Context: an optimization exercise on an open-source flow, tuned for small area, a short achievable clock period and few clock cycles per item. The choices shown serve that exercise and are no tape-out recipe.
Where RTL was checked, it was by simulation tests only, not by an equivalence proof against the original.
Not every run is shown, and edits may drop behaviour that the tests do not exercise.
The RTL of runs 1, 2, 6 and 7 was laid out without a check of its function.
No activity file was given, so power comes from the tool's default toggle rates.

--- flow/design.v: outline only ---
// module cnm_top: 1251 lines
// module cnm_fa: 4 lines
// module cnm_aoi21: 3 lines
// module cnm_oai21: 3 lines
// module cnm_nr: 3 lines
// module cnm_nd: 3 lines
// module cnm_ha: 4 lines
// module cnm_hn: 4 lines
// module cnm_x2: 3 lines
// module cnm_xn: 3 lines
// module cnm_or: 3 lines
module cnm_top (
    input  logic               clk,
    input  logic               rst,
    input  logic               in_valid,
    input  logic signed [7:0]  rea,
    input  logic signed [7:0]  ima,
    input  logic signed [7:0]  req,
    input  logic signed [7:0]  imq,
    output logic               out_valid,
    output logic signed [15:0] rep,
    output logic signed [15:0] imp
);
  // ...
==> flow/flow/run.sh <==
#!/bin/bash
# Own layout flow: the standard flow (standard synthesis, same steps and
# settings) with these changes:
#  - after the floorplan step, combinational cells that synthesis mapped at a
#    larger drive strength are set back to drive strength 1 (downsize.tcl);
#    the standard repair steps that follow upsize where timing needs it;
#  - the port buffers are the small sky130 buf_1 cell instead of the delay
#    cell buffer_ports picks by default (every input and output port still
#    gets its own buffer; repair may resize them);
#  - clock tree synthesis adds no dummy loads.
set -euo pipefail
export BUFFER_PORTS_ARGS="-buffer_cell sky130_fd_sc_hd__buf_1"
export CTS_ARGS="-sink_clustering_enable -repair_clock_nets -dont_use_dummy_load -buf_list {sky130_fd_sc_hd__clkbuf_4 sky130_fd_sc_hd__clkbuf_8}"
bash standard.sh floorplan > flow_make_floorplan.log 2>&1
RESULTS=orfs/results/$FLOW_PLATFORM/cnm_top/base \
LIB=$FLOW_HOME/platforms/$FLOW_PLATFORM/lib/sky130_fd_sc_hd__tt_025C_1v80.lib \
  openroad -no_init -exit flow/downsize.tcl > downsize.log 2>&1
touch orfs/results/$FLOW_PLATFORM/cnm_top/base/2_floorplan.odb
bash standard.sh > flow_make.log 2>&1
==> flow/flow/downsize.tcl <==
# Set every combinational cell of the synthesized, floorplanned design to its
# drive-strength-1 variant (same function and footprint family). The flow's
# later repair steps upsize again where timing needs it. Registers, clock and
# tap cells are left alone.
set results $::env(RESULTS)
read_liberty $::env(LIB)
read_db $results/2_floorplan.odb
set n 0
foreach inst [get_cells *] {
  set ref [get_property $inst ref_name]
  if {![regexp {^(sky130_fd_sc_hd__([a-z0-9]+))_([0-9]+)$} $ref -> base fn drive]} continue
  if {$drive <= 1} continue
  if {[regexp {^(df|ed|sd|dl|clk|tap|fill|decap|conb|probe|lpflow|buf|inv|bufinv|dly)} $fn]} continue
  set lc [get_lib_cells -quiet ${base}_1]
  if {$lc eq ""} continue
  replace_cell $inst $lc
  incr n
}
puts "downsized $n cells"
write_db $results/2_floorplan.odb
==> flow/standard.sh <==
#!/bin/bash
# synth_recipe.tcl (not shown) runs the flow's synth.tcl, then flattens the netlist and writes it again
# the make line also repeats each setting of config.mk as NAME=value (left out here)
make -C /OpenROAD-flow-scripts/flow DESIGN_CONFIG=/design/flow/config.mk WORK_HOME=/design/flow/orfs CLKGATE_MAP_FILE= SYNTH_SCRIPT=/design/flow/synth_recipe.tcl "${@:-finish}"
==> flow/config.mk <==
export PLATFORM = sky130hd
export DESIGN_NAME = cnm_top
export DESIGN_NICKNAME = cnm_top
export VERILOG_FILES = /design/flow/design.v
export SDC_FILE = /design/flow/constraint.sdc
export NUM_CORES = 4
export LEC_CHECK = 0
export CAP_MARGIN = 20
export CORE_MARGIN = 2
export CORE_UTILIZATION = 40
export CTS_BUF_LIST = sky130_fd_sc_hd__clkbuf_4 sky130_fd_sc_hd__clkbuf_8
export SETUP_SLACK_MARGIN = 4.65
export SLEW_MARGIN = 20
export SYNTH_HIERARCHICAL = 1
==> flow/constraint.sdc <==
create_clock -name core_clock -period 7.0 [get_ports {clk}]
set_input_delay 1.4000 -clock core_clock [delete_from_list [all_inputs] [get_ports {clk}]]
set_output_delay 1.4000 -clock core_clock [all_outputs]
set_load 0.01 [all_outputs]
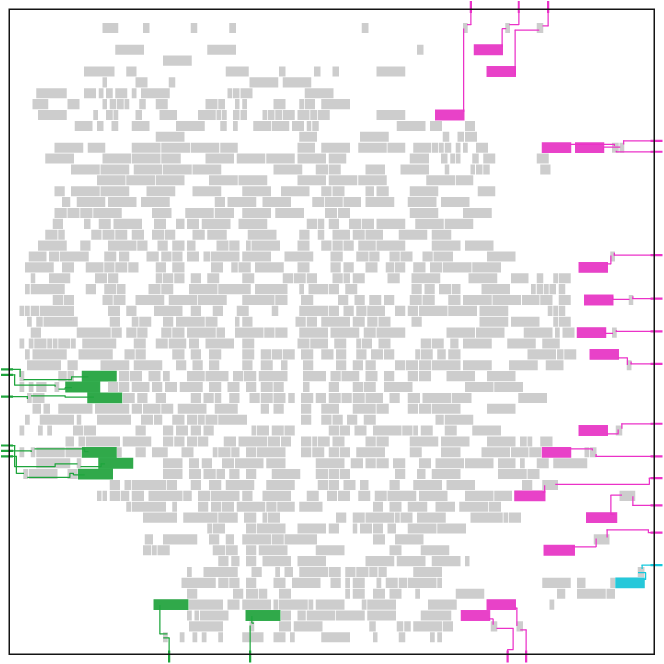
**Above:** run 1 (port wiring).
(4 px per um)
magenta -> rep  # bits 16, direction output, edge 11 east, 3 north, 2 south, end cells 16, wire 260 um
cyan -> out_valid  # bits 1, direction output, edge east, end cells 1, wire 7.40 um
green -> rea  # bits 8, direction input, edge 6 west, 2 south, end cells 8, wire 152 um
# port buffers: 67
Ports: 68

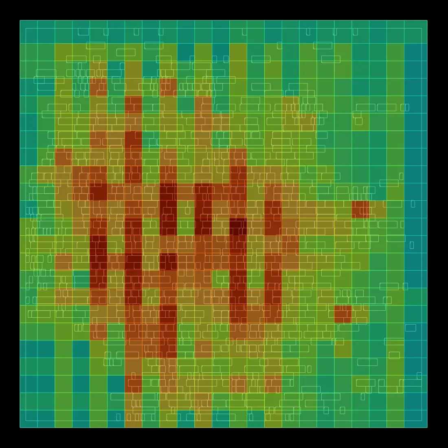
**Above:** run 1 (routing congestion).
met3 Use GR: 3.64%
GR met1 Demand/Resource: 22.6%
fin util: 44.7%
met2 usage: 28.2%

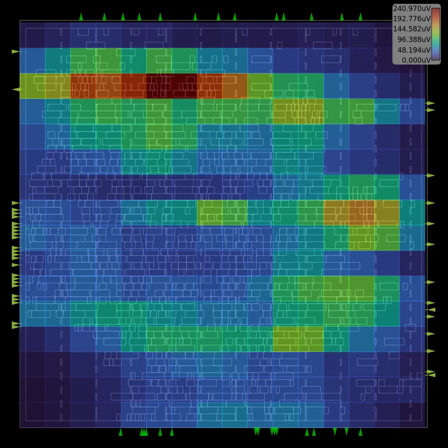
**Above:** run 1 (IR drop map).
Pint: 2.80 mW
switching power: 1.95 mW
power per cell area: 438 nW/um2
power consumption: 4.75 mW

==> flow_summary.ini, run 1 <==
[critical_path]
worstRegToRegCells = 5
worstPathArrival_ns = 2.66
critPathLaunchType = register
path_class = register to register
cp-end-kind = register

[sta]
hold_ws_ns = 0.309
rsz0062_at_grt = true
layout_min_cycle_time_ns = 2.35
clock-skew-final_ns = 0.0277
clock.fmax_mhz = 426
post-route-period-util_pct = 33.5
worst_pin_slew_ns = 0.415
slew_headroom_pct = 72.4
finalHoldViolations = 0
finalSetupViolCount = 0
maxSlewViolCount = 0

[route]
dr.pass1.iters = 5
viasPerCell = 5.02
totalWireLength_um = 21800
num_vias = 6332
drt_iter0_drc = 422

[power]
clockPowerShare_pct = 10.4
peakVddDrop_uv = 223
combPwrFrac_pct = 59.1
p_leak_nw = 4.17

[layout]
drive_gt1_share_pct = 20.8
diodes = 0
multiInputGateArea_um2 = 5880
final_area_um2 = 10800

[placed_design]
pre_cts_ws_ns = 4.10
place_inst = 1168
hpwl_um = 14400

[global_route]
grt_util_all_layers_pct = 17.3
grt_max_degree = 24
antenna_found_initial = 0
grt_pass1_wl_um = 34900
overflow = 0
grt_pass1_vias = 6392

[floorplanning]
initial_core_util_pct = 40.6
rows = 57
core_area_um2 = 24200
die_x_um = 161
fp.dieH_um = 161

[yosys]
seq_area_frac_synth_pct = 31.1
avgSynthCellArea_um2 = 11.8
yosys_register_bits = 153
syn-instance-count = 837
syn_area_um2 = 9850
syn_nets = 1006
synth_cell_type_count = 25

[clocking]
cts_buffer_depth = 2
cts_tree = done
cts_buffers = 17
clkTransAtPathRegs_ns = 0.09
htree_levels = 4
cts_hold_buf = 0
root_buffer = clkbuf_8

[run_status]
status = timing/DRC/antenna clean

[job]
max-cap-violations = 0

[worst_hold_path]
hold_class = register to register
-- run 1: layer usage --
layer | track usage, % | part of all wire, %
met5 | 0 | 0
met4 | 6.98 | 3.2
met3 | 3.64 | 6.6
met2 | 28.2 | 48
met1 | 22.6 | 42
-- run 1: worst max-delay path, stage by stage (launching register included) --
cell	delay, ns
dfxtp_4	0.48
a22oi_1	0.15
xnor2_1	0.24
fa_1	0.48
fa_1	0.42
fa_1	0.43
-- run 1: placed cells by master, fill, tap and decap left out, types with 6 or more instances in the layout --
cell type | synthesis | layout
a21oi_1 | 0 | 20
a22oi_1 | 69 | 103
a22oi_2 | 43 | 9
buf_1 | 0 | 42
buf_2 | 13 | 6
buf_4 | 16 | 77
buf_6 | 33 | 7
clkbuf_2 | 4 | 14
clkbuf_8 | 0 | 17
dfxtp_1 | 153 | 114
dfxtp_2 | 0 | 6
dfxtp_4 | 0 | 33
fa_1 | 104 | 99
ha_1 | 30 | 30
inv_1 | 30 | 30
nand2_1 | 31 | 31
nand2b_1 | 6 | 6
nor2_1 | 6 | 6
o21ai_0 | 15 | 12
o21ai_1 | 20 | 21
or2_1 | 24 | 24
xnor2_1 | 174 | 171
xor2_1 | 26 | 24
-- run 1: metrics by stage --
step	util [%]	power (mW)
final	44.7	4.75
after global routing	44.7	5.27
after CTS	42.0	4.71
after detailed placement	39.8	4.02
after global placement	39.8	3.97
after floorplan	-	3.64
-- run 1: synth_stat cells --
cell type	n	area, um2
a21oi_2	26	228
a22oi_1	69	518
a22oi_2	43	538
buf_2	13	65.1
buf_4	16	120
buf_6	33	372
buf_8	1	15.0
clkbuf_2	4	20.0
dfxtp_1	153	3060
fa_1	104	2080
ha_1	30	375
inv_1	30	113
inv_2	1	3.75
inv_4	3	18.8
nand2_1	31	116
nand2b_1	6	37.5
nand3b_1	5	37.5
nor2_1	6	22.5
nor2b_1	3	18.8
o21ai_0	15	75.1
o21ai_1	20	100
o22ai_1	1	6.26
or2_1	24	150
xnor2_1	174	1520
xor2_1	26	228
-- run 1: cells by family (layout without fill, tap and decap cells) --
group / Yosys count / count (layout) / share of synthesized area [%]
AO/OA/AOI/OAI: 174 / 174 / 14.9
XOR/XNOR: 200 / 200 / 17.8
adder cells (fa/ha/maj): 134 / 134 / 25.0
buffers and inverters: 101 / 201 / 7.38
flip-flops: 153 / 153 / 31.1
AND/OR/NAND/NOR: 75 / 75 / 3.89
-- run 1: power groups by stage --
stage / Clock, mW / Combinational (mW) / Sequential, mW
3_3_place_gp: 0 / 2.49 / 1.48
4_1_cts: 0.520 / 2.73 / 1.46
5_1_grt: 0.556 / 3.22 / 1.49
6_report: 0.495 / 2.81 / 1.45
3_5_place_dp: 0 / 2.53 / 1.48
2_1_floorplan: 0 / 2.19 / 1.45
-- run 1: layout make-up --
type,instances,share of cell area [%]
Multi-Input combinational cell,583,54.3
Inverter,34,1.25
Timing Repair Buffer,150,9.09
Clock buffer,17,2.16
Sequential cell,153,29.5
Tap cell,324,3.74
-- run 1: what timing repair did --
action,in CTS,in global routing
gates resized for setup,87,55
buffers inserted,16,60
pin swaps,5,10
endpoints found under the setup margin,69,43
==> run 2: too many edits to list; what changed since run 1 <==
flow/design.v: 1284 -> 1349 lines; modules unchanged: 2
  cnm_top: edited, 1251 -> 1341 lines
  removed: cnm_aoi21, cnm_oai21, cnm_nr, cnm_nd, cnm_hn, cnm_x2, cnm_xn, cnm_or
==> flow/run.sh (new file) <==
#!/bin/bash
# synth_recipe.tcl (not shown) runs the flow's synth.tcl, then flattens the netlist and writes it again
# the make line also repeats each setting of config.mk as NAME=value (left out here)
make -C /OpenROAD-flow-scripts/flow DESIGN_CONFIG=/design/flow/config.mk WORK_HOME=/design/flow/orfs CLKGATE_MAP_FILE= SYNTH_SCRIPT=/design/flow/synth_recipe.tcl finish
--- a/flow/config.mk
+++ b/flow/config.mk
@@ -9,6 +9,4 @@
 export CORE_MARGIN = 2
 export CORE_UTILIZATION = 40
-export CTS_BUF_LIST = sky130_fd_sc_hd__clkbuf_4 sky130_fd_sc_hd__clkbuf_8
-export SETUP_SLACK_MARGIN = 4.65
 export SLEW_MARGIN = 20
 export SYNTH_HIERARCHICAL = 1
removed: flow/flow/run.sh
removed: flow/flow/downsize.tcl
removed: flow/standard.sh
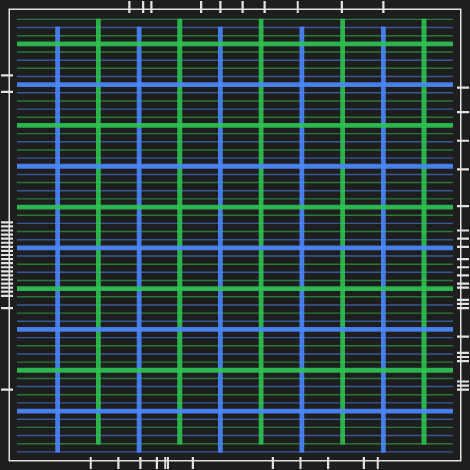
**Above:** run 2 (supply network).
(3 px per um) Pins as bars on the die edge.
green -> VDD
blue -> VSS
met5 straps = 10
rows = 53
Die Span Y: 150 um
Die Width: 150 um
Core Area: 21000 um2

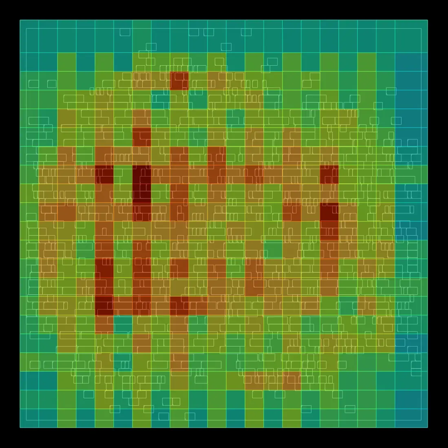
**Above:** run 2 (routing congestion).
GR met1 Demand/Resource: 24.1%
global route hottest layer: met2
GRT Util Overall: 17.2%

==> run 2 against run 1 <==
  * Sequential share of layout area fell by 16 points
  * Total power is 17% lower
  * Final area down 10%
  * Critical path depth is 3 higher
  * Setup slack worse by 3.0 ns
  * Area after synthesis decreased by 13%
  * Sequential cell count down 89
  * Via count decreased by 9.1%
  * Critical endpoint is now rep_r99_374$_DFF_P_
  * Largest power group unchanged
==> flow_summary.ini, run 2 <==
[run_status]
status = timing/DRC/antenna clean

[sta]
finalHoldViolations = 0
worst_pin_slew_ns = 0.780
rsz0062_at_grt = false
finalSetupViolCount = 0
clock.fmax_mhz = 186
layout_min_cycle_time_ns = 5.38
maxSlewViolCount = 0
post-route-period-util_pct = 76.8
fin_setup_tns_ns = 0
slew_headroom_pct = 47.9

[yosys]
yosys_most_used_dff = dfxtp_1
yosys.area.top_type = fa_1
yosysWarnings = 7
synth_area_leaders = fa_1 46%, dfxtp_1 15%, ha_1 8.2%, and2_1 7.7%, nand2_1 7.2%
synth_common_cells = 195 x fa_1, 163 x nand2_1, 105 x and2_1
syn_nets = 1122
synth_cell_type_count = 43
yosysTopAreaCellShare_pct = 45.8
ys_async_sr_fraction_pct = 0
syn_area_um2 = 8530
avgSynthCellArea_um2 = 10.2
yosys_register_bits = 64
seq_area_frac_synth_pct = 15.0
syn-instance-count = 836
yosysMostFrequentCell = fa_1
synth-edff-count = 0

[route]
antenna_left = 0
drt_iter0_drc = 323
drc_errors = 0
viasPerCell = 4.95
num_vias = 5754
totalWireLength_um = 17600
dr.pass1.iters = 4
wire_per_inst_um = 15.1

[critical_path]
path_cells = clkdlybuf4s50_1 > nand2_1 > fa_1 > fa_1 > fa_1 > fa_1 > fa_1 > fa_1
critPathTopFamily = adder cells
critPathLaunchType = input port
crit_top_cell = fa_1
slowest_stage = clkdlybuf4s50_1
path_class = input port to register
path_buf_inv = 1
required_ns = 7.22
critPathMaxStageDelay_ns = 0.92
worstPathArrival_ns = 5.60
cp-end-kind = register
crit_path_max_fanout = 16
cp.depth = 8

[clocking]
root_buffer = clkbuf_16
postCtsSetupBuffers = 0
cts_resized = 0
cts_sinks = 64
clkTransAtPathRegs_ns = 0.05
cts_buffers = 9
htree_levels = 3
cts_tree = done
cts_buffer_depth = 2
cts_hold_buf = 0

[global_route]
grt_pass1_vias = 6224
antenna_found_initial = 0
grt_max_degree = 17
grt_pass1_wl_um = 30200
overflow = 0

[layout]
fillers = 2025
nets = 1169
final_area_um2 = 9720
drive_gt1_share_pct = 3.60
syn_to_final_growth_pct = 14.0
diodes = 0
mostFrequentLayoutCells = 195 x fa_1, 163 x nand2_1, 105 x and2_1
layout_commonest_cell = fa_1

[power]
p_leak_nw = 4.20
peakVddDrop_uv = 270

[floorplanning]
pin_count = 68
rows = 53
initial_core_util_pct = 40.7
die_area_um2 = 22500

[placed_design]
numPortBuffers = 67
hpwl_um = 13300
dpl_cell_area_um2 = 9440
place_congestion = 0.791

[worst_hold_path]
hold_path_depth = 2
hold_class = input port to register

[job]
max-cap-violations = 0
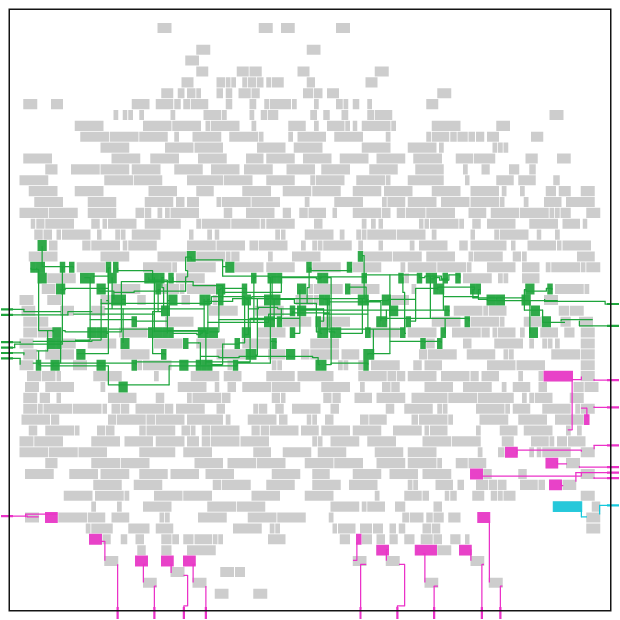
**Above:** run 2 (port wiring).
(4 px per um)
green -> rea  # bits 8, direction input, edge 6 west, 2 east, end cells 128, wire 1620 um
magenta -> rep  # bits 16, direction output, edge 9 south, 6 east, 1 west, end cells 16, wire 251 um
cyan -> out_valid  # bits 1, direction output, edge east, end cells 1, wire 7.40 um

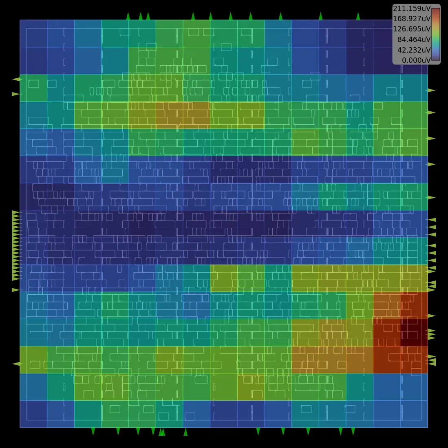
**Above:** run 2 (IR drop map).
power per cell area: 404 nW/um2
power consumption: 3.93 mW

[run 2: cell count changes after synthesis, moves of 67 or more]
cell	change
and2_1	+105
xnor2_1	-157
inv_1	+67
dfxtp_1	-89
fa_1	+91
nand2_1	+132
a22oi_1	-69
[run 2: logic make-up (layout without fill, tap and decap cells)]
kind of cell               after synthesis  in the layout  synth area share, %
and+or+nand+nor                        298            298                 16.8
xor gates and xnor gates                28             28                 2.88
adders and majority gates              251            251                 54.0
AOI/OAI and AO/OA                       58             58                 4.99
DFF                                     64             64                 15.0
buffers and inverters                  136            188                 6.15
muxes                                    1              1                0.117
[run 2: stage by stage]
step | hold WS, ns | setup slack, ns | std cells | util, %
final | 1.59 | 1.62 | 1163 | 46.4
after global routing | 1.62 | 1.44 | 1163 | 46.4
after CTS | 1.59 | 1.61 | 1163 | 46.4
after detailed placement | 1.95 | 1.26 | 1147 | 45.1
after global placement | 1.95 | 1.31 | 1147 | 45.1
after floorplan | 1.47 | 2.08 | 836 | -
[run 2: where the power goes]
part / internal (mW) / switching [mW]
Combinational: 1.48 / 1.45
Sequential: 0.550 / 0.0356
Clock: 0.248 / 0.163
Total: 2.28 / 1.65
[run 2: final cells by class]
| class | count | area [um2] | share of cell area, % |
|---|---|---|---|
| Sequential cell | 64 | 1280 | 13.2 |
| Clock buffer | 11 | 243 | 2.50 |
| Tap cell | 275 | 344 | 3.54 |
| Clock inverter | 5 | 32.5 | 0.335 |
| Multi-Input combinational cell | 636 | 6720 | 69.2 |
| Timing Repair Buffer | 75 | 731 | 7.52 |
| Inverter | 97 | 364 | 3.75 |
[run 2: per-layer routing]
metal / track usage [%] / vias up / wire (um)
met1: 24.1 / 2952 / 7990
met2: 28.2 / 133 / 8520
met3: 2.68 / 12 / 883
met4: 4.15 / 0 / 189
met5: 0 / - / 0
li1: - / 2657 / -
--- run 3: outline of the changes from run 2 ---
flow/design.v: 1349 -> 1351 lines; modules unchanged: 2
  cnm_top: edited, 1341 -> 1343 lines
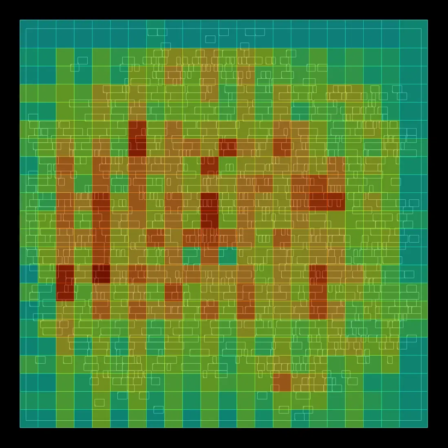
**Above:** run 3 (routing congestion).
fin util: 46.0%
GRT Util Overall: 16.5%

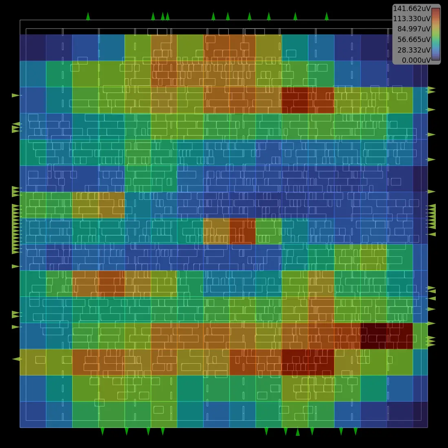
**Above:** run 3 (IR drop map).
Pint: 2.54 mW
switching power: 1.70 mW
power per cell area: 408 nW/um2
power consumption: 4.24 mW

==> run 3 against run 2 <==
  * Still clean on timing, DRC and antenna
  * Global-route usage is 0.74 points lower
  * Critical path depth increased by 1
  * Synthesized cell count up 4.1%
  * Utilization decreased by 0.34 points
  * Maximum frequency rose by 19%
  * Die area up 7.6%
  * Sequential share of layout area up 5.5 points
  * Worst hold slack got worse by 1.2 ns
  * Largest power group unchanged
==> flow_summary.ini, run 3 <==
[run_status]
status = timing/DRC/antenna clean

[placed_design]
numPortBuffers = 67
hpwl_um = 13700
place_congestion = 0.777

[floorplanning]
initial_core_util_pct = 40.7
rows = 55
die_area_um2 = 24200
pin_count = 68

[layout]
layout_commonest_cell = fa_1
syn_to_final_growth_pct = 13.0
fillers = 2152
diodes = 0
nets = 1197
drive_gt1_share_pct = 2.73
mostFrequentLayoutCells = 195 x fa_1, 163 x nand2_1, 105 x and2_1

[critical_path]
path_cells = inv_1 > ha_1 > a21o_1 > a21oi_1 > o211ai_1 > a21boi_0 > o221ai_1 > xor2_1 > clkdlybuf4s50_1
critPathMaxStageDelay_ns = 0.56
path_class = register to primary output
crit_path_max_fanout = 4
r2r_slack_ns = 2.83
slowest_stage = clkdlybuf4s50_1
worstRegToRegCells = 7
cp-end-kind = primary output
required_ns = 5.60
critPathLaunchType = register
worstPathArrival_ns = 3.10

[yosys]
avgSynthCellArea_um2 = 10.6
yosysMostFrequentCell = fa_1
syn_area_um2 = 9190
seq_area_frac_synth_pct = 21.1
yosys_most_used_dff = dfxtp_1
synth_area_leaders = fa_1 42%, dfxtp_1 21%, ha_1 7.6%, and2_1 7.1%, nand2_1 6.7%
synth-edff-count = 0
yosysWarnings = 7
yosys.area.top_type = fa_1
syn_nets = 1156
yosys_register_bits = 97
synth_cell_type_count = 43
ys_async_sr_fraction_pct = 0
synth_common_cells = 195 x fa_1, 163 x nand2_1, 105 x and2_1
yosysTopAreaCellShare_pct = 42.5
syn-instance-count = 870

[clocking]
cts_buffers = 9
htree_levels = 3
clk_latency_ns = 0.35
root_buffer = clkbuf_16
cts_resized = 0
cts_hold_buf = 0
postCtsSetupBuffers = 0
cts_tree = done
cts_sinks = 97
cts_buffer_depth = 2
clkTransAtPathRegs_ns = 0.06

[global_route]
grt_max_degree = 17
antenna_found_initial = 0
grt_pass1_vias = 6404
grt_pass1_wl_um = 31400
overflow = 0

[worst_hold_path]
hold_class = register to register
hold_path_depth = 1

[route]
viasPerCell = 4.97
antenna_left = 0
dr.pass1.iters = 5
drt_iter0_drc = 286
drc_errors = 0

[sta]
slew_headroom_pct = 47.9
layout_min_cycle_time_ns = 4.50
finalHoldViolations = 0
finalSetupViolCount = 0
clock.fmax_mhz = 222
rsz0062_at_grt = false
maxSlewViolCount = 0
fin_setup_tns_ns = 0
post-route-period-util_pct = 64.3
clock-skew-final_ns = 0.00837
worst_pin_slew_ns = 0.780

[power]
peakVddDrop_uv = 157
p_leak_nw = 4.46

[job]
max-cap-violations = 0
Testbench counts for the RTL of run 3, summed over its fixed seeds: cycles 16,016, items 16,000.
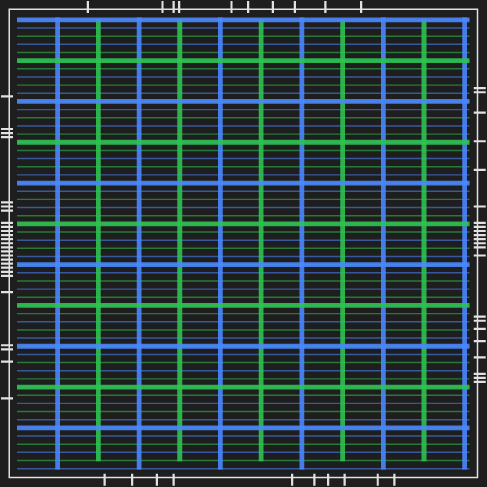
**Above:** run 3 (supply network).
(3 px per um) Pins as bars on the die edge.
blue -> VSS
green -> VDD
rows = 55
signal pins = 68
met1 rails = 56
met5 straps = 11
Core Area: 22600 um2
Die Span Y: 156 um
Die Width: 156 um

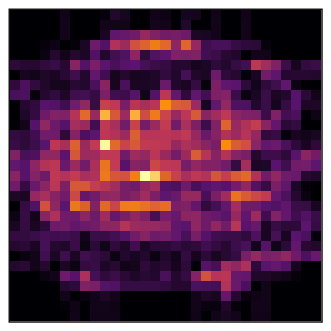
**Above:** run 3 (wire density map).
(2 px per um) The die is cut into 31 by 31 equal tiles; black is low, pale yellow is high, scaled to the fullest tile. Values are wire area over tile area, all layers added.
tiles over half the peak = 8.2%
fullest tile = 0.56
densest ninth of the die = center
nearly empty tiles = 19%
mean over tiles = 0.12
wire per inst: 15.3 um
drt total wl: 18400 um
vias: 5966

[run 3: cell count changes in the layout (fill, tap and decap cells not counted)]
cell | previous run | this run
clkbuf_1 | 1 | 2
clkinvlp_4 | 0 | 2
bufinv_16 | 0 | 2
clkbuf_8 | 1 | 0
clkinv_2 | 3 | 1
clkinv_4 | 2 | 0
buf_4 | 8 | 2
dfxtp_1 | 64 | 97
nor2b_1 | 4 | 5
[run 3: layout make-up]
type | instances | area, um2 | area share (%)
clock buffer | 11 | 233 | 2.24
clock inverter | 5 | 80.1 | 0.771
inverter | 97 | 364 | 3.50
multi-input combinational | 637 | 6730 | 64.8
sequential | 97 | 1940 | 18.7
tap | 285 | 357 | 3.43
timing repair buffer | 69 | 686 | 6.60
[run 3: where the power goes]
group | total (mW) | switching (mW) | internal [mW]
logic | 2.89 | 1.41 | 1.48
clock network | 0.519 | 0.207 | 0.312
registers | 0.832 | 0.0852 | 0.747
[run 3: cells by family after synthesis]
family	after synthesis	synth area share, %
simple gates	299	15.7
fa+ha+maj	251	50.1
mux	1	0.109
flops	97	21.1
buf+inv	136	5.70
compound gates	58	4.63
xor+xnor	28	2.67
[run 3: through the flow]
step	std cells	area, um2	hold slack (ns)	setup WS, ns
finish	1201	10400	0.440	2.50
global route	1201	10400	0.463	2.22
CTS	1201	10400	0.448	2.45
detailed placement	1185	10100	0.426	2.83
global placement	1185	10100	0.425	2.85
floorplan	870	9190	0.414	3.08
[run 3: critical path: cells and delay by family (launching register included)]
kind,cells,cell delay (ns)
flip-flops,1,0.31
AO/OA/AOI/OAI,5,1.37
XOR/XNOR,1,0.17
adder cells (fa/ha/maj),1,0.29
buffers and inverters,2,0.62
[run 3: routing by layer]
metal / up-vias / routed length (um) / track usage (%)
met4: 0 / 197 / 3.80
met5: - / 0 / 0
met3: 13 / 925 / 3.11
met1: 3072 / 8340 / 23.0
met2: 137 / 8920 / 26.9
li1: 2744 / - / -
==> run 4: changes to the inputs <==
--- a/flow/config.mk
+++ b/flow/config.mk
@@ -8,5 +8,6 @@
 export CAP_MARGIN = 20
 export CORE_MARGIN = 2
 export CORE_UTILIZATION = 40
+export SETUP_SLACK_MARGIN = 3.6
 export SLEW_MARGIN = 20
 export SYNTH_HIERARCHICAL = 1
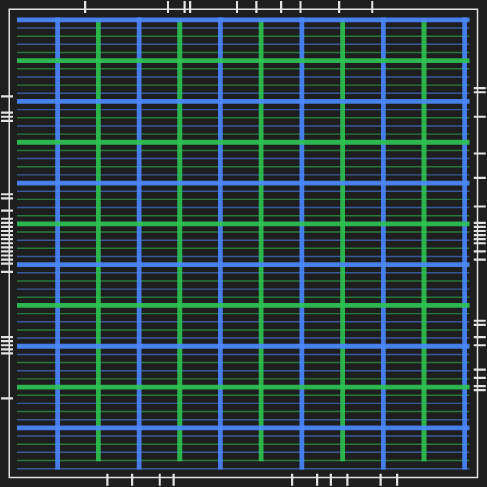
**Above:** run 4 (supply network).
(3 px per um) Pins as bars on the die edge.
blue -> VSS
green -> VDD
met1 rails = 56
signal pins = 68
met4 straps = 11
Max VDD drop: 174 uV

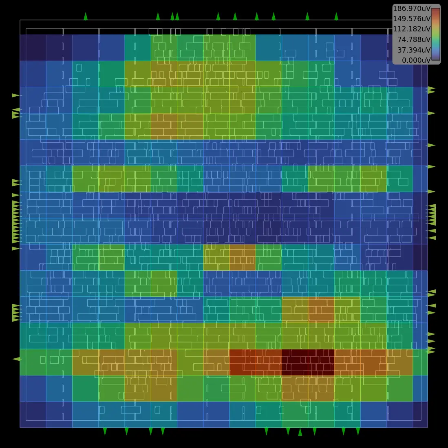
**Above:** run 4 (IR drop map).
Pint: 2.70 mW
switching power: 1.97 mW

==> run 4 against run 3 <==
  * Still clean on timing, DRC and antenna
  * Setup slack gained 0.60 ns
  * Via count rose by 6.6%
  * Die area is the same
  * Global-route usage rose by 2.2 points
  * Combinational power grew 17%
  * Utilization increased by 5.5 points
  * Worst hold slack better by 0.0088 ns
  * Sequential share of layout area is 1.1 points lower
  * Routed wire length up 15%
  * Clock skew increased by 0.0018 ns
  * Critical path depth increased by 3
  * Clock power down 7.3%
  * Largest cell class unchanged
==> flow_summary.ini, run 4 <==
[run_status]
status = timing/DRC/antenna clean

[yosys]
yosysWarnings = 7
seq_area_frac_synth_pct = 21.1
synth_xor_area_share_pct = 2.67
yosysTopAreaCellShare_pct = 42.5
synth_top_family_by_area = adder cells
syn_area_um2 = 9190
yosys_register_bits = 97
synth-edff-count = 0
yosys_most_used_dff = dfxtp_1
synth_fa_ha_area_share_pct = 50.1
avgSynthCellArea_um2 = 10.6
ys_async_sr_fraction_pct = 0
synth-simple-area-share_pct = 15.7
synthMuxAreaShare_pct = 0.109
syn-instance-count = 870
synth_cell_type_count = 43
yosys.area.top_type = fa_1
synth_compound_area_share_pct = 4.63
synth_common_cells = 195 x fa_1, 163 x nand2_1, 105 x and2_1
yosysMostFrequentCell = fa_1

[clocking]
cts_buffer_depth = 2
htree_levels = 3
cts_sinks = 97
cts_buffers = 9
cts_tree = done
clkTransAtPathRegs_ns = 0.07

[sta]
finalSetupViolCount = 0
clock-skew-final_ns = 0.0102
setup_ws_ns = 3.10
hold_ws_ns = 0.449
rsz0062_at_grt = true
maxSlewViolCount = 0
layout_min_cycle_time_ns = 3.90
fin_setup_tns_ns = 0
slew_headroom_pct = 70.3

[global_route]
use_met3_pct = 3.67
grt_pass1_vias = 7064
busiest_layer = met2
use_met1_pct = 25.1
grt_pass1_wl_um = 35400
grt_max_degree = 17
antenna_found_initial = 0

[critical_path]
path_class = register to primary output
cp-end-kind = primary output
required_ns = 5.60
r2r_slack_ns = 3.34
crit_path_max_fanout = 2

[power]
power_density_nw_per_um2 = 402
p_leak_nw = 4.94

[layout]
nets = 1269
fillers = 2022
mostFrequentLayoutCells = 152 x fa_1, 149 x nand2_1, 98 x and2_1
multiInputGateArea_um2 = 7350
syn_to_final_growth_pct = 26.5
diodes = 0

[floorplanning]
rows = 55
initial_core_util_pct = 40.7
fp.dieH_um = 156
die_area_um2 = 24200
pin_count = 68
core_area_um2 = 22600
die_x_um = 156

[placed_design]
numPortBuffers = 67
pre_cts_ws_ns = 2.92
place_congestion = 0.786
place_inst = 1184

[route]
drt_iter0_drc = 244
viasPerCell = 4.99
dr.pass1.iters = 5
wire_per_inst_um = 16.6

[worst_hold_path]
hold_class = register to register
hold_path_depth = 1
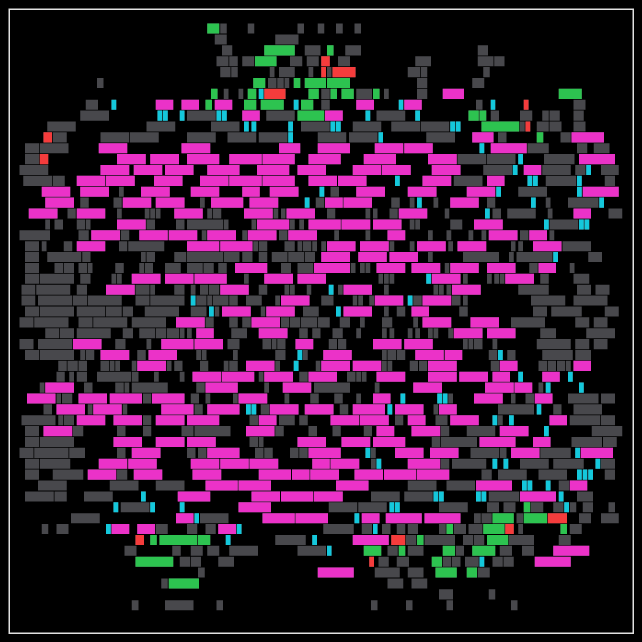
**Above:** run 4 (gate-type map).
(4 px per um)
red -> NOR gates  # cells 13, where spread over the die
magenta -> adder and majority cells  # cells 251, most used fa_1
cyan -> inverters  # cells 97, most used inv_1, where spread over the die
green -> inverting AOI/OAI gates  # cells 44, most used a21oi_1
Post-Layout Cell Count: 1273
multi-input combinational area share: 63.2%
commonest non-fill, non-tap cell in the layout: fa_1

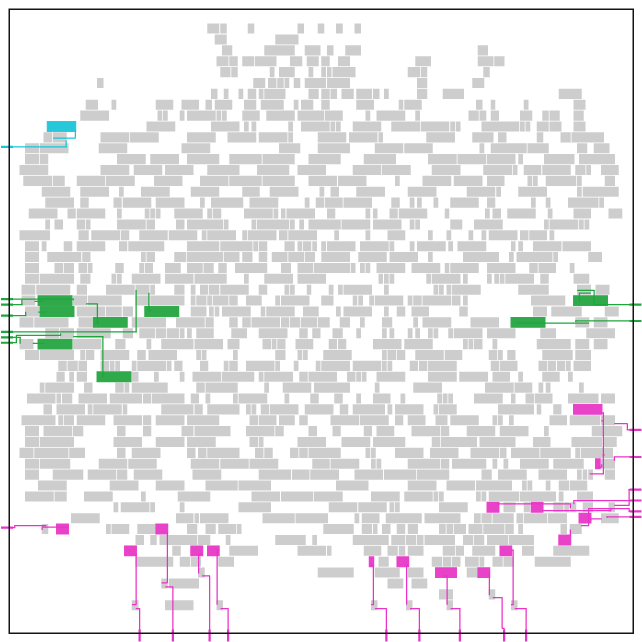
**Above:** run 4 (port wiring).
(4 px per um)
green -> rea  # bits 8, direction input, edge 6 west, 2 east, end cells 8, wire 174 um
cyan -> out_valid  # bits 1, direction output, edge west, end cells 1, wire 22.7 um
magenta -> rep  # bits 16, direction output, edge 9 south, 6 east, 1 west, end cells 16, wire 318 um

[run 4: cell counts after synthesis]
Identical to the previous run, type by type.
[run 4: metrics by stage]
stage / total power [mW] / instance area (um2)
final: 4.68 / 11600
after global routing: 5.16 / 11600
after CTS: 4.57 / 11300
after detailed placement: 3.82 / 10200
after global placement: 3.77 / 10200
after floorplan: 2.80 / 9460
[run 4: area by class of cell]
type / count / share of cell area, %
multi-input combinational: 637 / 63.2
inverter: 97 / 3.13
timing repair buffer: 141 / 10.5
sequential: 97 / 17.6
clock inverter: 5 / 0.312
clock buffer: 11 / 2.18
tap: 285 / 3.07
[run 4: logic make-up after synthesis]
group	count (synthesis)
fa+ha+maj	251
mux	1
flops	97
simple gates	299
compound gates	58
xor+xnor	28
buf+inv	136
[run 4: repair_timing]
item	CTS	global route
endpoints found under the setup margin	60	58
setup buffers	62	11
hold buffers	0	0
endpoints found under the hold margin	0	0
gates resized for setup	223	75
pin swaps	71	65
[run 4: critical path, stage by stage, from the launching register on]
cell and delay (ns):
dfxtp_2 0.32, inv_2 0.04, ha_4 0.15, fa_2 0.33
a21o_1 0.21, a221oi_4 0.29, buf_4 0.18, nor3_4 0.04
nor2_2 0.13, buf_4 0.13, o21ai_2 0.05, xor2_1 0.15
buf_2 0.14
[run 4: power by group]
part / switching, mW / internal [mW]
registers: 0.0747 / 0.747
clock network: 0.217 / 0.264
logic: 1.68 / 1.69
total: 1.97 / 2.70
[run 4: per-layer routing]
| metal | vias to the layer above | part of all wire, % | wire (um) |
|---|---|---|---|
| li1 | 2893 | - | - |
| met1 | 3272 | 45 | 9430 |
| met2 | 169 | 48 | 10200 |
| met3 | 23 | 5.3 | 1120 |
| met4 | 0 | 1.5 | 323 |
| met5 | - | 0 | 0 |
==> run 5: changes to the inputs <==
--- a/flow/config.mk
+++ b/flow/config.mk
@@ -8,6 +8,6 @@
 export CAP_MARGIN = 20
 export CORE_MARGIN = 2
 export CORE_UTILIZATION = 40
-export SETUP_SLACK_MARGIN = 3.6
+export SETUP_SLACK_MARGIN = 3.0
 export SLEW_MARGIN = 20
 export SYNTH_HIERARCHICAL = 1
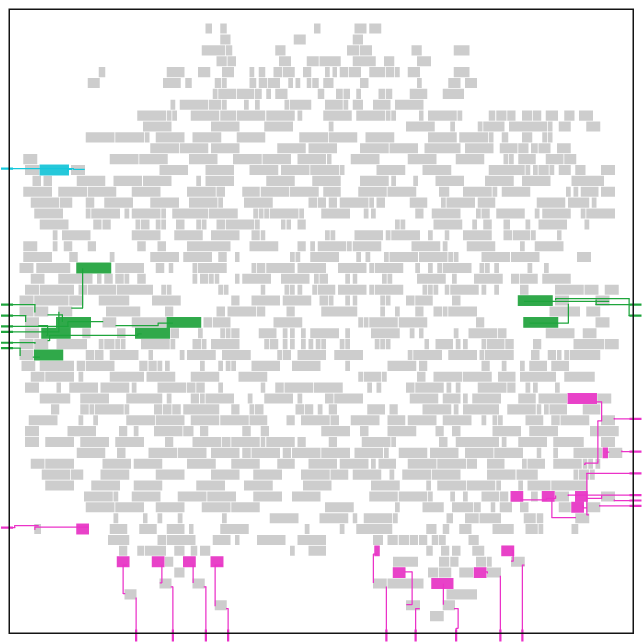
**Above:** run 5 (port wiring).
(4 px per um)
green -> rea  # bits 8, direction input, edge 6 west, 2 east, end cells 8, wire 196 um
magenta -> rep  # bits 16, direction output, edge 9 south, 6 east, 1 west, end cells 16, wire 276 um
cyan -> out_valid  # bits 1, direction output, edge west, end cells 1, wire 19.9 um

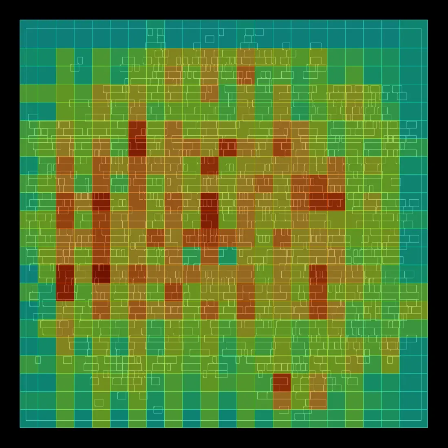
**Above:** run 5 (routing congestion).
fin util: 47.4%
GRT Util Overall: 16.7%

==> run 5 against run 4 <==
  * Synthesized cell count unchanged
  * Combinational power is 12% lower
  * Count of clock-buffer cells in the layout stayed put
  * Register-to-register slack worse by 0.21 ns
  * Clock power up 8.1%
  * Global-route usage shrank 2.0 points
  * Sequential cell count is the same
  * Still clean
  * Critical path type unchanged
==> flow_summary.ini, run 5 <==
[run_status]
status = timing/DRC/antenna clean

[layout]
diodes = 0
nets = 1211
layout_commonest_cell = fa_1
syn_to_final_growth_pct = 16.2
mostFrequentLayoutCells = 194 x fa_1, 163 x nand2_1, 103 x and2_1
drive_gt1_share_pct = 10.1

[critical_path]
r2r_slack_ns = 3.13
path_cells = inv_1 > ha_2 > fa_2 > a21o_1 > a221oi_4 > buf_6 > nor3_4 > nor2_2 > buf_4 > o21ai_2 > xor2_1 > buf_2
slowest_stage = fa_2
cp.depth = 12
crit_path_max_fanout = 2
critPathMaxStageDelay_ns = 0.36
worstRegToRegCells = 7
required_ns = 5.60
worstPathArrival_ns = 2.57
critPathTopFamily = compound AO/OA/AOI/OAI gates
critPathLaunchType = register

[sta]
rsz0062_at_grt = true
worst_pin_slew_ns = 0.794
slew_headroom_pct = 47.0
clock.fmax_mhz = 252
fin_setup_tns_ns = 0
layout_min_cycle_time_ns = 3.97
hold_ws_ns = 0.442
finalHoldViolations = 0
maxSlewViolCount = 0
setup_ws_ns = 3.03
clock-skew-final_ns = 0.00841
finalSetupViolCount = 0

[worst_hold_path]
hold_class = register to register

[placed_design]
numPortBuffers = 67
hpwl_um = 13700
place_congestion = 0.777

[route]
drc_errors = 0
drt_iter0_drc = 252
viasPerCell = 5.01
dr.pass1.iters = 5
antenna_left = 0

[clocking]
root_buffer = clkbuf_16
htree_levels = 3
cts_sinks = 97
clk_latency_ns = 0.35
cts_tree = done
cts_buffer_depth = 2
clkTransAtPathRegs_ns = 0.06
cts_hold_buf = 0
cts_buffers = 9

[floorplanning]
rows = 55
core_area_um2 = 22600
initial_core_util_pct = 40.7
fp.dieH_um = 156
die_area_um2 = 24200
pin_count = 68
die_x_um = 156

[yosys]
yosys_most_used_dff = dfxtp_1
yosysMostFrequentCell = fa_1
yosysWarnings = 7
synth_area_leaders = fa_1 42%, dfxtp_1 21%, ha_1 7.6%, and2_1 7.1%, nand2_1 6.7%
yosys.area.top_type = fa_1
yosys_register_bits = 97
yosysTopAreaCellShare_pct = 42.5
synth_cell_type_count = 43
seq_area_frac_synth_pct = 21.1
synth-edff-count = 0
ys_async_sr_fraction_pct = 0
syn-instance-count = 870
avgSynthCellArea_um2 = 10.6
syn_nets = 1156
synth_common_cells = 195 x fa_1, 163 x nand2_1, 105 x and2_1
syn_area_um2 = 9190

[power]
finalPower_mw = 4.34
power_density_nw_per_um2 = 406
p_leak_nw = 4.57

[global_route]
antenna_found_initial = 0
overflow = 0
grt_pass1_vias = 6528
grt_pass1_wl_um = 31900
grt_max_degree = 17

[job]
max-cap-violations = 0
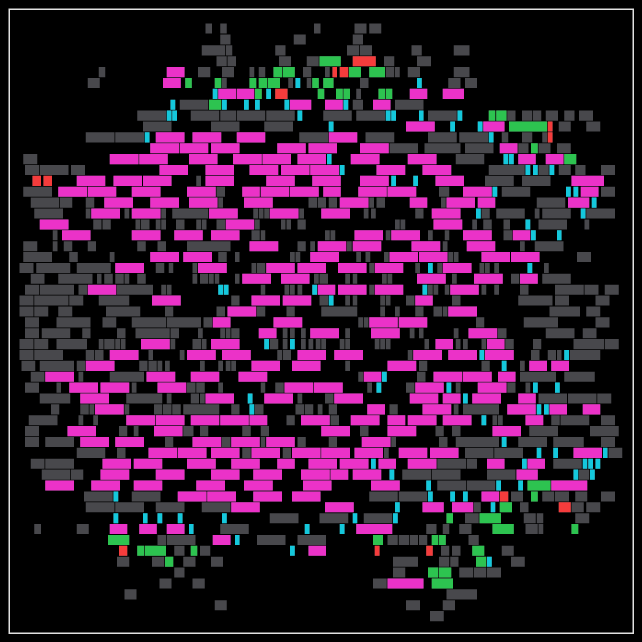
**Above:** run 5 (gate-type map).
(4 px per um)
magenta -> adder and majority cells  # cells 251, most used fa_1
cyan -> inverters  # cells 97, most used inv_1
red -> NOR gates  # cells 13, where spread over the die
green -> inverting AOI/OAI gates  # cells 44, most used a21oi_1
multi-input combinational area share: 64.5%
Post-Layout Cell Count: 1215

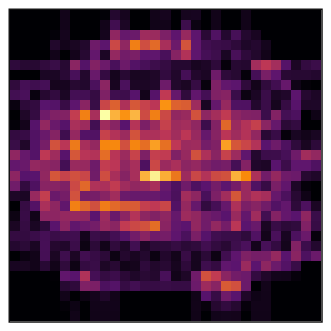
**Above:** run 5 (wire density map).
(2 px per um) The die is cut into 31 by 31 equal tiles; black is low, pale yellow is high, scaled to the fullest tile. Values are wire area over tile area, all layers added.
tiles over half the peak = 9.3%
mean over tiles = 0.12
nearly empty tiles = 18%
densest ninth of the die = center
fullest tile = 0.55
vias: 6084
drt total wl: 18800 um
wire per inst: 15.5 um

==> run 5: final cells by class <==
cell class                      count  area, um2
Fill cell                        2128      11900
Multi-Input combinational cell    637       6890
Sequential cell                    97       2000
Timing Repair Buffer               83        761
Inverter                           97        364
Tap cell                          285        357
Clock buffer                       11        233
Clock inverter                      5       80.1
==> run 5: worst reg2reg max path, cell delays in order, from the launching register on <==
cell and delay [ns]:
dfxtp_2 0.56, nand2_1 0.14, fa_1 0.48, fa_1 0.54
fa_1 0.53, fa_1 0.52, fa_1 0.51, fa_1 0.47
==> run 5: where the power goes <==
part           internal (mW)  switching [mW]  leakage (nW)
clock                  0.313           0.207         0.146
sequential             0.746          0.0853         0.821
combinational           1.50            1.49          3.61
total                   2.56            1.78          4.57
==> run 5: layer usage <==
metal,share of wire (%),vias up,global-route usage [%]
met5,0,-,0
met2,49,144,27.7
met1,45,3154,23.0
met3,5.0,14,3.17
li1,-,2772,-
met4,1.0,0,3.80
==> run 5: per-stage QoR <==
step	utilization (%)	instances	instance area [um2]
5_1_grt	47.4	1215	10700
4_1_cts	46.6	1210	10500
3_5_place_dp	44.6	1185	10100
3_3_place_gp	44.6	1185	10100
2_1_floorplan	-	870	9190
6_report	47.4	1215	10700
==> run 5: what timing repair did <==
item                                    4_1_cts  5_1_grt
endpoints found under the setup margin       32       21
pin swaps                                    10       15
setup buffers                                 9        5
resized for setup                            57       47
==> run 5: logic make-up (layout without fill, tap and decap cells) <==
kind of cell | Yosys count | after routing | share of synthesized area [%]
xor+xnor | 28 | 28 | 2.67
mux | 1 | 1 | 0.109
compound gates | 58 | 58 | 4.63
fa+ha+maj | 251 | 251 | 50.1
simple gates | 299 | 299 | 15.7
buf+inv | 136 | 196 | 5.70
flops | 97 | 97 | 21.1
## Run 6: large edit since run 5, in outline
flow/design.v: 1351 -> 1666 lines; modules unchanged: 2
  cnm_top: edited, 1343 -> 1639 lines
  cnm_hn: new, 4 lines
  cnm_ao: new, 3 lines
  cnm_an: new, 3 lines
  cnm_x2: new, 3 lines
  cnm_xn: new, 3 lines
  cnm_or: new, 3 lines
==> module cnm_or as of run 6 <==
module cnm_or (input logic a, input logic b, output logic y);
    assign y = a | b;
endmodule
==> module cnm_an as of run 6 <==
module cnm_an (input logic a, input logic b, output logic y);
    assign y = a & b;
endmodule
==> module cnm_xn as of run 6 <==
module cnm_xn (input logic a, input logic b, output logic y);
    assign y = ~(a ^ b);
endmodule
==> module cnm_x2 as of run 6 <==
module cnm_x2 (input logic a, input logic b, output logic y);
    assign y = a ^ b;
endmodule
==> module cnm_ao as of run 6 <==
module cnm_ao (input logic g1, input logic p1, input logic g0, output logic y);
    assign y = g1 | (p1 & g0);
endmodule
==> module cnm_hn as of run 6 <==
module cnm_hn (input logic a, input logic b, output logic s, output logic co);
    cnm_xn u_s (.a(a), .b(b), .y(s));
    cnm_or u_c (.a(a), .b(b), .y(co));
endmodule
==> flow/flow/run.sh (new file) <==
#!/bin/bash
# Own layout flow: the standard flow (standard synthesis, same steps and
# settings), except that the port buffers are the small sky130 buf_1 cell
# instead of the delay cell buffer_ports picks by default. Every input and
# output port still gets its own buffer; repair may resize them.
set -euo pipefail
export BUFFER_PORTS_ARGS="-buffer_cell sky130_fd_sc_hd__buf_1"
bash standard.sh > flow_make.log 2>&1
==> flow/standard.sh (new file) <==
#!/bin/bash
# synth_recipe.tcl (not shown) runs the flow's synth.tcl, then flattens the netlist and writes it again
# the make line also repeats each setting of config.mk as NAME=value (left out here)
make -C /OpenROAD-flow-scripts/flow DESIGN_CONFIG=/design/flow/config.mk WORK_HOME=/design/flow/orfs CLKGATE_MAP_FILE= SYNTH_SCRIPT=/design/flow/synth_recipe.tcl "${@:-finish}"
--- a/flow/config.mk
+++ b/flow/config.mk
@@ -9,5 +9,6 @@
 export CORE_MARGIN = 2
 export CORE_UTILIZATION = 40
-export SETUP_SLACK_MARGIN = 3.0
+export CTS_BUF_LIST = sky130_fd_sc_hd__clkbuf_4 sky130_fd_sc_hd__clkbuf_8
+export SETUP_SLACK_MARGIN = 3.5
 export SLEW_MARGIN = 20
 export SYNTH_HIERARCHICAL = 1
removed: flow/run.sh
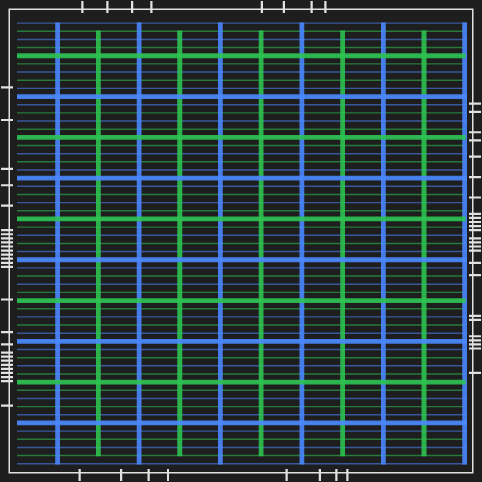
**Above:** run 6 (supply network).
(3 px per um) Pins as bars on the die edge.
green -> VDD
blue -> VSS
met4 straps = 11
met5 straps = 10
signal pins = 68
Core Area: 22000 um2
Max VDD drop: 215 uV

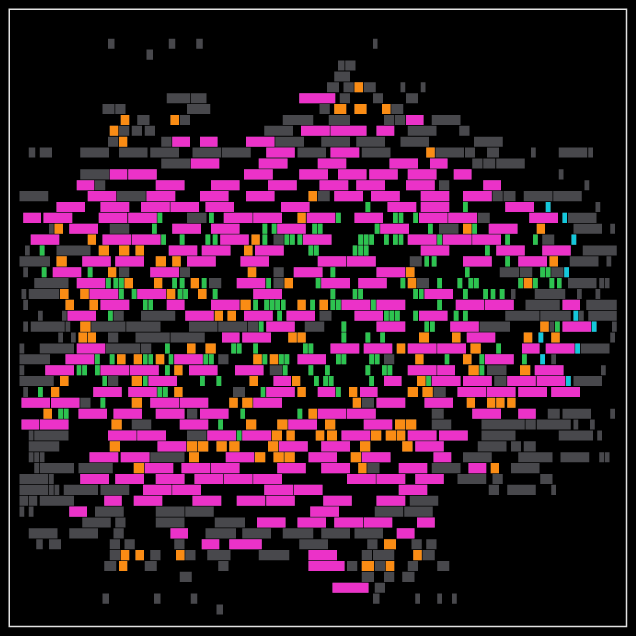
**Above:** run 6 (gate-type map).
(4 px per um)
orange -> AND and OR gates  # cells 126, most used and2_1
cyan -> inverters  # cells 10, most used inv_1, where east
magenta -> adder and majority cells  # cells 234, most used fa_1
green -> NAND gates  # cells 164, most used nand2_1
multi-input combinational area share: 69.0%
Post-Layout Cell Count: 1088

==> run 6 against run 5 <==
  * Area after synthesis fell by 2.2%
  * Critical path depth fell by 4
  * Sequential share of layout area rose by 1.7 points
  * Routed wire length fell by 7.8%
  * Highest routed layer unchanged
  * Clock skew rose by 0.0043 ns
  * Via count fell by 12%
  * Largest cell class unchanged
  * Final cell count fell by 10%
  * Die area fell by 2.1%
  * Worst hold slack improved by 0.020 ns
  * Register-to-register slack improved by 0.48 ns
  * Critical path type unchanged
  * Count of clock-buffer cells in the layout fell by 1
  * Still clean on timing, DRC and antenna
  * Maximum frequency rose by 1.7%
==> flow_summary.ini, run 6 <==
[run_status]
status = timing/DRC/antenna clean

[layout]
mostFrequentLayoutCells = 200 x fa_1, 164 x nand2_1, 67 x and2_1
fillers = 2071
layout_commonest_cell = fa_1
diodes = 0
regArea_um2 = 1970
drive_gt1_share_pct = 16.8
syn_to_final_growth_pct = 7.02
multiInputGateArea_um2 = 6650
nets = 1073
final_area_um2 = 9630

[yosys]
yosys_register_bits = 93
syn-instance-count = 772
yosys.area.top_type = fa_1
avgSynthCellArea_um2 = 11.7
yosysWarnings = 7
yosys_most_used_dff = dfxtp_1
synth_cell_type_count = 13
seq_area_frac_synth_pct = 20.7
synth_common_cells = 201 x fa_1, 164 x nand2_1, 93 x dfxtp_1
yosysMostFrequentCell = fa_1
synth-edff-count = 0
ys_async_sr_fraction_pct = 0
syn_nets = 1041
synth_area_leaders = fa_1 45%, dfxtp_1 21%, nand2_1 6.8%, and2_1 4.9%, ha_1 4.6%
syn_area_um2 = 9000
yosysTopAreaCellShare_pct = 44.7

[critical_path]
cp.depth = 8
critPathMaxStageDelay_ns = 0.60
cp-end-kind = primary output
worstRegToRegCells = 7
worstPathArrival_ns = 2.50
required_ns = 5.60
crit_top_cell = a21o_1
path_class = register to primary output
critPathTopFamily = adder cells
crit_path_max_fanout = 5
slowest_stage = fa_2
path_buf_inv = 1
r2r_slack_ns = 3.61
path_cells = fa_2 > ha_4 > a21o_1 > a21o_1 > a21o_4 > a21o_1 > xnor2_1 > buf_2
critPathLaunchType = register

[clocking]
cts_buffer_depth = 2
cts_tree = done
root_buffer = clkbuf_8
clk_latency_ns = 0.38
cts_hold_buf = 0
htree_levels = 3
cts_sinks = 93
clkTransAtPathRegs_ns = 0.09
cts_buffers = 9

[global_route]
grt_pass1_vias = 5919
grt_max_degree = 18
antenna_found_initial = 0
overflow = 0
grt_pass1_wl_um = 29900

[worst_hold_path]
hold_class = register to register
hold_path_depth = 1

[route]
viasPerCell = 4.94
dr.pass1.iters = 5
antenna_left = 0
drt_iter0_drc = 326
drc_errors = 0

[sta]
slew_headroom_pct = 72.7
hold_ws_ns = 0.462
finalHoldViolations = 0
layout_min_cycle_time_ns = 3.90
fin_setup_tns_ns = 0
clock-skew-final_ns = 0.0127
rsz0062_at_grt = true
finalSetupViolCount = 0
clock.fmax_mhz = 256
maxSlewViolCount = 0
post-route-period-util_pct = 55.7
worst_pin_slew_ns = 0.410

[placed_design]
numPortBuffers = 67
dpl_cell_area_um2 = 9050
hpwl_um = 12600
place_congestion = 0.807

[floorplanning]
rows = 54
fp.dieH_um = 154
initial_core_util_pct = 41.0
pin_count = 68
die_x_um = 154
die_area_um2 = 23700

[power]
p_leak_nw = 3.88

[job]
max-cap-violations = 0
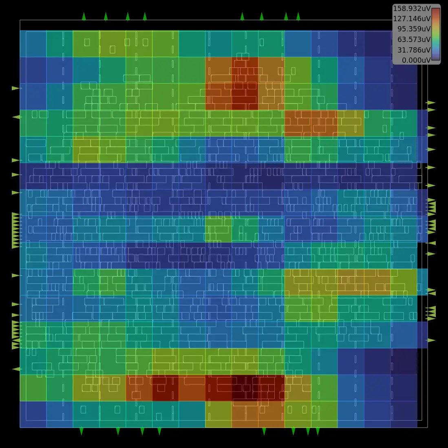
**Above:** run 6 (IR drop map).
power per cell area: 392 nW/um2
Pint: 2.26 mW
power consumption: 3.78 mW
switching power: 1.52 mW

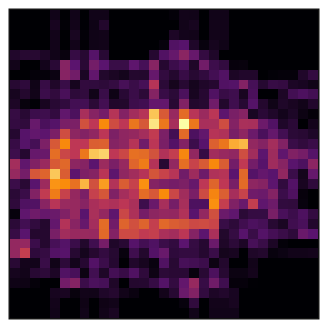
**Above:** run 6 (wire density map).
(2 px per um) The die is cut into 31 by 31 equal tiles; black is low, pale yellow is high, scaled to the fullest tile. Values are wire area over tile area, all layers added.
tiles over half the peak = 11%
fullest tile = 0.56
emptiest ninth of the die = north-east
nearly empty tiles = 23%
densest ninth of the die = center
mean over tiles = 0.12
GRT Util Overall: 16.0%
wire per inst: 15.9 um
vias: 5373
drt total wl: 17300 um

## run 6: cell types whose count changed in the layout (fill, tap and decap cells not counted), sizes merged, moves of 9 or more
cell / delta
ha: -23
xnor2: +22
inv: -86
clkdlybuf4s50: -52
a21o: +29
buf: +66
dlygate4sd2: -9
or2: +14
a21oi: -19
xor2: -11
## run 6: worst reg2reg max path: stages (launching register included)
cell and delay, ns:
dfxtp_2 0.59, nand2_1 0.15, fa_1 0.48, fa_1 0.45, fa_1 0.51, fa_1 0.43, fa_1 0.40, ha_1 0.27
## run 6: power breakdown
part	switching (mW)	leakage, nW	internal (mW)	total, mW
clock	0.195	0.0884	0.168	0.363
combinational	1.21	3.00	1.35	2.56
sequential	0.116	0.792	0.742	0.858
## run 6: repair_timing
action	CTS	global route
gates resized for setup	63	26
pin swaps	26	8
setup endpoints to repair	38	25
buffers inserted	3	15
endpoints found under the hold margin	0	0
cloned	0	0
## run 6: final cells by class
class                      count  share of cell area, %
multi-input combinational    605                   69.0
sequential                    93                   20.4
timing repair buffer          85                   4.51
tap                          280                   3.64
clock buffer                  10                   1.36
clock inverter                 5                  0.637
inverter                      10                  0.390
## run 6: per-layer routing
metal | track usage [%] | wire, um | share of wire, % | vias to the layer above
li1 | - | - | - | 2396
met1 | 22.0 | 7660 | 44 | 2775
met2 | 26.4 | 8340 | 48 | 171
met3 | 2.65 | 963 | 5.6 | 31
met4 | 4.58 | 365 | 2.1 | 0
met5 | 0 | 0 | 0 | -
## run 6: logic make-up (layout without fill, tap and decap cells)
kind of cell    count (synthesis)  count (layout)  synth area share [%]
compound gates                 40              40                  3.34
xor+xnor                       39              39                  3.80
fa+ha+maj                     234             234                  49.3
buf+inv                        74             110                  6.55
flops                          93              93                  20.7
simple gates                  292             292                  16.3
## run 6: metrics by stage
step / utilization [%] / total power, mW / worst slack, ns / instances
2_1_floorplan: - / 2.97 / 3.54 / 772
3_3_place_gp: 41.2 / 3.14 / 3.28 / 1055
3_5_place_dp: 41.2 / 3.16 / 3.23 / 1055
4_1_cts: 42.9 / 3.80 / 3.05 / 1073
5_1_grt: 43.8 / 4.21 / 2.99 / 1088
6_report: 43.8 / 3.78 / 3.10 / 1088
==> run 7: too many edits to list; what changed since run 6 <==
flow/design.v: 1666 -> 1717 lines; modules unchanged: 8
  cnm_top: edited, 1639 -> 1690 lines
--- a/flow/config.mk
+++ b/flow/config.mk
@@ -10,5 +10,5 @@
 export CORE_UTILIZATION = 40
 export CTS_BUF_LIST = sky130_fd_sc_hd__clkbuf_4 sky130_fd_sc_hd__clkbuf_8
-export SETUP_SLACK_MARGIN = 3.5
+export SETUP_SLACK_MARGIN = 4.3
 export SLEW_MARGIN = 20
 export SYNTH_HIERARCHICAL = 1
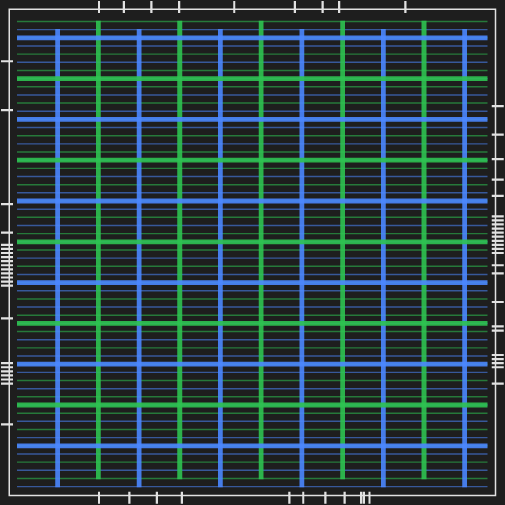
**Above:** run 7 (supply network).
(3 px per um) Pins as bars on the die edge.
blue -> VSS
green -> VDD
signal pins = 68
rows = 57
met4 straps = 11
Core Area: 24300 um2
Max VDD drop: 304 uV

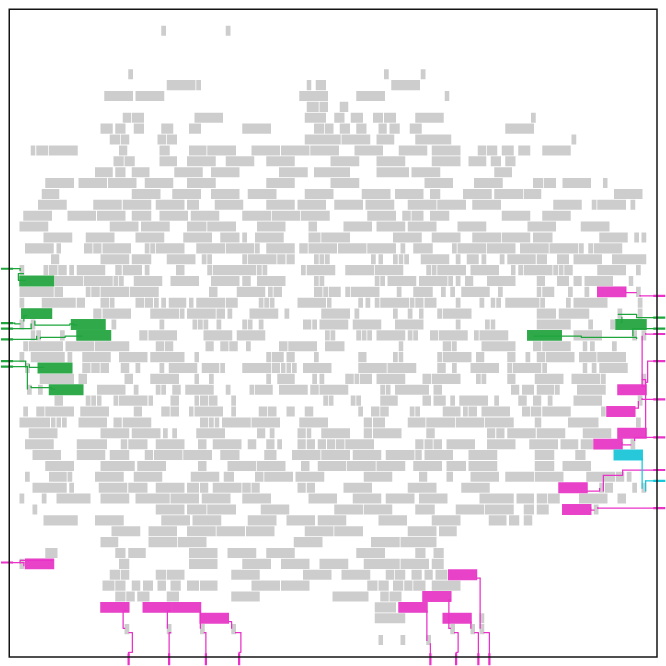
**Above:** run 7 (port wiring).
(4 px per um)
green -> rea  # bits 8, direction input, edge 6 west, 2 east, end cells 8, wire 119 um
magenta -> rep  # bits 16, direction output, edge 8 south, 7 east, 1 west, end cells 16, wire 211 um
cyan -> out_valid  # bits 1, direction output, edge east, end cells 1, wire 12.3 um

==> run 7 against run 6 <==
  * Via count is 6.5% higher
  * Highest routed layer unchanged
  * Area after synthesis is 10% higher
  * Largest cell class unchanged
  * Final cell count rose by 9.7%
  * Register-to-register slack improved by 0.77 ns
  * Clock power rose by 77%
  * Largest power group unchanged
  * Critical endpoint is now imp_s695_q1_919$_DFF_P_
==> flow_summary.ini, run 7 <==
[clocking]
cts_sinks = 154
cts_hold_buf = 0
clkTransAtPathRegs_ns = 0.08
cts_tree = done
root_buffer = clkbuf_8
cts_buffers = 17
htree_levels = 4
clk_latency_ns = 0.46
cts_buffer_depth = 2

[sta]
worst_pin_slew_ns = 0.400
maxSlewViolCount = 0
clock-skew-final_ns = 0.0134
finalSetupViolCount = 0
layout_min_cycle_time_ns = 2.62
slew_headroom_pct = 73.4
clock.fmax_mhz = 382
finalHoldViolations = 0
post-route-period-util_pct = 37.4
rsz0062_at_grt = false
fin_setup_tns_ns = 0

[route]
drc_errors = 0
dr.pass1.iters = 5
antenna_left = 0
drt_iter0_drc = 294
viasPerCell = 4.80

[critical_path]
path_class = register to register
critPathTopFamily = adder cells
slowest_stage = dfxtp_2
required_ns = 7.33
path_buf_inv = 0
critPathMaxStageDelay_ns = 0.54
cp.depth = 5
worstRegToRegCells = 5
crit_path_max_fanout = 16
crit_top_cell = fa_1
cp-end-kind = register
worstPathArrival_ns = 2.95
critPathLaunchType = register
r2r_slack_ns = 4.38
path_cells = nand2_1 > fa_1 > fa_1 > fa_1 > fa_1

[yosys]
yosys_most_used_dff = dfxtp_1
yosys_register_bits = 154
yosysWarnings = 7
yosys.area.top_type = fa_1
synth_common_cells = 201 x fa_1, 164 x nand2_1, 154 x dfxtp_1
synth-edff-count = 0
syn_nets = 1071
yosysTopAreaCellShare_pct = 40.5
synth_cell_type_count = 12
ys_async_sr_fraction_pct = 0
yosysMostFrequentCell = fa_1
syn-instance-count = 802
avgSynthCellArea_um2 = 12.4
syn_area_um2 = 9930
seq_area_frac_synth_pct = 31.0
synth_area_leaders = fa_1 41%, dfxtp_1 31%, and2_1 7.0%, nand2_1 6.2%, ha_1 4.2%

[placed_design]
place_congestion = 0.809
numPortBuffers = 67
hpwl_um = 13400
dpl_cell_area_um2 = 10300

[worst_hold_path]
hold_path_depth = 0
hold_class = register to register

[power]
switching_share_pct = 37.2
clockPowerShare_pct = 12.4
seqPwrFrac_pct = 27.4
p_leak_nw = 4.32
combPwrFrac_pct = 60.1

[layout]
final_area_um2 = 10900
layout_commonest_cell = fa_1
syn_to_final_growth_pct = 9.25
drive_gt1_share_pct = 8.40
nets = 1125
mostFrequentLayoutCells = 200 x fa_1, 164 x nand2_1, 122 x dfxtp_1
diodes = 0
fillers = 2298

[floorplanning]
rows = 57
fp.dieH_um = 162
die_x_um = 162
pin_count = 68
initial_core_util_pct = 40.8
die_area_um2 = 26100

[global_route]
antenna_found_initial = 0
overflow = 0
grt_pass1_vias = 6337
grt_pass1_wl_um = 32100
grt_max_degree = 18

[run_status]
status = timing/DRC/antenna clean

[job]
max-cap-violations = 0
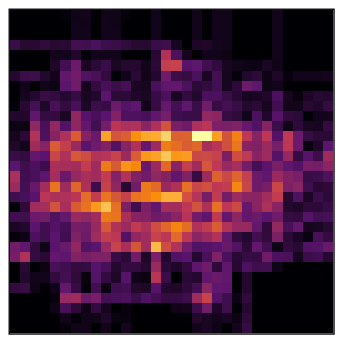
**Above:** run 7 (wire density map).
(2 px per um) The die is cut into 32 by 32 equal tiles; black is low, pale yellow is high, scaled to the fullest tile. Values are wire area over tile area, all layers added.
fullest tile = 0.54
densest ninth of the die = center
mean over tiles = 0.11
nearly empty tiles = 22%
tiles over half the peak = 11%
emptiest ninth of the die = north-east
GRT Util Overall: 15.9%
vias: 5724
wire per inst: 16.0 um
drt total wl: 19000 um

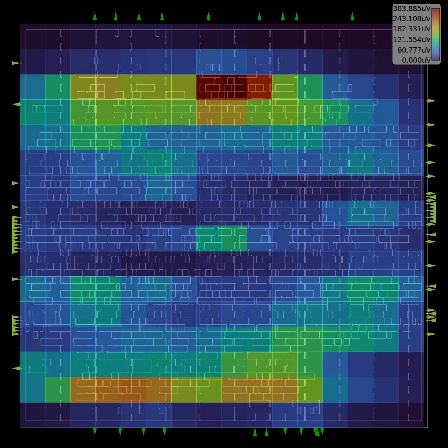
**Above:** run 7 (IR drop map).
switching power: 1.93 mW
power consumption: 5.18 mW
power per cell area: 477 nW/um2
Pint: 3.25 mW

==> run 7: changes by cell type after synthesis <==
| cell | before | now |
|---|---|---|
| dfxtp_1 | 93 | 154 |
| and2_1 | 71 | 111 |
| and2_2 | 40 | 0 |
| buf_4 | 45 | 13 |
| nor2b_1 | 2 | 3 |
==> run 7: layer usage <==
| layer | vias to the layer above | GRT usage, % | part of all wire (%) |
|---|---|---|---|
| li1 | 2570 | - | - |
| met3 | 17 | 4.06 | 5.7 |
| met2 | 156 | 26.9 | 51 |
| met1 | 2981 | 20.4 | 42 |
| met5 | - | 0 | 0 |
| met4 | 0 | 3.98 | 1.1 |
==> run 7: logic make-up after synthesis <==
family / after synthesis / synth area share, %
simple gates: 293 / 14.3
fa+ha+maj: 234 / 44.7
flops: 154 / 31.0
buf+inv: 42 / 3.51
compound gates: 40 / 3.02
xor+xnor: 39 / 3.44
==> run 7: area by class of cell <==
cell class | count | area (um2) | share of cell area (%)
inverter | 10 | 37.5 | 0.346
sequential | 154 | 3190 | 29.4
multi-input combinational | 606 | 6590 | 60.8
timing repair buffer | 67 | 251 | 2.32
clock buffer | 21 | 283 | 2.61
tap | 324 | 405 | 3.74
clock inverter | 11 | 95.1 | 0.876
==> run 7: timing repair <==
| action | in CTS | in global routing |
|---|---|---|
| gates resized for setup | 32 | 35 |
| setup endpoints to repair | 30 | 26 |
| buffers inserted | 0 | 0 |
| pin swaps | 0 | 2 |
==> run 7: metrics by stage <==
step | instances | worst slack [ns] | utilization (%) | hold WS [ns]
final | 1193 | 4.38 | 44.6 | 0.330
after global routing | 1193 | 4.29 | 44.6 | 0.339
after global placement | 1161 | 4.04 | 42.3 | 0.311
after floorplan | 802 | 4.45 | - | 0.310
after detailed placement | 1161 | 4.01 | 42.3 | 0.315
after CTS | 1193 | 4.27 | 44.0 | 0.335
==> run 7: power by group through the flow <==
stage          combinational (mW)  sequential [mW]  clock [mW]
2_1_floorplan                2.34             1.44           0
3_3_place_gp                 2.88             1.44           0
3_5_place_dp                 2.90             1.45           0
4_1_cts                      2.92             1.43       0.671
5_1_grt                      3.60             1.46       0.716
6_report                     3.11             1.42       0.644
## Run 8: large edit since run 7, in outline
flow/design.v: 1717 -> 1703 lines; modules unchanged: 8
  cnm_top: edited, 1690 -> 1676 lines
--- a/flow/config.mk
+++ b/flow/config.mk
@@ -10,5 +10,5 @@
 export CORE_UTILIZATION = 40
 export CTS_BUF_LIST = sky130_fd_sc_hd__clkbuf_4 sky130_fd_sc_hd__clkbuf_8
-export SETUP_SLACK_MARGIN = 4.3
+export SETUP_SLACK_MARGIN = 4.0
 export SLEW_MARGIN = 20
 export SYNTH_HIERARCHICAL = 1
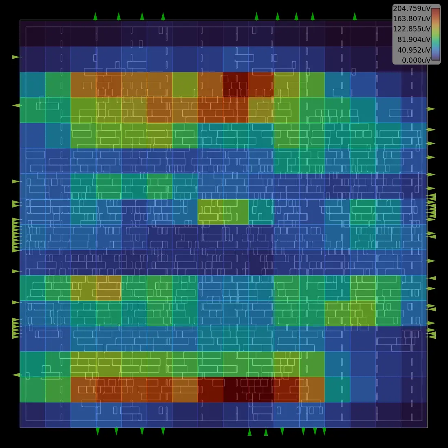
**Above:** run 8 (IR drop map).
Pint: 3.04 mW
power consumption: 4.81 mW
power per cell area: 452 nW/um2
switching power: 1.77 mW

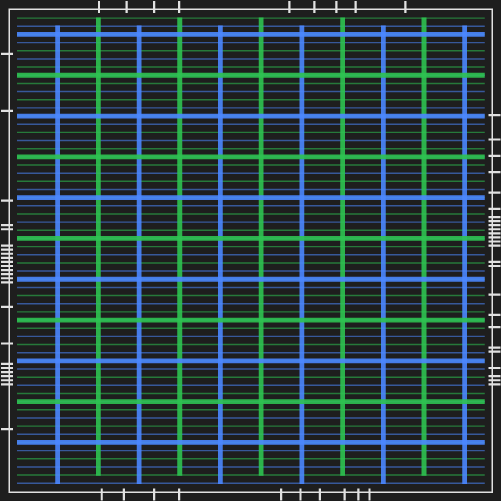
**Above:** run 8 (supply network).
(3 px per um) Pins as bars on the die edge.
green -> VDD
blue -> VSS
signal pins = 68
met5 straps = 11
Die Span Y: 160 um
Max VDD drop: 332 uV
Core Area: 24200 um2

==> run 8 against run 7 <==
  * Critical path type unchanged
  * Global-route usage is 0.17 points higher
  * Setup slack got worse by 0.25 ns
  * Largest power group unchanged
  * Count of clock-buffer cells in the layout down 2
  * Largest cell class unchanged
  * Critical path depth did not move
==> flow_summary.ini, run 8 <==
[run_status]
status = timing/DRC/antenna clean

[sta]
hold_ws_ns = 0.327
fin_setup_tns_ns = 0
layout_min_cycle_time_ns = 2.87
finalSetupViolCount = 0
maxSlewViolCount = 0
slew_headroom_pct = 62.5
clock-skew-final_ns = 0.0132
finalHoldViolations = 0
worst_pin_slew_ns = 0.561
clock.fmax_mhz = 348
rsz0062_at_grt = false
post-route-period-util_pct = 41.1

[route]
wire_per_inst_um = 15.7
viasPerCell = 4.69
drc_errors = 0
wl_met2_um = 9520
dr.pass1.iters = 4
wl_met1_um = 7970
maxUsedRoutingLayer = met4
num_vias = 5554
drt_iter0_drc = 335
totalWireLength_um = 18600
routed-wl-met3_um = 1020
antenna_left = 0

[yosys]
yosys_register_bits = 145
yosysMostFrequentCell = fa_1
syn_nets = 1062
seq_area_frac_synth_pct = 29.6
syn_area_um2 = 9790
synth_common_cells = 201 x fa_1, 164 x nand2_1, 145 x dfxtp_1
ys_async_sr_fraction_pct = 0
yosysWarnings = 7
syn-instance-count = 793
synth-edff-count = 0
avgSynthCellArea_um2 = 12.3
yosys.area.top_type = fa_1
synth_cell_type_count = 13
yosys_most_used_dff = dfxtp_1
yosysTopAreaCellShare_pct = 41.1
synth_area_leaders = fa_1 41%, dfxtp_1 30%, nand2_1 6.3%, and2_1 5.0%, ha_1 4.2%

[clocking]
cts_hold_buf = 0
clkTransAtPathRegs_ns = 0.08
postCtsSetupBuffers = 0
root_buffer = clkbuf_8
clk_latency_ns = 0.46
cts_buffers = 17
cts_sinks = 145
htree_levels = 4
cts_buffer_depth = 2
cts_tree = done

[layout]
layout_commonest_cell = fa_1
syn_to_final_growth_pct = 8.65
drive_gt1_share_pct = 11.0
nets = 1116
final_area_um2 = 10600
diodes = 0
mostFrequentLayoutCells = 201 x fa_1, 164 x nand2_1, 114 x dfxtp_1

[critical_path]
required_ns = 7.34
worstRegToRegCells = 5
critPathLaunchType = register
slowest_stage = dfxtp_2
path_buf_inv = 0
cp-end-kind = register
critPathTopFamily = adder cells
critPathMaxStageDelay_ns = 0.62
worstPathArrival_ns = 3.21
r2r_slack_ns = 4.13
cp.depth = 5
crit_top_cell = fa_1
path_cells = nand2_1 > fa_1 > fa_1 > fa_1 > fa_1
path_class = register to register
crit_path_max_fanout = 17

[job]
max-cap-violations = 0

[placed_design]
hpwl_um = 13100
place_inst = 1152
dpl_cell_area_um2 = 10100
place_congestion = 0.843
numPortBuffers = 67

[floorplanning]
die_x_um = 160
pin_count = 68
die_area_um2 = 25800
initial_core_util_pct = 40.5
rows = 57

[worst_hold_path]
hold_path_depth = 0
hold_class = register to register

[global_route]
antenna_found_initial = 0
grt_pass1_vias = 6335
grt_util_all_layers_pct = 16.1
grt_pass1_wl_um = 32000
overflow = 0
grt_max_degree = 18

[power]
p_leak_nw = 4.30
Testbench counts for the RTL of run 8, summed over its fixed seeds: cycles 16,024, items 16,000.
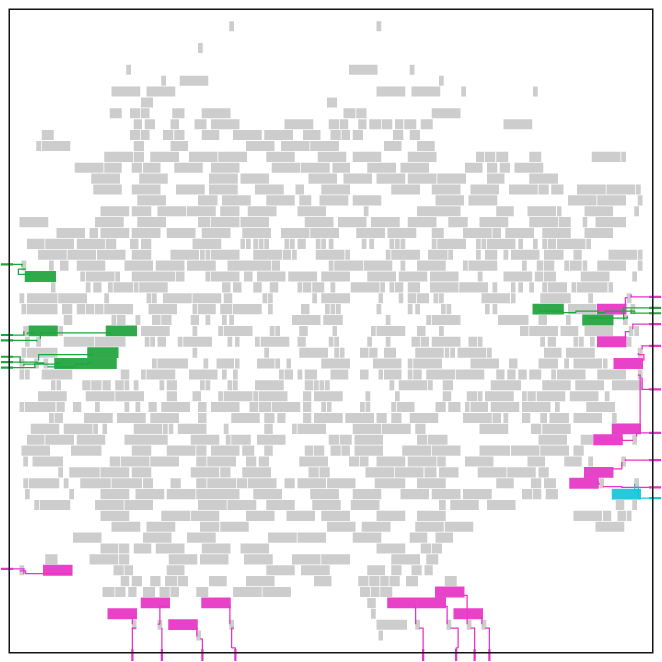
**Above:** run 8 (port wiring).
(4 px per um)
cyan -> out_valid  # bits 1, direction output, edge east, end cells 1, wire 8.90 um
green -> rea  # bits 8, direction input, edge 6 west, 2 east, end cells 8, wire 147 um
magenta -> rep  # bits 16, direction output, edge 8 south, 7 east, 1 west, end cells 16, wire 176 um

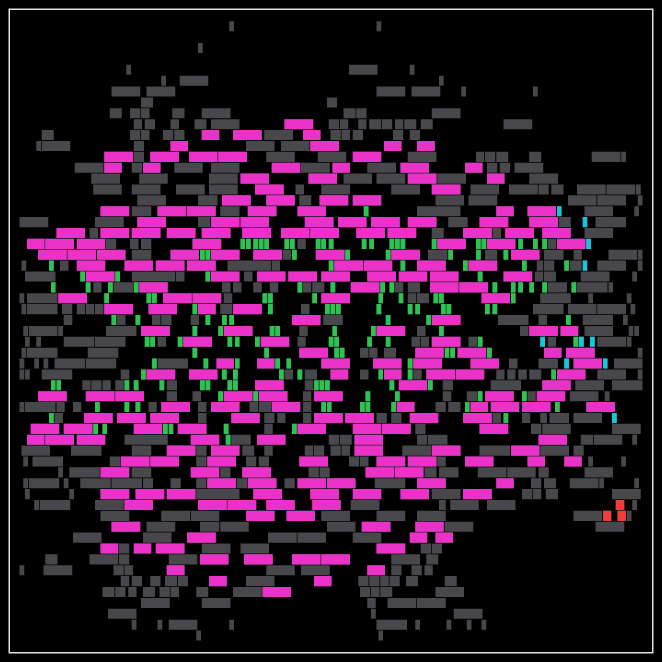
**Above:** run 8 (gate-type map).
(4 px per um)
red -> NOR gates  # cells 3, most used nor2b_1
green -> NAND gates  # cells 164, most used nand2_1
cyan -> inverters  # cells 10, most used inv_1, where east
magenta -> adder and majority cells  # cells 234, most used fa_1
Post-Layout Cell Count: 1184
multi-input combinational area share: 61.5%

[run 8: cell types whose count changed after synthesis, sizes merged]
cell   previous run  this run
dfxtp           154       145
[run 8: worst reg2reg max path, stage by stage (launching register included)]
cell and delay (ns):
dfxtp_2 0.62, nand2_1 0.15, fa_1 0.57, fa_1 0.44
fa_1 0.56, fa_1 0.42
[run 8: per-stage QoR]
stage	utilization, %	worst slack, ns
floorplan	-	4.32
global placement	41.9	3.91
detailed placement	41.9	3.87
CTS	44.0	3.99
global route	44.0	4.03
finish	44.0	4.13
[run 8: area by class of cell]
| cell class | instances | area (um2) |
|---|---|---|
| Fill cell | 2285 | 13500 |
| Multi-Input combinational cell | 606 | 6540 |
| Sequential cell | 145 | 2940 |
| Tap cell | 324 | 405 |
| Clock buffer | 19 | 255 |
| Timing Repair Buffer | 67 | 251 |
| Clock inverter | 13 | 208 |
| Inverter | 10 | 37.5 |
[run 8: routing by layer]
metal	global-route usage, %	vias up
li1	-	2533
met1	21.5	2876
met2	26.7	136
met3	3.41	9
met4	4.10	0
met5	0	-
[run 8: power breakdown]
group	total [mW]	leakage, nW	switching (mW)	internal, mW
combinational	2.68	2.85	1.28	1.40
sequential	1.36	1.22	0.164	1.20
clock	0.771	0.234	0.332	0.439
[run 8: logic make-up (layout without fill, tap and decap cells)]
group,after synthesis,after routing,synth area share [%]
compound gates,40,40,3.07
flops,145,145,29.6
fa+ha+maj,234,234,45.3
simple gates,293,293,14.9
xor+xnor,39,39,3.49
buf+inv,42,109,3.56
[run 8: what timing repair did]
item / 4_1_cts / 5_1_grt
setup endpoints to repair: 13 / 23
pin swaps: 0 / 0
gates resized for setup: 21 / 10
==> run 9: too many edits to list; what changed since run 8 <==
flow/design.v: 1703 -> 1242 lines; modules unchanged: 8
  cnm_top: edited, 1676 -> 1215 lines
--- a/flow/config.mk
+++ b/flow/config.mk
@@ -10,5 +10,5 @@
 export CORE_UTILIZATION = 40
 export CTS_BUF_LIST = sky130_fd_sc_hd__clkbuf_4 sky130_fd_sc_hd__clkbuf_8
-export SETUP_SLACK_MARGIN = 4.0
+export SETUP_SLACK_MARGIN = 4.5
 export SLEW_MARGIN = 20
 export SYNTH_HIERARCHICAL = 1
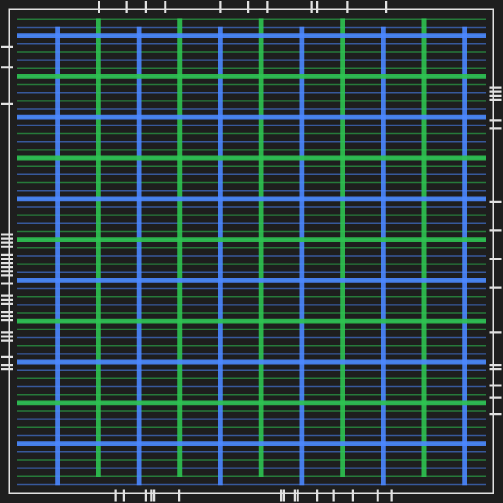
**Above:** run 9 (supply network).
(3 px per um) Pins as bars on the die edge.
blue -> VSS
green -> VDD
met1 rails = 58
signal pins = 68
met5 straps = 11
rows = 57
Max VDD drop: 256 uV
Core Area: 24200 um2
Die Span Y: 161 um
Die Width: 161 um

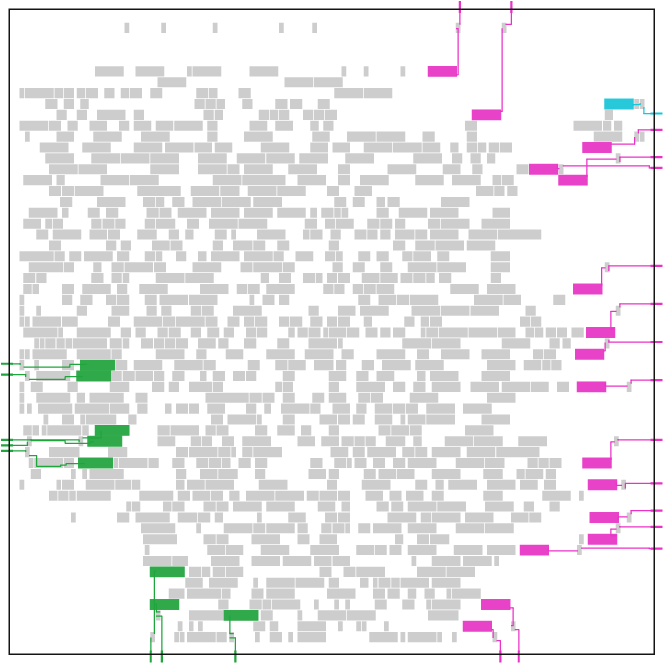
**Above:** run 9 (port wiring).
(4 px per um)
green -> rea  # bits 8, direction input, edge 5 west, 3 south, end cells 8, wire 146 um
magenta -> rep  # bits 16, direction output, edge 12 east, 2 south, 2 north, end cells 16, wire 248 um
cyan -> out_valid  # bits 1, direction output, edge east, end cells 1, wire 6.10 um

==> run 9 against run 8 <==
  * Still clean on timing, DRC and antenna
  * Area after synthesis up 0.50%
  * Clock skew down 0.0048 ns
  * Total power increased by 2.6%
  * Combinational power is essentially flat
  * Non-clock buffer count grew 24
  * First-iteration DRC count up 21%
  * Sequential share of layout area rose by 2.0 points
  * Utilization is 0.12 points higher
  * Sequential power grew 7%
  * Final cell count increased by 1.6%
  * Global-route usage is 1.8 points higher
  * Critical path type unchanged
  * Critical endpoint is now rep_s165_q1_583$_DFF_P_
  * Largest cell class unchanged
  * Largest power group unchanged
==> flow_summary.ini, run 9 <==
[run_status]
status = timing/DRC/antenna clean

[route]
drt_iter0_drc = 405
drc_errors = 0
totalWireLength_um = 21300
dr.pass1.iters = 4
wire_per_inst_um = 17.7
viasPerCell = 5.01
num_vias = 6027
antenna_left = 0

[clocking]
root_buffer = clkbuf_8
htree_levels = 4
cts_tree = done
cts_buffer_depth = 2
clk_latency_ns = 0.46
cts_buffers = 17
cts_sinks = 153
clkTransAtPathRegs_ns = 0.09

[yosys]
ys_async_sr_fraction_pct = 0
yosysMostFrequentCell = xnor2_1
yosys_register_bits = 153
syn_nets = 992
seq_area_frac_synth_pct = 31.1
yosys_most_used_dff = dfxtp_1
synth_cell_type_count = 26
yosysTopAreaCellShare_pct = 31.1
avgSynthCellArea_um2 = 12.0
syn-instance-count = 823
synth_common_cells = 186 x xnor2_1, 153 x dfxtp_1, 104 x fa_1
yosysWarnings = 7
yosys.area.top_type = dfxtp_1
syn_area_um2 = 9840
synth_area_leaders = dfxtp_1 31%, fa_1 21%, xnor2_1 17%, a22oi_2 5.5%, a22oi_1 5.3%
synth-edff-count = 0

[placed_design]
place_congestion = 0.868
numPortBuffers = 67
hpwl_um = 14400
pre_cts_ws_ns = 4.02
place_inst = 1156

[sta]
rsz0062_at_grt = true
maxSlewViolCount = 0
fin_setup_tns_ns = 0
setup_ws_ns = 4.60
clock-skew-final_ns = 0.00840
finalHoldViolations = 0
clock.fmax_mhz = 417
slew_headroom_pct = 65.1
finalSetupViolCount = 0
layout_min_cycle_time_ns = 2.40
post-route-period-util_pct = 34.2
worst_pin_slew_ns = 0.524

[critical_path]
path_class = register to register
crit_path_max_fanout = 11
critPathMaxStageDelay_ns = 0.59
r2r_slack_ns = 4.60
worstRegToRegCells = 5
path_cells = inv_4 > xnor2_1 > fa_1 > fa_1 > fa_1
slowest_stage = dfxtp_2
required_ns = 7.34
cp.depth = 5
crit_top_cell = fa_1
critPathLaunchType = register
cp-end-kind = register
path_buf_inv = 1
worstPathArrival_ns = 2.74
critPathTopFamily = adder cells

[power]
p_leak_nw = 4.05
seqPwrFrac_pct = 29.6
switching_share_pct = 37.4
clockPowerShare_pct = 16.4
combPwrFrac_pct = 54.0

[layout]
mostFrequentLayoutCells = 185 x xnor2_1, 122 x dfxtp_1, 104 x fa_1
fillers = 2322
drive_gt1_share_pct = 15.5
nets = 1035
diodes = 0
syn_to_final_growth_pct = 8.73

[floorplanning]
die_area_um2 = 25900
pin_count = 68
rows = 57
initial_core_util_pct = 40.6

[worst_hold_path]
hold_class = register to register
hold_path_depth = 0

[global_route]
grt_max_degree = 24
grt_pass1_wl_um = 35500
antenna_found_initial = 0
grt_pass1_vias = 6442
grt_util_all_layers_pct = 17.8
overflow = 0

[job]
max-cap-violations = 0
Testbench counts for the RTL of run 9, summed over its fixed seeds: cycles 16,024, items 16,000.
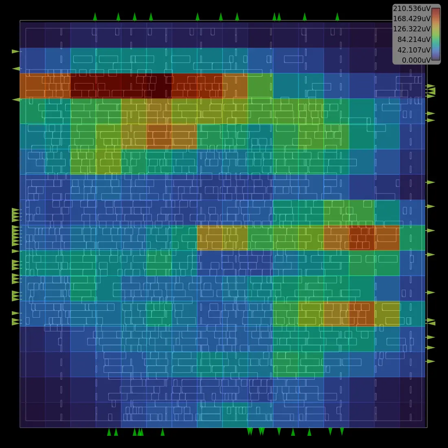
**Above:** run 9 (IR drop map).
power consumption: 4.93 mW
power per cell area: 461 nW/um2
Pint: 3.09 mW
switching power: 1.84 mW

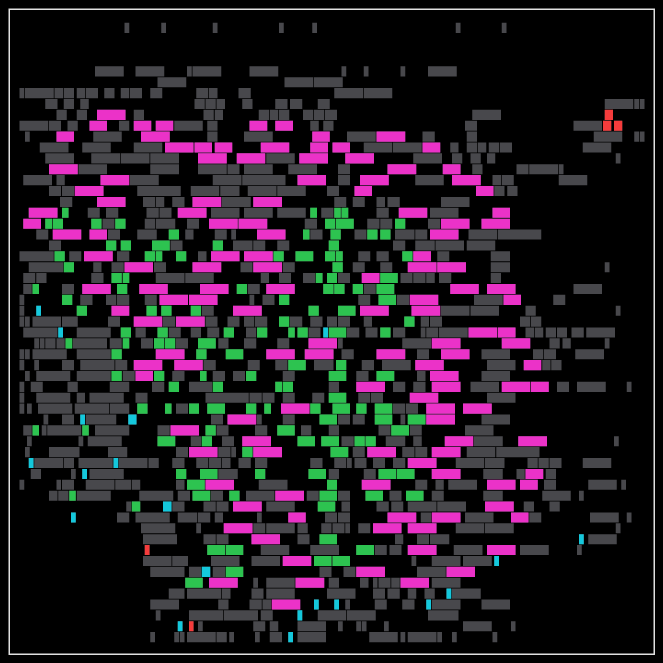
**Above:** run 9 (gate-type map).
(4 px per um)
red -> NOR gates  # cells 5, most used nor2b_1, where spread over the die
magenta -> adder and majority cells  # cells 134, most used fa_1
green -> inverting AOI/OAI gates  # cells 134, most used a22oi_1
cyan -> inverters  # cells 20, most used inv_1
multi-input combinational area share: 57.2%
Post-Layout Cell Count: 1203
commonest non-fill, non-tap cell in the layout: xnor2_1

-- run 9: changes by cell type after synthesis, sizes merged, moves of 8 or more --
| cell | change |
|---|---|
| a22oi | +112 |
| buf | +31 |
| dfxtp | +8 |
| xor2 | +14 |
| and2 | -93 |
| or2 | +9 |
| xnor2 | +147 |
| inv | +10 |
| o21ai | +21 |
| nand2 | -147 |
| fa | -97 |
-- run 9: metal layers --
metal	wire (um)	global-route usage, %	part of all wire (%)	up-vias
li1	-	-	-	2816
met1	9420	23.1	44	2998
met2	10200	29.6	48	186
met3	1170	4.05	5.5	27
met4	497	5.88	2.3	0
met5	0	0	0	-
-- run 9: power by group through the flow --
stage / registers [mW] / clock network [mW] / logic [mW]
floorplan: 1.45 / 0 / 2.16
global placement: 1.49 / 0 / 2.68
detailed placement: 1.49 / 0 / 2.70
CTS: 1.47 / 0.836 / 2.72
global route: 1.50 / 0.879 / 3.09
finish: 1.46 / 0.808 / 2.66
-- run 9: kinds of logic (layout without fill, tap and decap cells) --
group / Yosys count / in the layout / synth area share, %
compound gates: 174 / 174 / 14.9
xor+xnor: 200 / 200 / 17.8
fa+ha+maj: 134 / 134 / 25.0
buf+inv: 87 / 143 / 6.85
flops: 153 / 153 / 31.1
simple gates: 75 / 75 / 4.35
-- run 9: timing repair --
item                                    4_1_cts  5_1_grt
gates resized for setup                      35       31
endpoints found under the setup margin       40       16
setup buffers                                 0       15
hold buffers                                  0        0
-- run 9: worst reg2reg max path, delay by kind of cell, from the launching register on --
kind | cells | cell delay [ns]
adders and majority gates | 3 | 1.32
DFF | 1 | 0.59
buffers and inverters | 1 | 0.19
xor gates and xnor gates | 1 | 0.19
-- run 9: metrics by stage --
stage	power (mW)	cell area (um2)	utilization, %	hold WS (ns)
3_3_place_gp	4.17	9970	41.1	0.314
6_report	4.93	10700	44.1	0.328
3_5_place_dp	4.19	9970	41.1	0.316
4_1_cts	5.03	10500	43.3	0.328
5_1_grt	5.47	10700	44.1	0.330
2_1_floorplan	3.60	9840	-	0.310
-- run 9: area by class of cell --
| cell class | count | area (um2) | area share, % |
|---|---|---|---|
| tap | 324 | 405 | 3.79 |
| clock inverter | 12 | 209 | 1.95 |
| clock buffer | 20 | 269 | 2.51 |
| multi-input combinational | 583 | 6120 | 57.2 |
| timing repair buffer | 91 | 447 | 4.17 |
| sequential | 153 | 3170 | 29.6 |
| inverter | 20 | 82.6 | 0.772 |
==> run 10: changes to the inputs <==
==> flow/flow/run.sh (replaced) <==
#!/bin/bash
# Own layout flow: the standard flow (standard synthesis, same steps and
# settings) with two changes:
#  - the port buffers are the small sky130 buf_1 cell instead of the delay
#    cell buffer_ports picks by default (every input and output port still
#    gets its own buffer; repair may resize them);
#  - clock tree synthesis adds no dummy loads.
set -euo pipefail
export BUFFER_PORTS_ARGS="-buffer_cell sky130_fd_sc_hd__buf_1"
export CTS_ARGS="-sink_clustering_enable -repair_clock_nets -dont_use_dummy_load -buf_list {sky130_fd_sc_hd__clkbuf_4 sky130_fd_sc_hd__clkbuf_8}${CTS_EXTRA:-}"
bash standard.sh > flow_make.log 2>&1
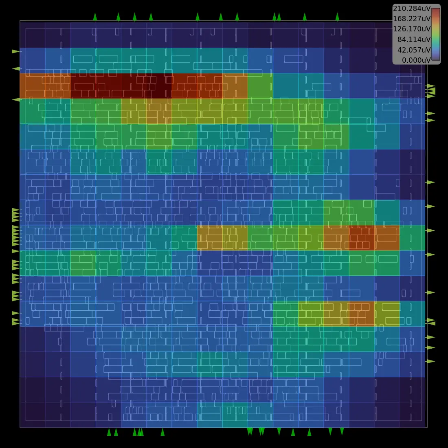
**Above:** run 10 (IR drop map).
power consumption: 4.62 mW
Pint: 2.85 mW
power per cell area: 442 nW/um2
switching power: 1.77 mW

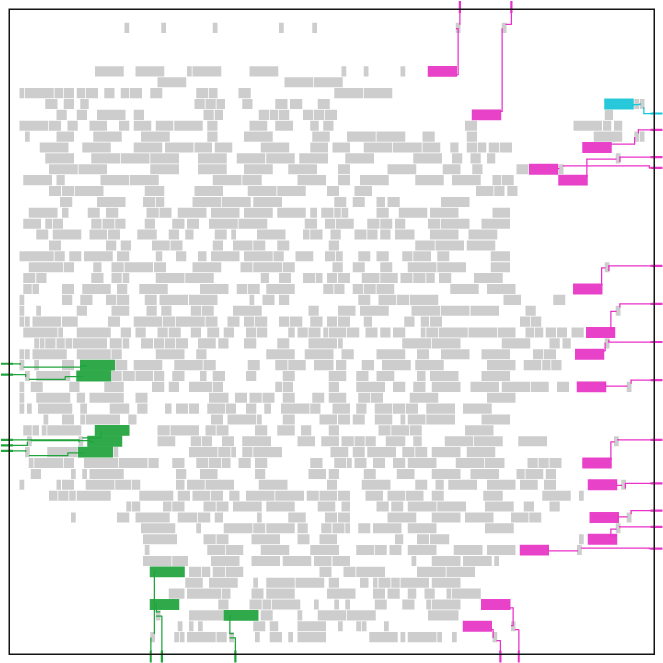
**Above:** run 10 (port wiring).
(4 px per um)
magenta -> rep  # bits 16, direction output, edge 12 east, 2 south, 2 north, end cells 16, wire 248 um
cyan -> out_valid  # bits 1, direction output, edge east, end cells 1, wire 6.10 um
green -> rea  # bits 8, direction input, edge 5 west, 3 south, end cells 8, wire 142 um

==> run 10 against run 9 <==
  * Setup slack got worse by 0.0078 ns
  * Total power fell by 6.3%
  * Sequential power about the same
  * Critical path depth stayed put
  * Count of clock-buffer cells in the layout down 3
  * Non-clock buffer count unchanged
  * Clock power shrank 38%
  * Sequential cell count is the same
  * Routed wire length is 0.63% lower
  * Global-route usage fell by 0.12 points
  * Largest power group unchanged
==> flow_summary.ini, run 10 <==
[clocking]
cts_sinks = 153
htree_levels = 4
clkTransAtPathRegs_ns = 0.08
cts_buffers = 17
cts_hold_buf = 0
cts_buffer_depth = 2
clk_latency_ns = 0.46
cts_tree = done
root_buffer = clkbuf_8

[critical_path]
critPathLaunchType = register
worstRegToRegCells = 5
cp-end-kind = register
crit_path_max_fanout = 18
required_ns = 7.32
worstPathArrival_ns = 2.73
r2r_slack_ns = 4.60
path_class = register to register

[layout]
nets = 1035
fillers = 2346
layout_commonest_cell = xnor2_1
final_area_um2 = 10500
mostFrequentLayoutCells = 185 x xnor2_1, 122 x dfxtp_1, 104 x fa_1
syn_to_final_growth_pct = 6.23
drive_gt1_share_pct = 13.9
multiInputGateArea_um2 = 6110
regArea_um2 = 3170
diodes = 0

[floorplanning]
fp.dieH_um = 161
initial_core_util_pct = 40.6
die_x_um = 161
die_area_um2 = 25900
rows = 57
core_area_um2 = 24200
pin_count = 68

[sta]
slew_headroom_pct = 64.6
clock-skew-final_ns = 0.0193
rsz0062_at_grt = true
worst_pin_slew_ns = 0.531
clock.fmax_mhz = 416
post-route-period-util_pct = 34.3
maxSlewViolCount = 0
fin_setup_tns_ns = 0
layout_min_cycle_time_ns = 2.40
finalHoldViolations = 0
finalSetupViolCount = 0
hold_ws_ns = 0.316

[worst_hold_path]
hold_class = register to register
hold_path_depth = 0

[placed_design]
place_congestion = 0.868
dpl_cell_area_um2 = 9970
hpwl_um = 14400
place_inst = 1156
numPortBuffers = 67

[run_status]
status = timing/DRC/antenna clean

[yosys]
yosysWarnings = 7
synth_cell_type_count = 26
synth_fa_ha_area_share_pct = 25.0
synthMuxAreaShare_pct = 0
seq_area_frac_synth_pct = 31.1
synth_area_leaders = dfxtp_1 31%, fa_1 21%, xnor2_1 17%, a22oi_2 5.5%, a22oi_1 5.3%
syn-instance-count = 823
yosysTopAreaCellShare_pct = 31.1
syn_area_um2 = 9840
synth_common_cells = 186 x xnor2_1, 153 x dfxtp_1, 104 x fa_1
synth_top_family_by_area = adder cells
avgSynthCellArea_um2 = 12.0
yosys_register_bits = 153
synth-edff-count = 0
synth_compound_area_share_pct = 14.9
synth_xor_area_share_pct = 17.8
yosys_most_used_dff = dfxtp_1
ys_async_sr_fraction_pct = 0
yosys.area.top_type = dfxtp_1
syn_nets = 992
yosysMostFrequentCell = xnor2_1
synth-simple-area-share_pct = 4.35

[global_route]
overflow = 0
grt_pass1_wl_um = 35100
antenna_found_initial = 0
grt_max_degree = 24
grt_pass1_vias = 6362

[route]
drt_iter0_drc = 459
viasPerCell = 5.02
drc_errors = 0
dr.pass1.iters = 6
antenna_left = 0

[power]
p_leak_nw = 3.93
peakVddDrop_uv = 256

[job]
max-cap-violations = 0
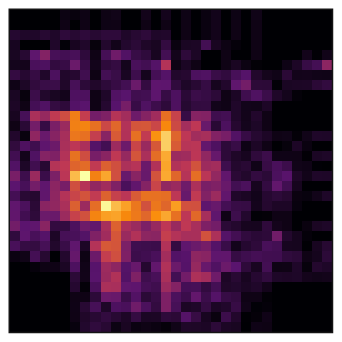
**Above:** run 10 (wire density map).
(2 px per um) The die is cut into 32 by 32 equal tiles; black is low, pale yellow is high, scaled to the fullest tile. Values are wire area over tile area, all layers added.
tiles over half the peak = 9.6%
densest ninth of the die = center
nearly empty tiles = 20%
emptiest ninth of the die = north-east
fullest tile = 0.69
vias: 5959
drt total wl: 21200 um
wire per inst: 17.8 um
GRT Util Overall: 17.7%

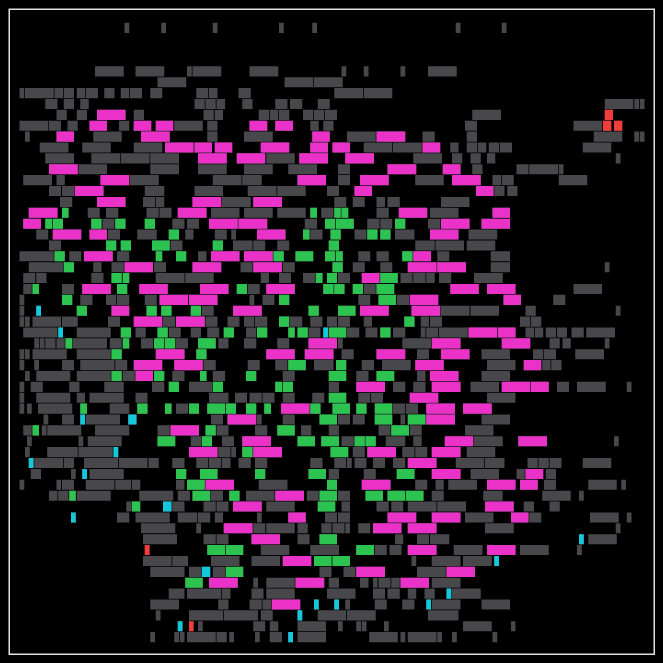
**Above:** run 10 (gate-type map).
(4 px per um)
green -> inverting AOI/OAI gates  # cells 134, most used a22oi_1
cyan -> inverters  # cells 20, most used inv_1
magenta -> adder and majority cells  # cells 134, most used fa_1
red -> NOR gates  # cells 5, most used nor2b_1, where spread over the die
Post-Layout Cell Count: 1188
multi-input combinational area share: 58.5%

-- run 10: cell types whose count changed in the layout (fill, tap and decap cells not counted) --
cell	previous run	this run
bufinv_16	5	0
dfxtp_4	28	29
dfxtp_2	3	2
clkbuf_4	1	0
a22oi_2	44	43
clkbuf_8	19	17
a22oi_1	68	69
clkinvlp_4	2	0
inv_6	5	0
-- run 10: power breakdown --
part           internal, mW  switching [mW]  total [mW]
clock network         0.214           0.288       0.502
logic                  1.38            1.28        2.66
registers              1.26           0.202        1.46
-- run 10: kinds of logic after synthesis --
kind of cell             after synthesis
AO/OA/AOI/OAI                        174
XOR/XNOR                             200
adder cells (fa/ha/maj)              134
buffers and inverters                 87
flip-flops                           153
AND/OR/NAND/NOR                       75
-- run 10: area by class of cell --
cell class / count / share of cell area, %
Sequential cell: 153 / 30.4
Clock buffer: 17 / 2.24
Timing Repair Buffer: 91 / 4.27
Tap cell: 324 / 3.88
Inverter: 20 / 0.790
Multi-Input combinational cell: 583 / 58.5
-- run 10: worst max-delay path, stage by stage, from the launching register on --
cell and delay (ns):
dfxtp_4 0.52, a22oi_1 0.15, xnor2_1 0.21, fa_1 0.48, fa_1 0.46, fa_1 0.44
-- run 10: layer usage --
metal | GRT usage, % | wire length, um | share of wire (%)
met1 | 22.8 | 9070 | 43
met2 | 29.1 | 10200 | 48
met3 | 4.49 | 1380 | 6.5
met4 | 6.05 | 507 | 2.4
met5 | 0 | 0 | 0
-- run 10: stage by stage --
step / utilization [%] / setup WS, ns
after detailed placement: 41.1 / 4.02
after floorplan: - / 4.64
final: 43.1 / 4.60
after global routing: 43.1 / 4.50
after CTS: 42.3 / 4.49
after global placement: 41.1 / 4.07
-- run 10: timing repair --
action                     in CTS  in global routing
gates resized for setup        34                 32
buffers inserted                0                 15
setup endpoints to repair      40                 17
==> run 11: changes to the inputs <==
--- a/flow/flow/run.sh
+++ b/flow/flow/run.sh
@@ -7,5 +7,5 @@
 #  - clock tree synthesis adds no dummy loads.
 set -euo pipefail
 export BUFFER_PORTS_ARGS="-buffer_cell sky130_fd_sc_hd__buf_1"
-export CTS_ARGS="-sink_clustering_enable -repair_clock_nets -dont_use_dummy_load -buf_list {sky130_fd_sc_hd__clkbuf_4 sky130_fd_sc_hd__clkbuf_8}${CTS_EXTRA:-}"
+export CTS_ARGS="-sink_clustering_enable -repair_clock_nets -dont_use_dummy_load -buf_list {sky130_fd_sc_hd__clkbuf_8}"
 bash standard.sh > flow_make.log 2>&1
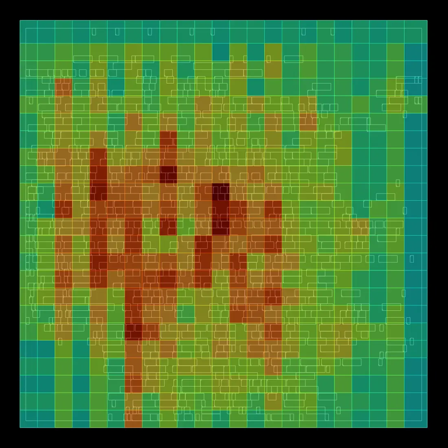
**Above:** run 11 (routing congestion).
met2 usage: 29.1%
GR met1 Demand/Resource: 22.8%
fin util: 43.1%

==> run 11 against run 10 <==
  * Still clean on timing, DRC and antenna
  * Sequential power about the same
  * Sequential share of layout area unchanged
  * Via count did not move
  * Area after synthesis is the same
  * Register-to-register slack barely moved
  * Non-clock buffer count unchanged
  * Routed wire length stayed put
  * Critical endpoint unchanged
  * Largest cell class unchanged
  * Highest routed layer unchanged
==> flow_summary.ini, run 11 <==
[run_status]
status = timing/DRC/antenna clean

[floorplanning]
core_area_um2 = 24200
die_x_um = 161
fp.dieH_um = 161
initial_core_util_pct = 40.6
rows = 57

[power]
switchingPower_mw = 1.77
finalPower_mw = 4.62
switching_share_pct = 38.4
combPwrFrac_pct = 57.5
seqPwrFrac_pct = 31.6
peakVddDrop_uv = 256
clockPowerShare_pct = 10.9
p_int_mw = 2.85

[route]
viasPerCell = 5.02
dr.pass1.iters = 6
antenna_left = 0
wire_per_inst_um = 17.8
drc_errors = 0
num_vias = 5959
drt_iter0_drc = 459

[clocking]
cts_buffer_depth = 2
htree_levels = 4
cts_tree = done
cts_sinks = 153
clk_latency_ns = 0.46
clkTransAtPathRegs_ns = 0.08
cts_buffers = 17
cts_hold_buf = 0

[sta]
maxSlewViolCount = 0
finalHoldViolations = 0
worst_pin_slew_ns = 0.531
layout_min_cycle_time_ns = 2.40
fin_setup_tns_ns = 0
rsz0062_at_grt = true
hold_ws_ns = 0.316
clock-skew-final_ns = 0.0193
post-route-period-util_pct = 34.3
clock.fmax_mhz = 416

[yosys]
synth_top_family_by_area = adder cells
synth_fa_ha_area_share_pct = 25.0
yosysTopAreaCellShare_pct = 31.1
synth_cell_type_count = 26
seq_area_frac_synth_pct = 31.1
synth-simple-area-share_pct = 4.35
syn-instance-count = 823
yosys_register_bits = 153
ys_async_sr_fraction_pct = 0
avgSynthCellArea_um2 = 12.0
synth_area_leaders = dfxtp_1 31%, fa_1 21%, xnor2_1 17%, a22oi_2 5.5%, a22oi_1 5.3%
yosys.area.top_type = dfxtp_1
yosysMostFrequentCell = xnor2_1
yosys_most_used_dff = dfxtp_1
syn_nets = 992

[placed_design]
hpwl_um = 14400
numPortBuffers = 67

[worst_hold_path]
hold_class = register to register

[layout]
multiInputGateArea_um2 = 6110
nets = 1035
diodes = 0
fillers = 2346
syn_to_final_growth_pct = 6.23
mostFrequentLayoutCells = 185 x xnor2_1, 122 x dfxtp_1, 104 x fa_1
layout_commonest_cell = xnor2_1

[critical_path]
cp-end-kind = register
crit_path_max_fanout = 18
worstRegToRegCells = 5
r2r_slack_ns = 4.60
required_ns = 7.32
path_class = register to register
critPathLaunchType = register

[global_route]
grt_util_all_layers_pct = 17.7
grt_max_degree = 24
grt_pass1_wl_um = 35100
-- run 11: cells by family (layout without fill, tap and decap cells) --
logic type | count (synthesis) | count (layout)
DFF | 153 | 153
buffers and inverters | 87 | 128
AOI/OAI and AO/OA | 174 | 174
adders and majority gates | 134 | 134
xor gates and xnor gates | 200 | 200
and+or+nand+nor | 75 | 75
-- run 11: cell type report --
cell class,count,share of cell area (%)
clock buffer,17,2.24
tap,324,3.88
sequential,153,30.4
timing repair buffer,91,4.27
multi-input combinational,583,58.5
inverter,20,0.790
-- run 11: routing by layer --
metal	routed length, um	GRT usage (%)	vias up
met5	0	0	-
met4	507	6.05	0
met3	1380	4.49	29
met2	10200	29.1	192
met1	9070	22.8	2943
li1	-	-	2795
-- run 11: timing repair --
item                       4_1_cts  5_1_grt
setup endpoints to repair       40       17
setup buffers                    0       15
resized for setup               34       32
-- run 11: stage by stage --
step / std cells / area, um2 / utilization (%) / setup slack [ns]
2_1_floorplan: 823 / 9840 / - / 4.64
5_1_grt: 1188 / 10500 / 43.1 / 4.50
3_5_place_dp: 1156 / 9970 / 41.1 / 4.02
4_1_cts: 1173 / 10300 / 42.3 / 4.49
6_report: 1188 / 10500 / 43.1 / 4.60
3_3_place_gp: 1156 / 9970 / 41.1 / 4.07
-- run 11: power by group through the flow --
stage	sequential [mW]	clock, mW	combinational, mW
floorplan	1.45	0	2.16
global placement	1.49	0	2.68
detailed placement	1.49	0	2.70
CTS	1.47	0.528	2.72
global route	1.50	0.567	3.08
finish	1.46	0.502	2.66
-- run 11: worst max-delay path, stage by stage, from the launching register on --
cell and delay [ns]:
dfxtp_4 0.52, a22oi_1 0.15, xnor2_1 0.21, fa_1 0.48
fa_1 0.46, fa_1 0.44
==> run 12: changes to the inputs <==
--- a/flow/flow/run.sh
+++ b/flow/flow/run.sh
@@ -7,5 +7,5 @@
 #  - clock tree synthesis adds no dummy loads.
 set -euo pipefail
 export BUFFER_PORTS_ARGS="-buffer_cell sky130_fd_sc_hd__buf_1"
-export CTS_ARGS="-sink_clustering_enable -repair_clock_nets -dont_use_dummy_load -buf_list {sky130_fd_sc_hd__clkbuf_8}"
+export CTS_ARGS="-sink_clustering_enable -repair_clock_nets -dont_use_dummy_load -buf_list {sky130_fd_sc_hd__clkbuf_4}"
 bash standard.sh > flow_make.log 2>&1
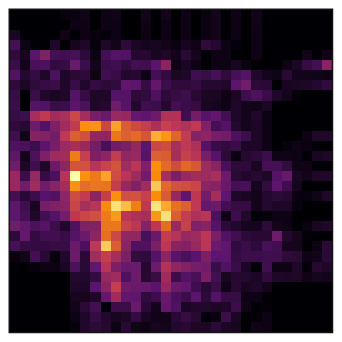
**Above:** run 12 (wire density map).
(2 px per um) The die is cut into 32 by 32 equal tiles; black is low, pale yellow is high, scaled to the fullest tile. Values are wire area over tile area, all layers added.
mean over tiles = 0.13
tiles over half the peak = 9.5%
emptiest ninth of the die = north-east
fullest tile = 0.70
densest ninth of the die = center
nearly empty tiles = 21%
wire per inst: 17.7 um
drt total wl: 21000 um
vias: 5953
GRT Util Overall: 17.5%

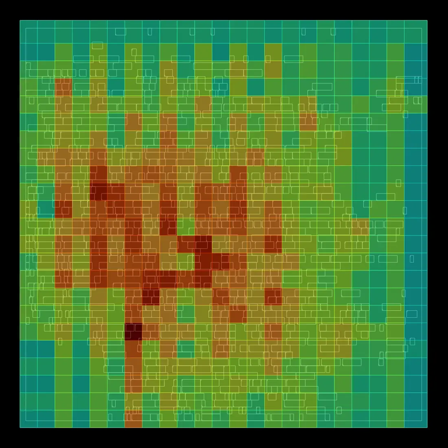
**Above:** run 12 (routing congestion).
fin util: 42.9%
met2 usage: 28.1%
met3 Use GR: 4.44%
GR met1 Demand/Resource: 22.7%

==> run 12 against run 11 <==
  * Synthesized cell count unchanged
  * Total power is 2.1% lower
  * Via count shrank 0.10%
  * Highest routed layer unchanged
  * Register-to-register slack about the same
  * Largest power group unchanged
  * Worst hold slack got worse by 0.0036 ns
==> flow_summary.ini, run 12 <==
[floorplanning]
die_area_um2 = 25900
pin_count = 68
initial_core_util_pct = 40.6
core_area_um2 = 24200
fp.dieH_um = 161
die_x_um = 161
rows = 57

[critical_path]
path_cells = a22oi_1 > xnor2_1 > fa_1 > fa_1 > fa_1
slowest_stage = dfxtp_4
worstRegToRegCells = 5
critPathTopFamily = adder cells
required_ns = 7.41
path_buf_inv = 0
path_class = register to register
critPathMaxStageDelay_ns = 0.54
crit_top_cell = fa_1
r2r_slack_ns = 4.59
crit_path_max_fanout = 18
cp-end-kind = register
cp.depth = 5
critPathLaunchType = register
worstPathArrival_ns = 2.81

[yosys]
syn_area_um2 = 9840
synth-edff-count = 0
synth_area_leaders = dfxtp_1 31%, fa_1 21%, xnor2_1 17%, a22oi_2 5.5%, a22oi_1 5.3%
yosysWarnings = 7
seq_area_frac_synth_pct = 31.1
ys_async_sr_fraction_pct = 0
synth_common_cells = 186 x xnor2_1, 153 x dfxtp_1, 104 x fa_1
yosysMostFrequentCell = xnor2_1
synth_cell_type_count = 26
yosysTopAreaCellShare_pct = 31.1
syn-instance-count = 823
yosys_register_bits = 153
avgSynthCellArea_um2 = 12.0
yosys_most_used_dff = dfxtp_1
syn_nets = 992
yosys.area.top_type = dfxtp_1

[placed_design]
dpl_cell_area_um2 = 9970
place_congestion = 0.868
place_inst = 1156
hpwl_um = 14400
numPortBuffers = 67

[sta]
clock.fmax_mhz = 415
maxSlewViolCount = 0
fin_setup_tns_ns = 0
clock-skew-final_ns = 0.0291
slew_headroom_pct = 64.1
finalHoldViolations = 0
worst_pin_slew_ns = 0.539
finalSetupViolCount = 0
post-route-period-util_pct = 34.4
rsz0062_at_grt = true
layout_min_cycle_time_ns = 2.41

[clocking]
cts_buffers = 17
clkTransAtPathRegs_ns = 0.12
clk_latency_ns = 0.54
cts_tree = done
cts_buffer_depth = 2
root_buffer = clkbuf_4
htree_levels = 4
cts_hold_buf = 0
cts_sinks = 153

[layout]
syn_to_final_growth_pct = 5.67
fillers = 2354
final_area_um2 = 10400
mostFrequentLayoutCells = 185 x xnor2_1, 115 x dfxtp_1, 104 x fa_1
drive_gt1_share_pct = 17.0
layout_commonest_cell = xnor2_1
fin_cells = 1189
nets = 1034

[power]
combPwrFrac_pct = 59.2
clockPowerShare_pct = 8.4
switching_share_pct = 38.7
p_leak_nw = 3.95
peakVddDrop_uv = 262
seqPwrFrac_pct = 32.4

[route]
dr.pass1.iters = 5
drt_iter0_drc = 454
viasPerCell = 5.01
antenna_left = 0
drc_errors = 0

[global_route]
overflow = 0
antenna_found_initial = 1
grt_pass1_wl_um = 34900
grt_pass1_vias = 6335
grt_max_degree = 24

[job]
max-cap-violations = 0

[worst_hold_path]
hold_path_depth = 0
hold_class = register to register

[run_status]
status = timing/DRC/antenna clean
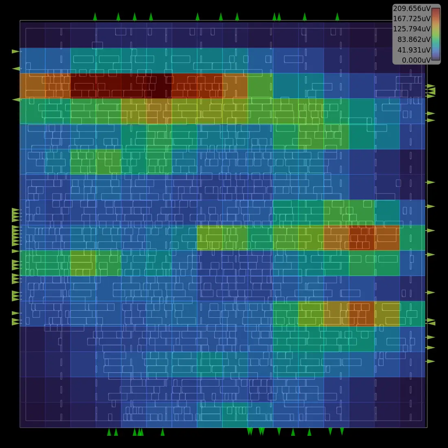
**Above:** run 12 (IR drop map).
power consumption: 4.53 mW
switching power: 1.75 mW
Pint: 2.77 mW
power per cell area: 435 nW/um2

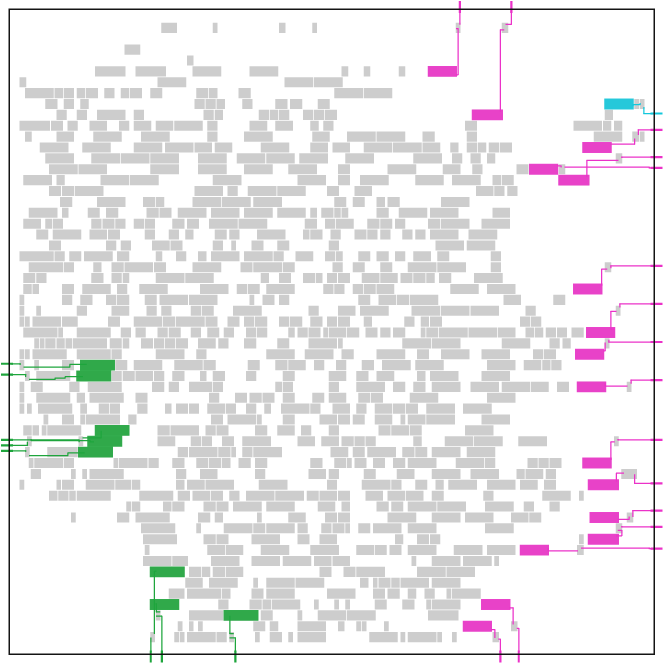
**Above:** run 12 (port wiring).
(4 px per um)
magenta -> rep  # bits 16, direction output, edge 12 east, 2 south, 2 north, end cells 16, wire 245 um
green -> rea  # bits 8, direction input, edge 5 west, 3 south, end cells 8, wire 143 um
cyan -> out_valid  # bits 1, direction output, edge east, end cells 1, wire 6.10 um

run 12: cell counts after synthesis:
Identical to the previous run, type by type.
run 12: power by group through the flow:
| stage | registers, mW | clock network, mW | logic [mW] |
|---|---|---|---|
| floorplan | 1.45 | 0 | 2.16 |
| global placement | 1.49 | 0 | 2.68 |
| detailed placement | 1.49 | 0 | 2.70 |
| CTS | 1.47 | 0.408 | 2.72 |
| global route | 1.51 | 0.444 | 3.11 |
| finish | 1.47 | 0.378 | 2.68 |
run 12: cell type report:
type / instances / area [um2] / area share [%]
Multi-Input combinational cell: 583 / 6110 / 58.8
Sequential cell: 153 / 3180 / 30.6
Timing Repair Buffer: 90 / 484 / 4.66
Tap cell: 324 / 405 / 3.90
Clock buffer: 17 / 128 / 1.23
Inverter: 20 / 82.6 / 0.794
Antenna cell: 2 / 5.00 / 0.0481
run 12: kinds of logic (layout without fill, tap and decap cells):
| group | count (synthesis) | after routing | share of synthesized area, % |
|---|---|---|---|
| xor+xnor | 200 | 200 | 17.8 |
| compound gates | 174 | 174 | 14.9 |
| other cells | 0 | 2 | 0 |
| buf+inv | 87 | 127 | 6.85 |
| flops | 153 | 153 | 31.1 |
| fa+ha+maj | 134 | 134 | 25.0 |
| simple gates | 75 | 75 | 4.35 |
run 12: metal layers:
layer / wire (um) / vias up / global-route usage [%]
li1: - / 2805 / -
met2: 9900 / 186 / 28.1
met1: 9110 / 2927 / 22.7
met5: 0 / - / 0
met4: 717 / 0 / 7.22
met3: 1310 / 35 / 4.44
run 12: metrics by stage:
stage	worst slack [ns]	util [%]	hold WS, ns
detailed placement	4.02	41.1	0.316
CTS	4.48	41.9	0.310
finish	4.59	42.9	0.312
floorplan	4.64	-	0.310
global placement	4.07	41.1	0.314
global route	4.48	42.9	0.306
run 12: repair_timing:
item,4_1_cts,5_1_grt
gates cloned,0,0
endpoints found under the setup margin,41,36
setup buffers,0,14
gates resized for setup,37,66
==> run 13: changes to the inputs <==
--- a/flow/config.mk
+++ b/flow/config.mk
@@ -5,10 +5,10 @@
 export SDC_FILE = /design/flow/constraint.sdc
 export NUM_CORES = 4
 export LEC_CHECK = 0
-export CAP_MARGIN = 20
+export CAP_MARGIN = 5
 export CORE_MARGIN = 2
 export CORE_UTILIZATION = 40
 export CTS_BUF_LIST = sky130_fd_sc_hd__clkbuf_4 sky130_fd_sc_hd__clkbuf_8
 export SETUP_SLACK_MARGIN = 4.5
-export SLEW_MARGIN = 20
+export SLEW_MARGIN = 5
 export SYNTH_HIERARCHICAL = 1
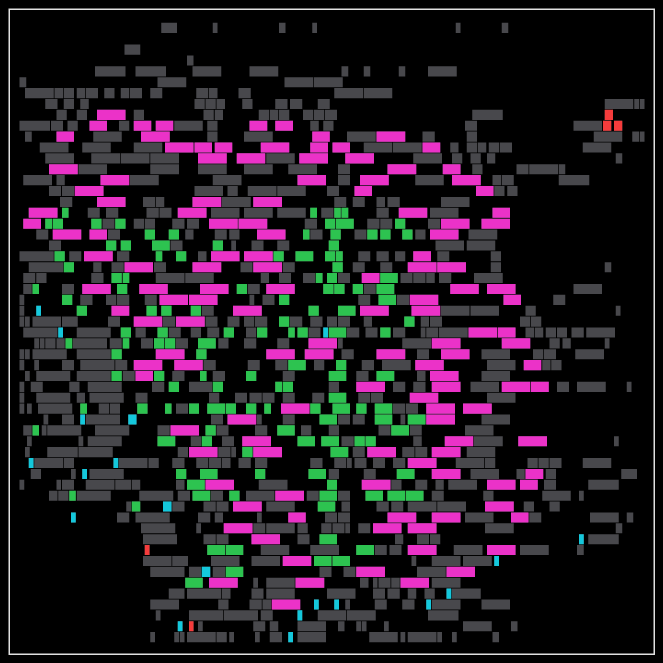
**Above:** run 13 (gate-type map).
(4 px per um)
magenta -> adder and majority cells  # cells 134, most used fa_1
green -> inverting AOI/OAI gates  # cells 134, most used a22oi_1
cyan -> inverters  # cells 20, most used inv_1
red -> NOR gates  # cells 5, most used nor2b_1, where spread over the die
Post-Layout Cell Count: 1189
multi-input combinational area share: 58.8%

==> run 13 against run 12 <==
  * Still clean on timing, DRC and antenna
  * Final cell count unchanged
  * Setup slack unchanged
  * Global-route usage unchanged
  * Critical endpoint unchanged
  * Clock skew stayed put
  * Sequential power about the same
  * Final area unchanged
  * Synthesized cell count stayed put
  * Total power did not move
==> flow_summary.ini, run 13 <==
[run_status]
status = timing/DRC/antenna clean

[floorplanning]
core_area_um2 = 24200
rows = 57
initial_core_util_pct = 40.6
die_x_um = 161
pin_count = 68
die_area_um2 = 25900
fp.dieH_um = 161

[yosys]
syn_nets = 992
yosysMostFrequentCell = xnor2_1
synth_area_leaders = dfxtp_1 31%, fa_1 21%, xnor2_1 17%, a22oi_2 5.5%, a22oi_1 5.3%
synth_cell_type_count = 26
ys_async_sr_fraction_pct = 0
synth-edff-count = 0
avgSynthCellArea_um2 = 12.0
yosysTopAreaCellShare_pct = 31.1
synth_common_cells = 186 x xnor2_1, 153 x dfxtp_1, 104 x fa_1
yosysWarnings = 7
yosys.area.top_type = dfxtp_1
seq_area_frac_synth_pct = 31.1
yosys_register_bits = 153
yosys_most_used_dff = dfxtp_1
syn-instance-count = 823
syn_area_um2 = 9840

[sta]
finalSetupViolCount = 0
layout_min_cycle_time_ns = 2.41
clock.fmax_mhz = 415
maxSlewViolCount = 0
clock-skew-final_ns = 0.0291
fin_setup_tns_ns = 0
post-route-period-util_pct = 34.4
finalHoldViolations = 0
worst_pin_slew_ns = 0.539
slew_headroom_pct = 64.1
rsz0062_at_grt = true
setup_ws_ns = 4.59

[critical_path]
critPathTopFamily = adder cells
crit_top_cell = fa_1
critPathMaxStageDelay_ns = 0.54
path_buf_inv = 0
worstRegToRegCells = 5
cp-end-kind = register
path_class = register to register
critPathLaunchType = register
r2r_slack_ns = 4.59
slowest_stage = dfxtp_4
required_ns = 7.41
path_cells = a22oi_1 > xnor2_1 > fa_1 > fa_1 > fa_1
crit_path_max_fanout = 18
cp.depth = 5
worstPathArrival_ns = 2.81

[global_route]
overflow = 0
grt_util_all_layers_pct = 17.5
grt_pass1_wl_um = 34900
antenna_found_initial = 1
grt_pass1_vias = 6335
grt_max_degree = 24

[route]
num_vias = 5953
totalWireLength_um = 21000
wire_per_inst_um = 17.7
antenna_left = 0
drc_errors = 0
viasPerCell = 5.01
dr.pass1.iters = 5
drt_iter0_drc = 454

[placed_design]
numPortBuffers = 67
hpwl_um = 14400
place_congestion = 0.868
pre_cts_ws_ns = 4.02

[job]
max-cap-violations = 0

[clocking]
cts_hold_buf = 0
cts_buffers = 17
cts_tree = done
root_buffer = clkbuf_4
clkTransAtPathRegs_ns = 0.12
cts_buffer_depth = 2
htree_levels = 4
clk_latency_ns = 0.54
cts_sinks = 153

[power]
peakVddDrop_uv = 262
p_leak_nw = 3.95
power_density_nw_per_um2 = 435

[layout]
fillers = 2354
syn_to_final_growth_pct = 5.67
drive_gt1_share_pct = 17.0
mostFrequentLayoutCells = 185 x xnor2_1, 115 x dfxtp_1, 104 x fa_1
nets = 1034
layout_commonest_cell = xnor2_1

[worst_hold_path]
hold_class = register to register
hold_path_depth = 0
## run 13: worst reg2reg max path: stages, from the launching register on
cell,delay (ns)
dfxtp_4,0.54
a22oi_1,0.16
xnor2_1,0.21
fa_1,0.48
fa_1,0.45
fa_1,0.44
## run 13: through the flow
stage	util, %	total power, mW	cells	instance area, um2	hold WS [ns]
2_1_floorplan	-	3.60	823	9840	0.310
3_3_place_gp	41.1	4.17	1156	9970	0.314
3_5_place_dp	41.1	4.19	1156	9970	0.316
4_1_cts	41.9	4.60	1173	10200	0.310
5_1_grt	42.9	5.06	1189	10400	0.306
6_report	42.9	4.53	1189	10400	0.312
## run 13: logic make-up after synthesis
| family | after synthesis | share of synthesized area, % |
|---|---|---|
| xor+xnor | 200 | 17.8 |
| compound gates | 174 | 14.9 |
| flops | 153 | 31.1 |
| fa+ha+maj | 134 | 25.0 |
| buf+inv | 87 | 6.85 |
| simple gates | 75 | 4.35 |
## run 13: repair_timing
item / CTS / global route
buffers inserted: 0 / 14
endpoints found under the hold margin: 0 / 0
endpoints found under the setup margin: 41 / 36
gates cloned: 0 / 0
resized for setup: 37 / 66
## run 13: area by class of cell
class | instances | area, um2 | share of cell area (%)
Clock buffer | 17 | 128 | 1.23
Multi-Input combinational cell | 583 | 6110 | 58.8
Sequential cell | 153 | 3180 | 30.6
Antenna cell | 2 | 5.00 | 0.0481
Tap cell | 324 | 405 | 3.90
Inverter | 20 | 82.6 | 0.794
Timing Repair Buffer | 90 | 484 | 4.66
## run 13: metal layers
metal  vias to the layer above  global-route usage [%]  share of wire, %
li1                       2805                       -                 -
met1                      2927                    22.7                43
met2                       186                    28.1                47
met3                        35                    4.44               6.2
met4                         0                    7.22               3.4
met5                         -                       0                 0
## run 13: power breakdown
group | internal (mW) | leakage (nW) | switching, mW
clock network | 0.111 | 0.0782 | 0.267
registers | 1.26 | 1.30 | 0.204
logic | 1.40 | 2.57 | 1.28
total | 2.77 | 3.95 | 1.75
==> run 14: changes to the inputs <==
--- a/flow/flow/run.sh
+++ b/flow/flow/run.sh
@@ -7,5 +7,5 @@
 #  - clock tree synthesis adds no dummy loads.
 set -euo pipefail
 export BUFFER_PORTS_ARGS="-buffer_cell sky130_fd_sc_hd__buf_1"
-export CTS_ARGS="-sink_clustering_enable -repair_clock_nets -dont_use_dummy_load -buf_list {sky130_fd_sc_hd__clkbuf_4}"
+export CTS_ARGS="-sink_clustering_enable -repair_clock_nets -dont_use_dummy_load -buf_list {sky130_fd_sc_hd__clkbuf_4 sky130_fd_sc_hd__clkbuf_8 sky130_fd_sc_hd__clkbuf_16} -sink_clustering_size 30 -sink_clustering_max_diameter 100"
 bash standard.sh > flow_make.log 2>&1
--- a/flow/config.mk
+++ b/flow/config.mk
@@ -5,10 +5,10 @@
 export SDC_FILE = /design/flow/constraint.sdc
 export NUM_CORES = 4
 export LEC_CHECK = 0
-export CAP_MARGIN = 5
+export CAP_MARGIN = 20
 export CORE_MARGIN = 2
 export CORE_UTILIZATION = 40
 export CTS_BUF_LIST = sky130_fd_sc_hd__clkbuf_4 sky130_fd_sc_hd__clkbuf_8
 export SETUP_SLACK_MARGIN = 4.5
-export SLEW_MARGIN = 5
+export SLEW_MARGIN = 20
 export SYNTH_HIERARCHICAL = 1
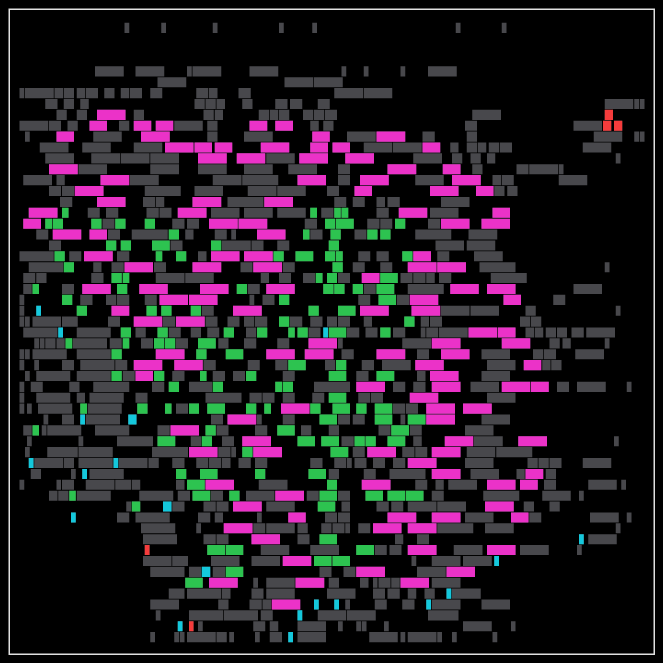
**Above:** run 14 (gate-type map).
(4 px per um)
magenta -> adder and majority cells  # cells 134, most used fa_1
cyan -> inverters  # cells 20, most used inv_1
red -> NOR gates  # cells 5, most used nor2b_1, where spread over the die
green -> inverting AOI/OAI gates  # cells 134, most used a22oi_1
Post-Layout Cell Count: 1188
multi-input combinational area share: 57.4%

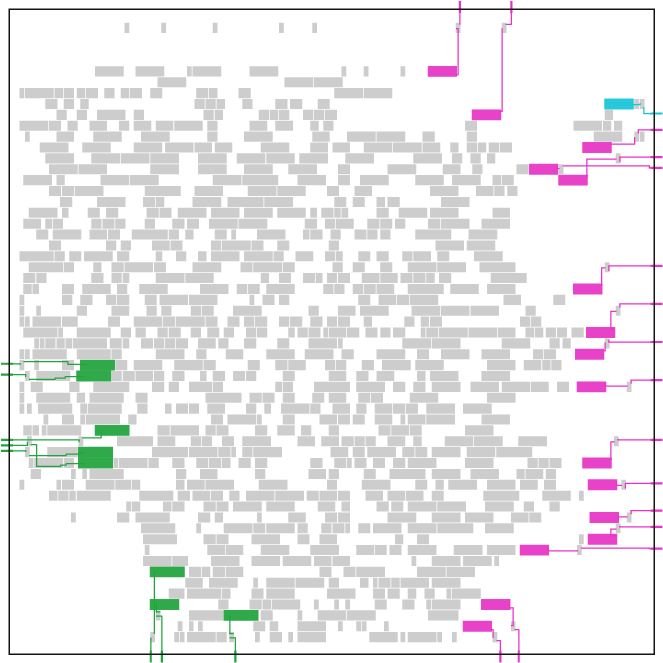
**Above:** run 14 (port wiring).
(4 px per um)
green -> rea  # bits 8, direction input, edge 5 west, 3 south, end cells 8, wire 146 um
magenta -> rep  # bits 16, direction output, edge 12 east, 2 south, 2 north, end cells 16, wire 248 um
cyan -> out_valid  # bits 1, direction output, edge east, end cells 1, wire 6.10 um

==> run 14 against run 13 <==
  * Utilization up 1.0 points
  * Critical path depth unchanged
  * Non-clock buffer count up 1
  * Final area up 2.4%
  * Maximum frequency up 0.81%
  * Routed wire length up 0.77%
  * Global-route usage up 0.15 points
  * Die area unchanged
  * Setup slack better by 0.019 ns
  * First-iteration DRC count down 18%
  * Sequential share of layout area down 0.80 points
  * Critical endpoint unchanged
  * Highest routed layer unchanged
==> flow_summary.ini, run 14 <==
[run_status]
status = timing/DRC/antenna clean

[critical_path]
r2r_slack_ns = 4.61
cp-end-kind = register
crit_path_max_fanout = 18
required_ns = 7.29
worstRegToRegCells = 5
critPathLaunchType = register
worstPathArrival_ns = 2.68

[floorplanning]
die_x_um = 161
pin_count = 68
rows = 57
core_area_um2 = 24200
initial_core_util_pct = 40.6
die_area_um2 = 25900

[clocking]
cts_tree = done
clk_latency_ns = 0.42
cts_hold_buf = 0
cts_buffers = 17
htree_levels = 4

[route]
drc_errors = 0
drt_iter0_drc = 372
num_vias = 5980
viasPerCell = 5.03
totalWireLength_um = 21200
dr.pass1.iters = 5

[sta]
fin_setup_tns_ns = 0
maxSlewViolCount = 0
finalSetupViolCount = 0
setup_ws_ns = 4.61
finalHoldViolations = 0
worst_pin_slew_ns = 0.544

[power]
p_leak_nw = 4.02
peakVddDrop_uv = 256

[placed_design]
numPortBuffers = 67
pre_cts_ws_ns = 4.02
place_congestion = 0.868

[yosys]
yosys.area.top_type = dfxtp_1
syn_area_um2 = 9840
yosys_register_bits = 153
yosysWarnings = 7
synth_area_leaders = dfxtp_1 31%, fa_1 21%, xnor2_1 17%, a22oi_2 5.5%, a22oi_1 5.3%
syn_nets = 992
avgSynthCellArea_um2 = 12.0
ys_async_sr_fraction_pct = 0
yosysTopAreaCellShare_pct = 31.1
syn-instance-count = 823

[layout]
drive_gt1_share_pct = 14.0
syn_to_final_growth_pct = 8.23
layout_commonest_cell = xnor2_1
nets = 1035
diodes = 0

[job]
max-cap-violations = 0

[global_route]
grt_max_degree = 24
antenna_found_initial = 0
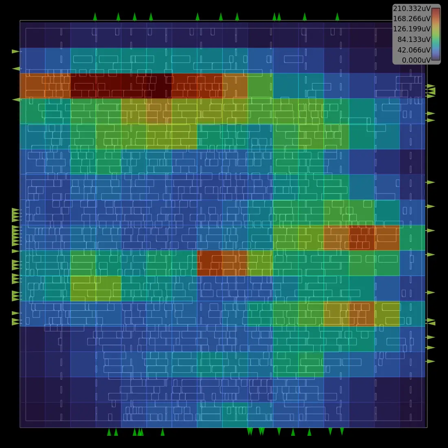
**Above:** run 14 (IR drop map).
Pint: 3.06 mW
power per cell area: 456 nW/um2
power consumption: 4.86 mW

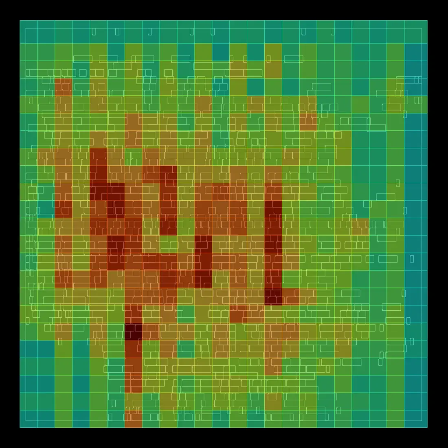
**Above:** run 14 (routing congestion).
GRT Util Overall: 17.7%
wire per inst: 17.9 um
met3 Use GR: 4.29%
fin util: 43.9%

## run 14: cell counts after synthesis
No cell type changed its count.
## run 14: layer usage
metal  track usage [%]  up-vias  wire length (um)
li1                  -     2799                 -
met1              22.6     2951              9270
met2              28.8      194             10000
met3              4.29       36              1240
met4              7.39        0               708
met5                 0        -                 0
## run 14: report_power, final
| part | internal, mW | switching, mW |
|---|---|---|
| Combinational | 1.38 | 1.29 |
| Clock | 0.420 | 0.311 |
| Sequential | 1.26 | 0.203 |
## run 14: metrics by stage
step	cell area [um2]	cells
after floorplan	9840	823
after global placement	9970	1156
after detailed placement	9970	1156
after CTS	10500	1173
after global routing	10700	1188
final	10700	1188
## run 14: worst max-delay path, cell delays in order (launching register included)
cell	delay, ns
dfxtp_4	0.52
a22oi_1	0.15
xnor2_1	0.21
fa_1	0.48
fa_1	0.46
fa_1	0.44
## run 14: final cells by class
cell class                 count  area [um2]
fill                        2325       13600
clock buffer                  17         425
timing repair buffer          91         447
multi-input combinational    583        6120
tap                          324         405
sequential                   153        3170
inverter                      20        82.6
## run 14: logic make-up after synthesis
family          after synthesis  synth area share (%)
compound gates              174                  14.9
xor+xnor                    200                  17.8
fa+ha+maj                   134                  25.0
buf+inv                      87                  6.85
flops                       153                  31.1
simple gates                 75                  4.35
## run 14: timing repair
action | in CTS | in global routing
buffers inserted | 0 | 15
gates resized for setup | 37 | 30
setup endpoints to repair | 40 | 13

Check on run 14: ideal ports give 4.610 ns setup slack; a clkbuf_16 on the clock port and buf_2 on the inputs give 4.610 ns; moving port delays by the midpoint clock arrival (0.465 ns) as well gives 4.610 ns.
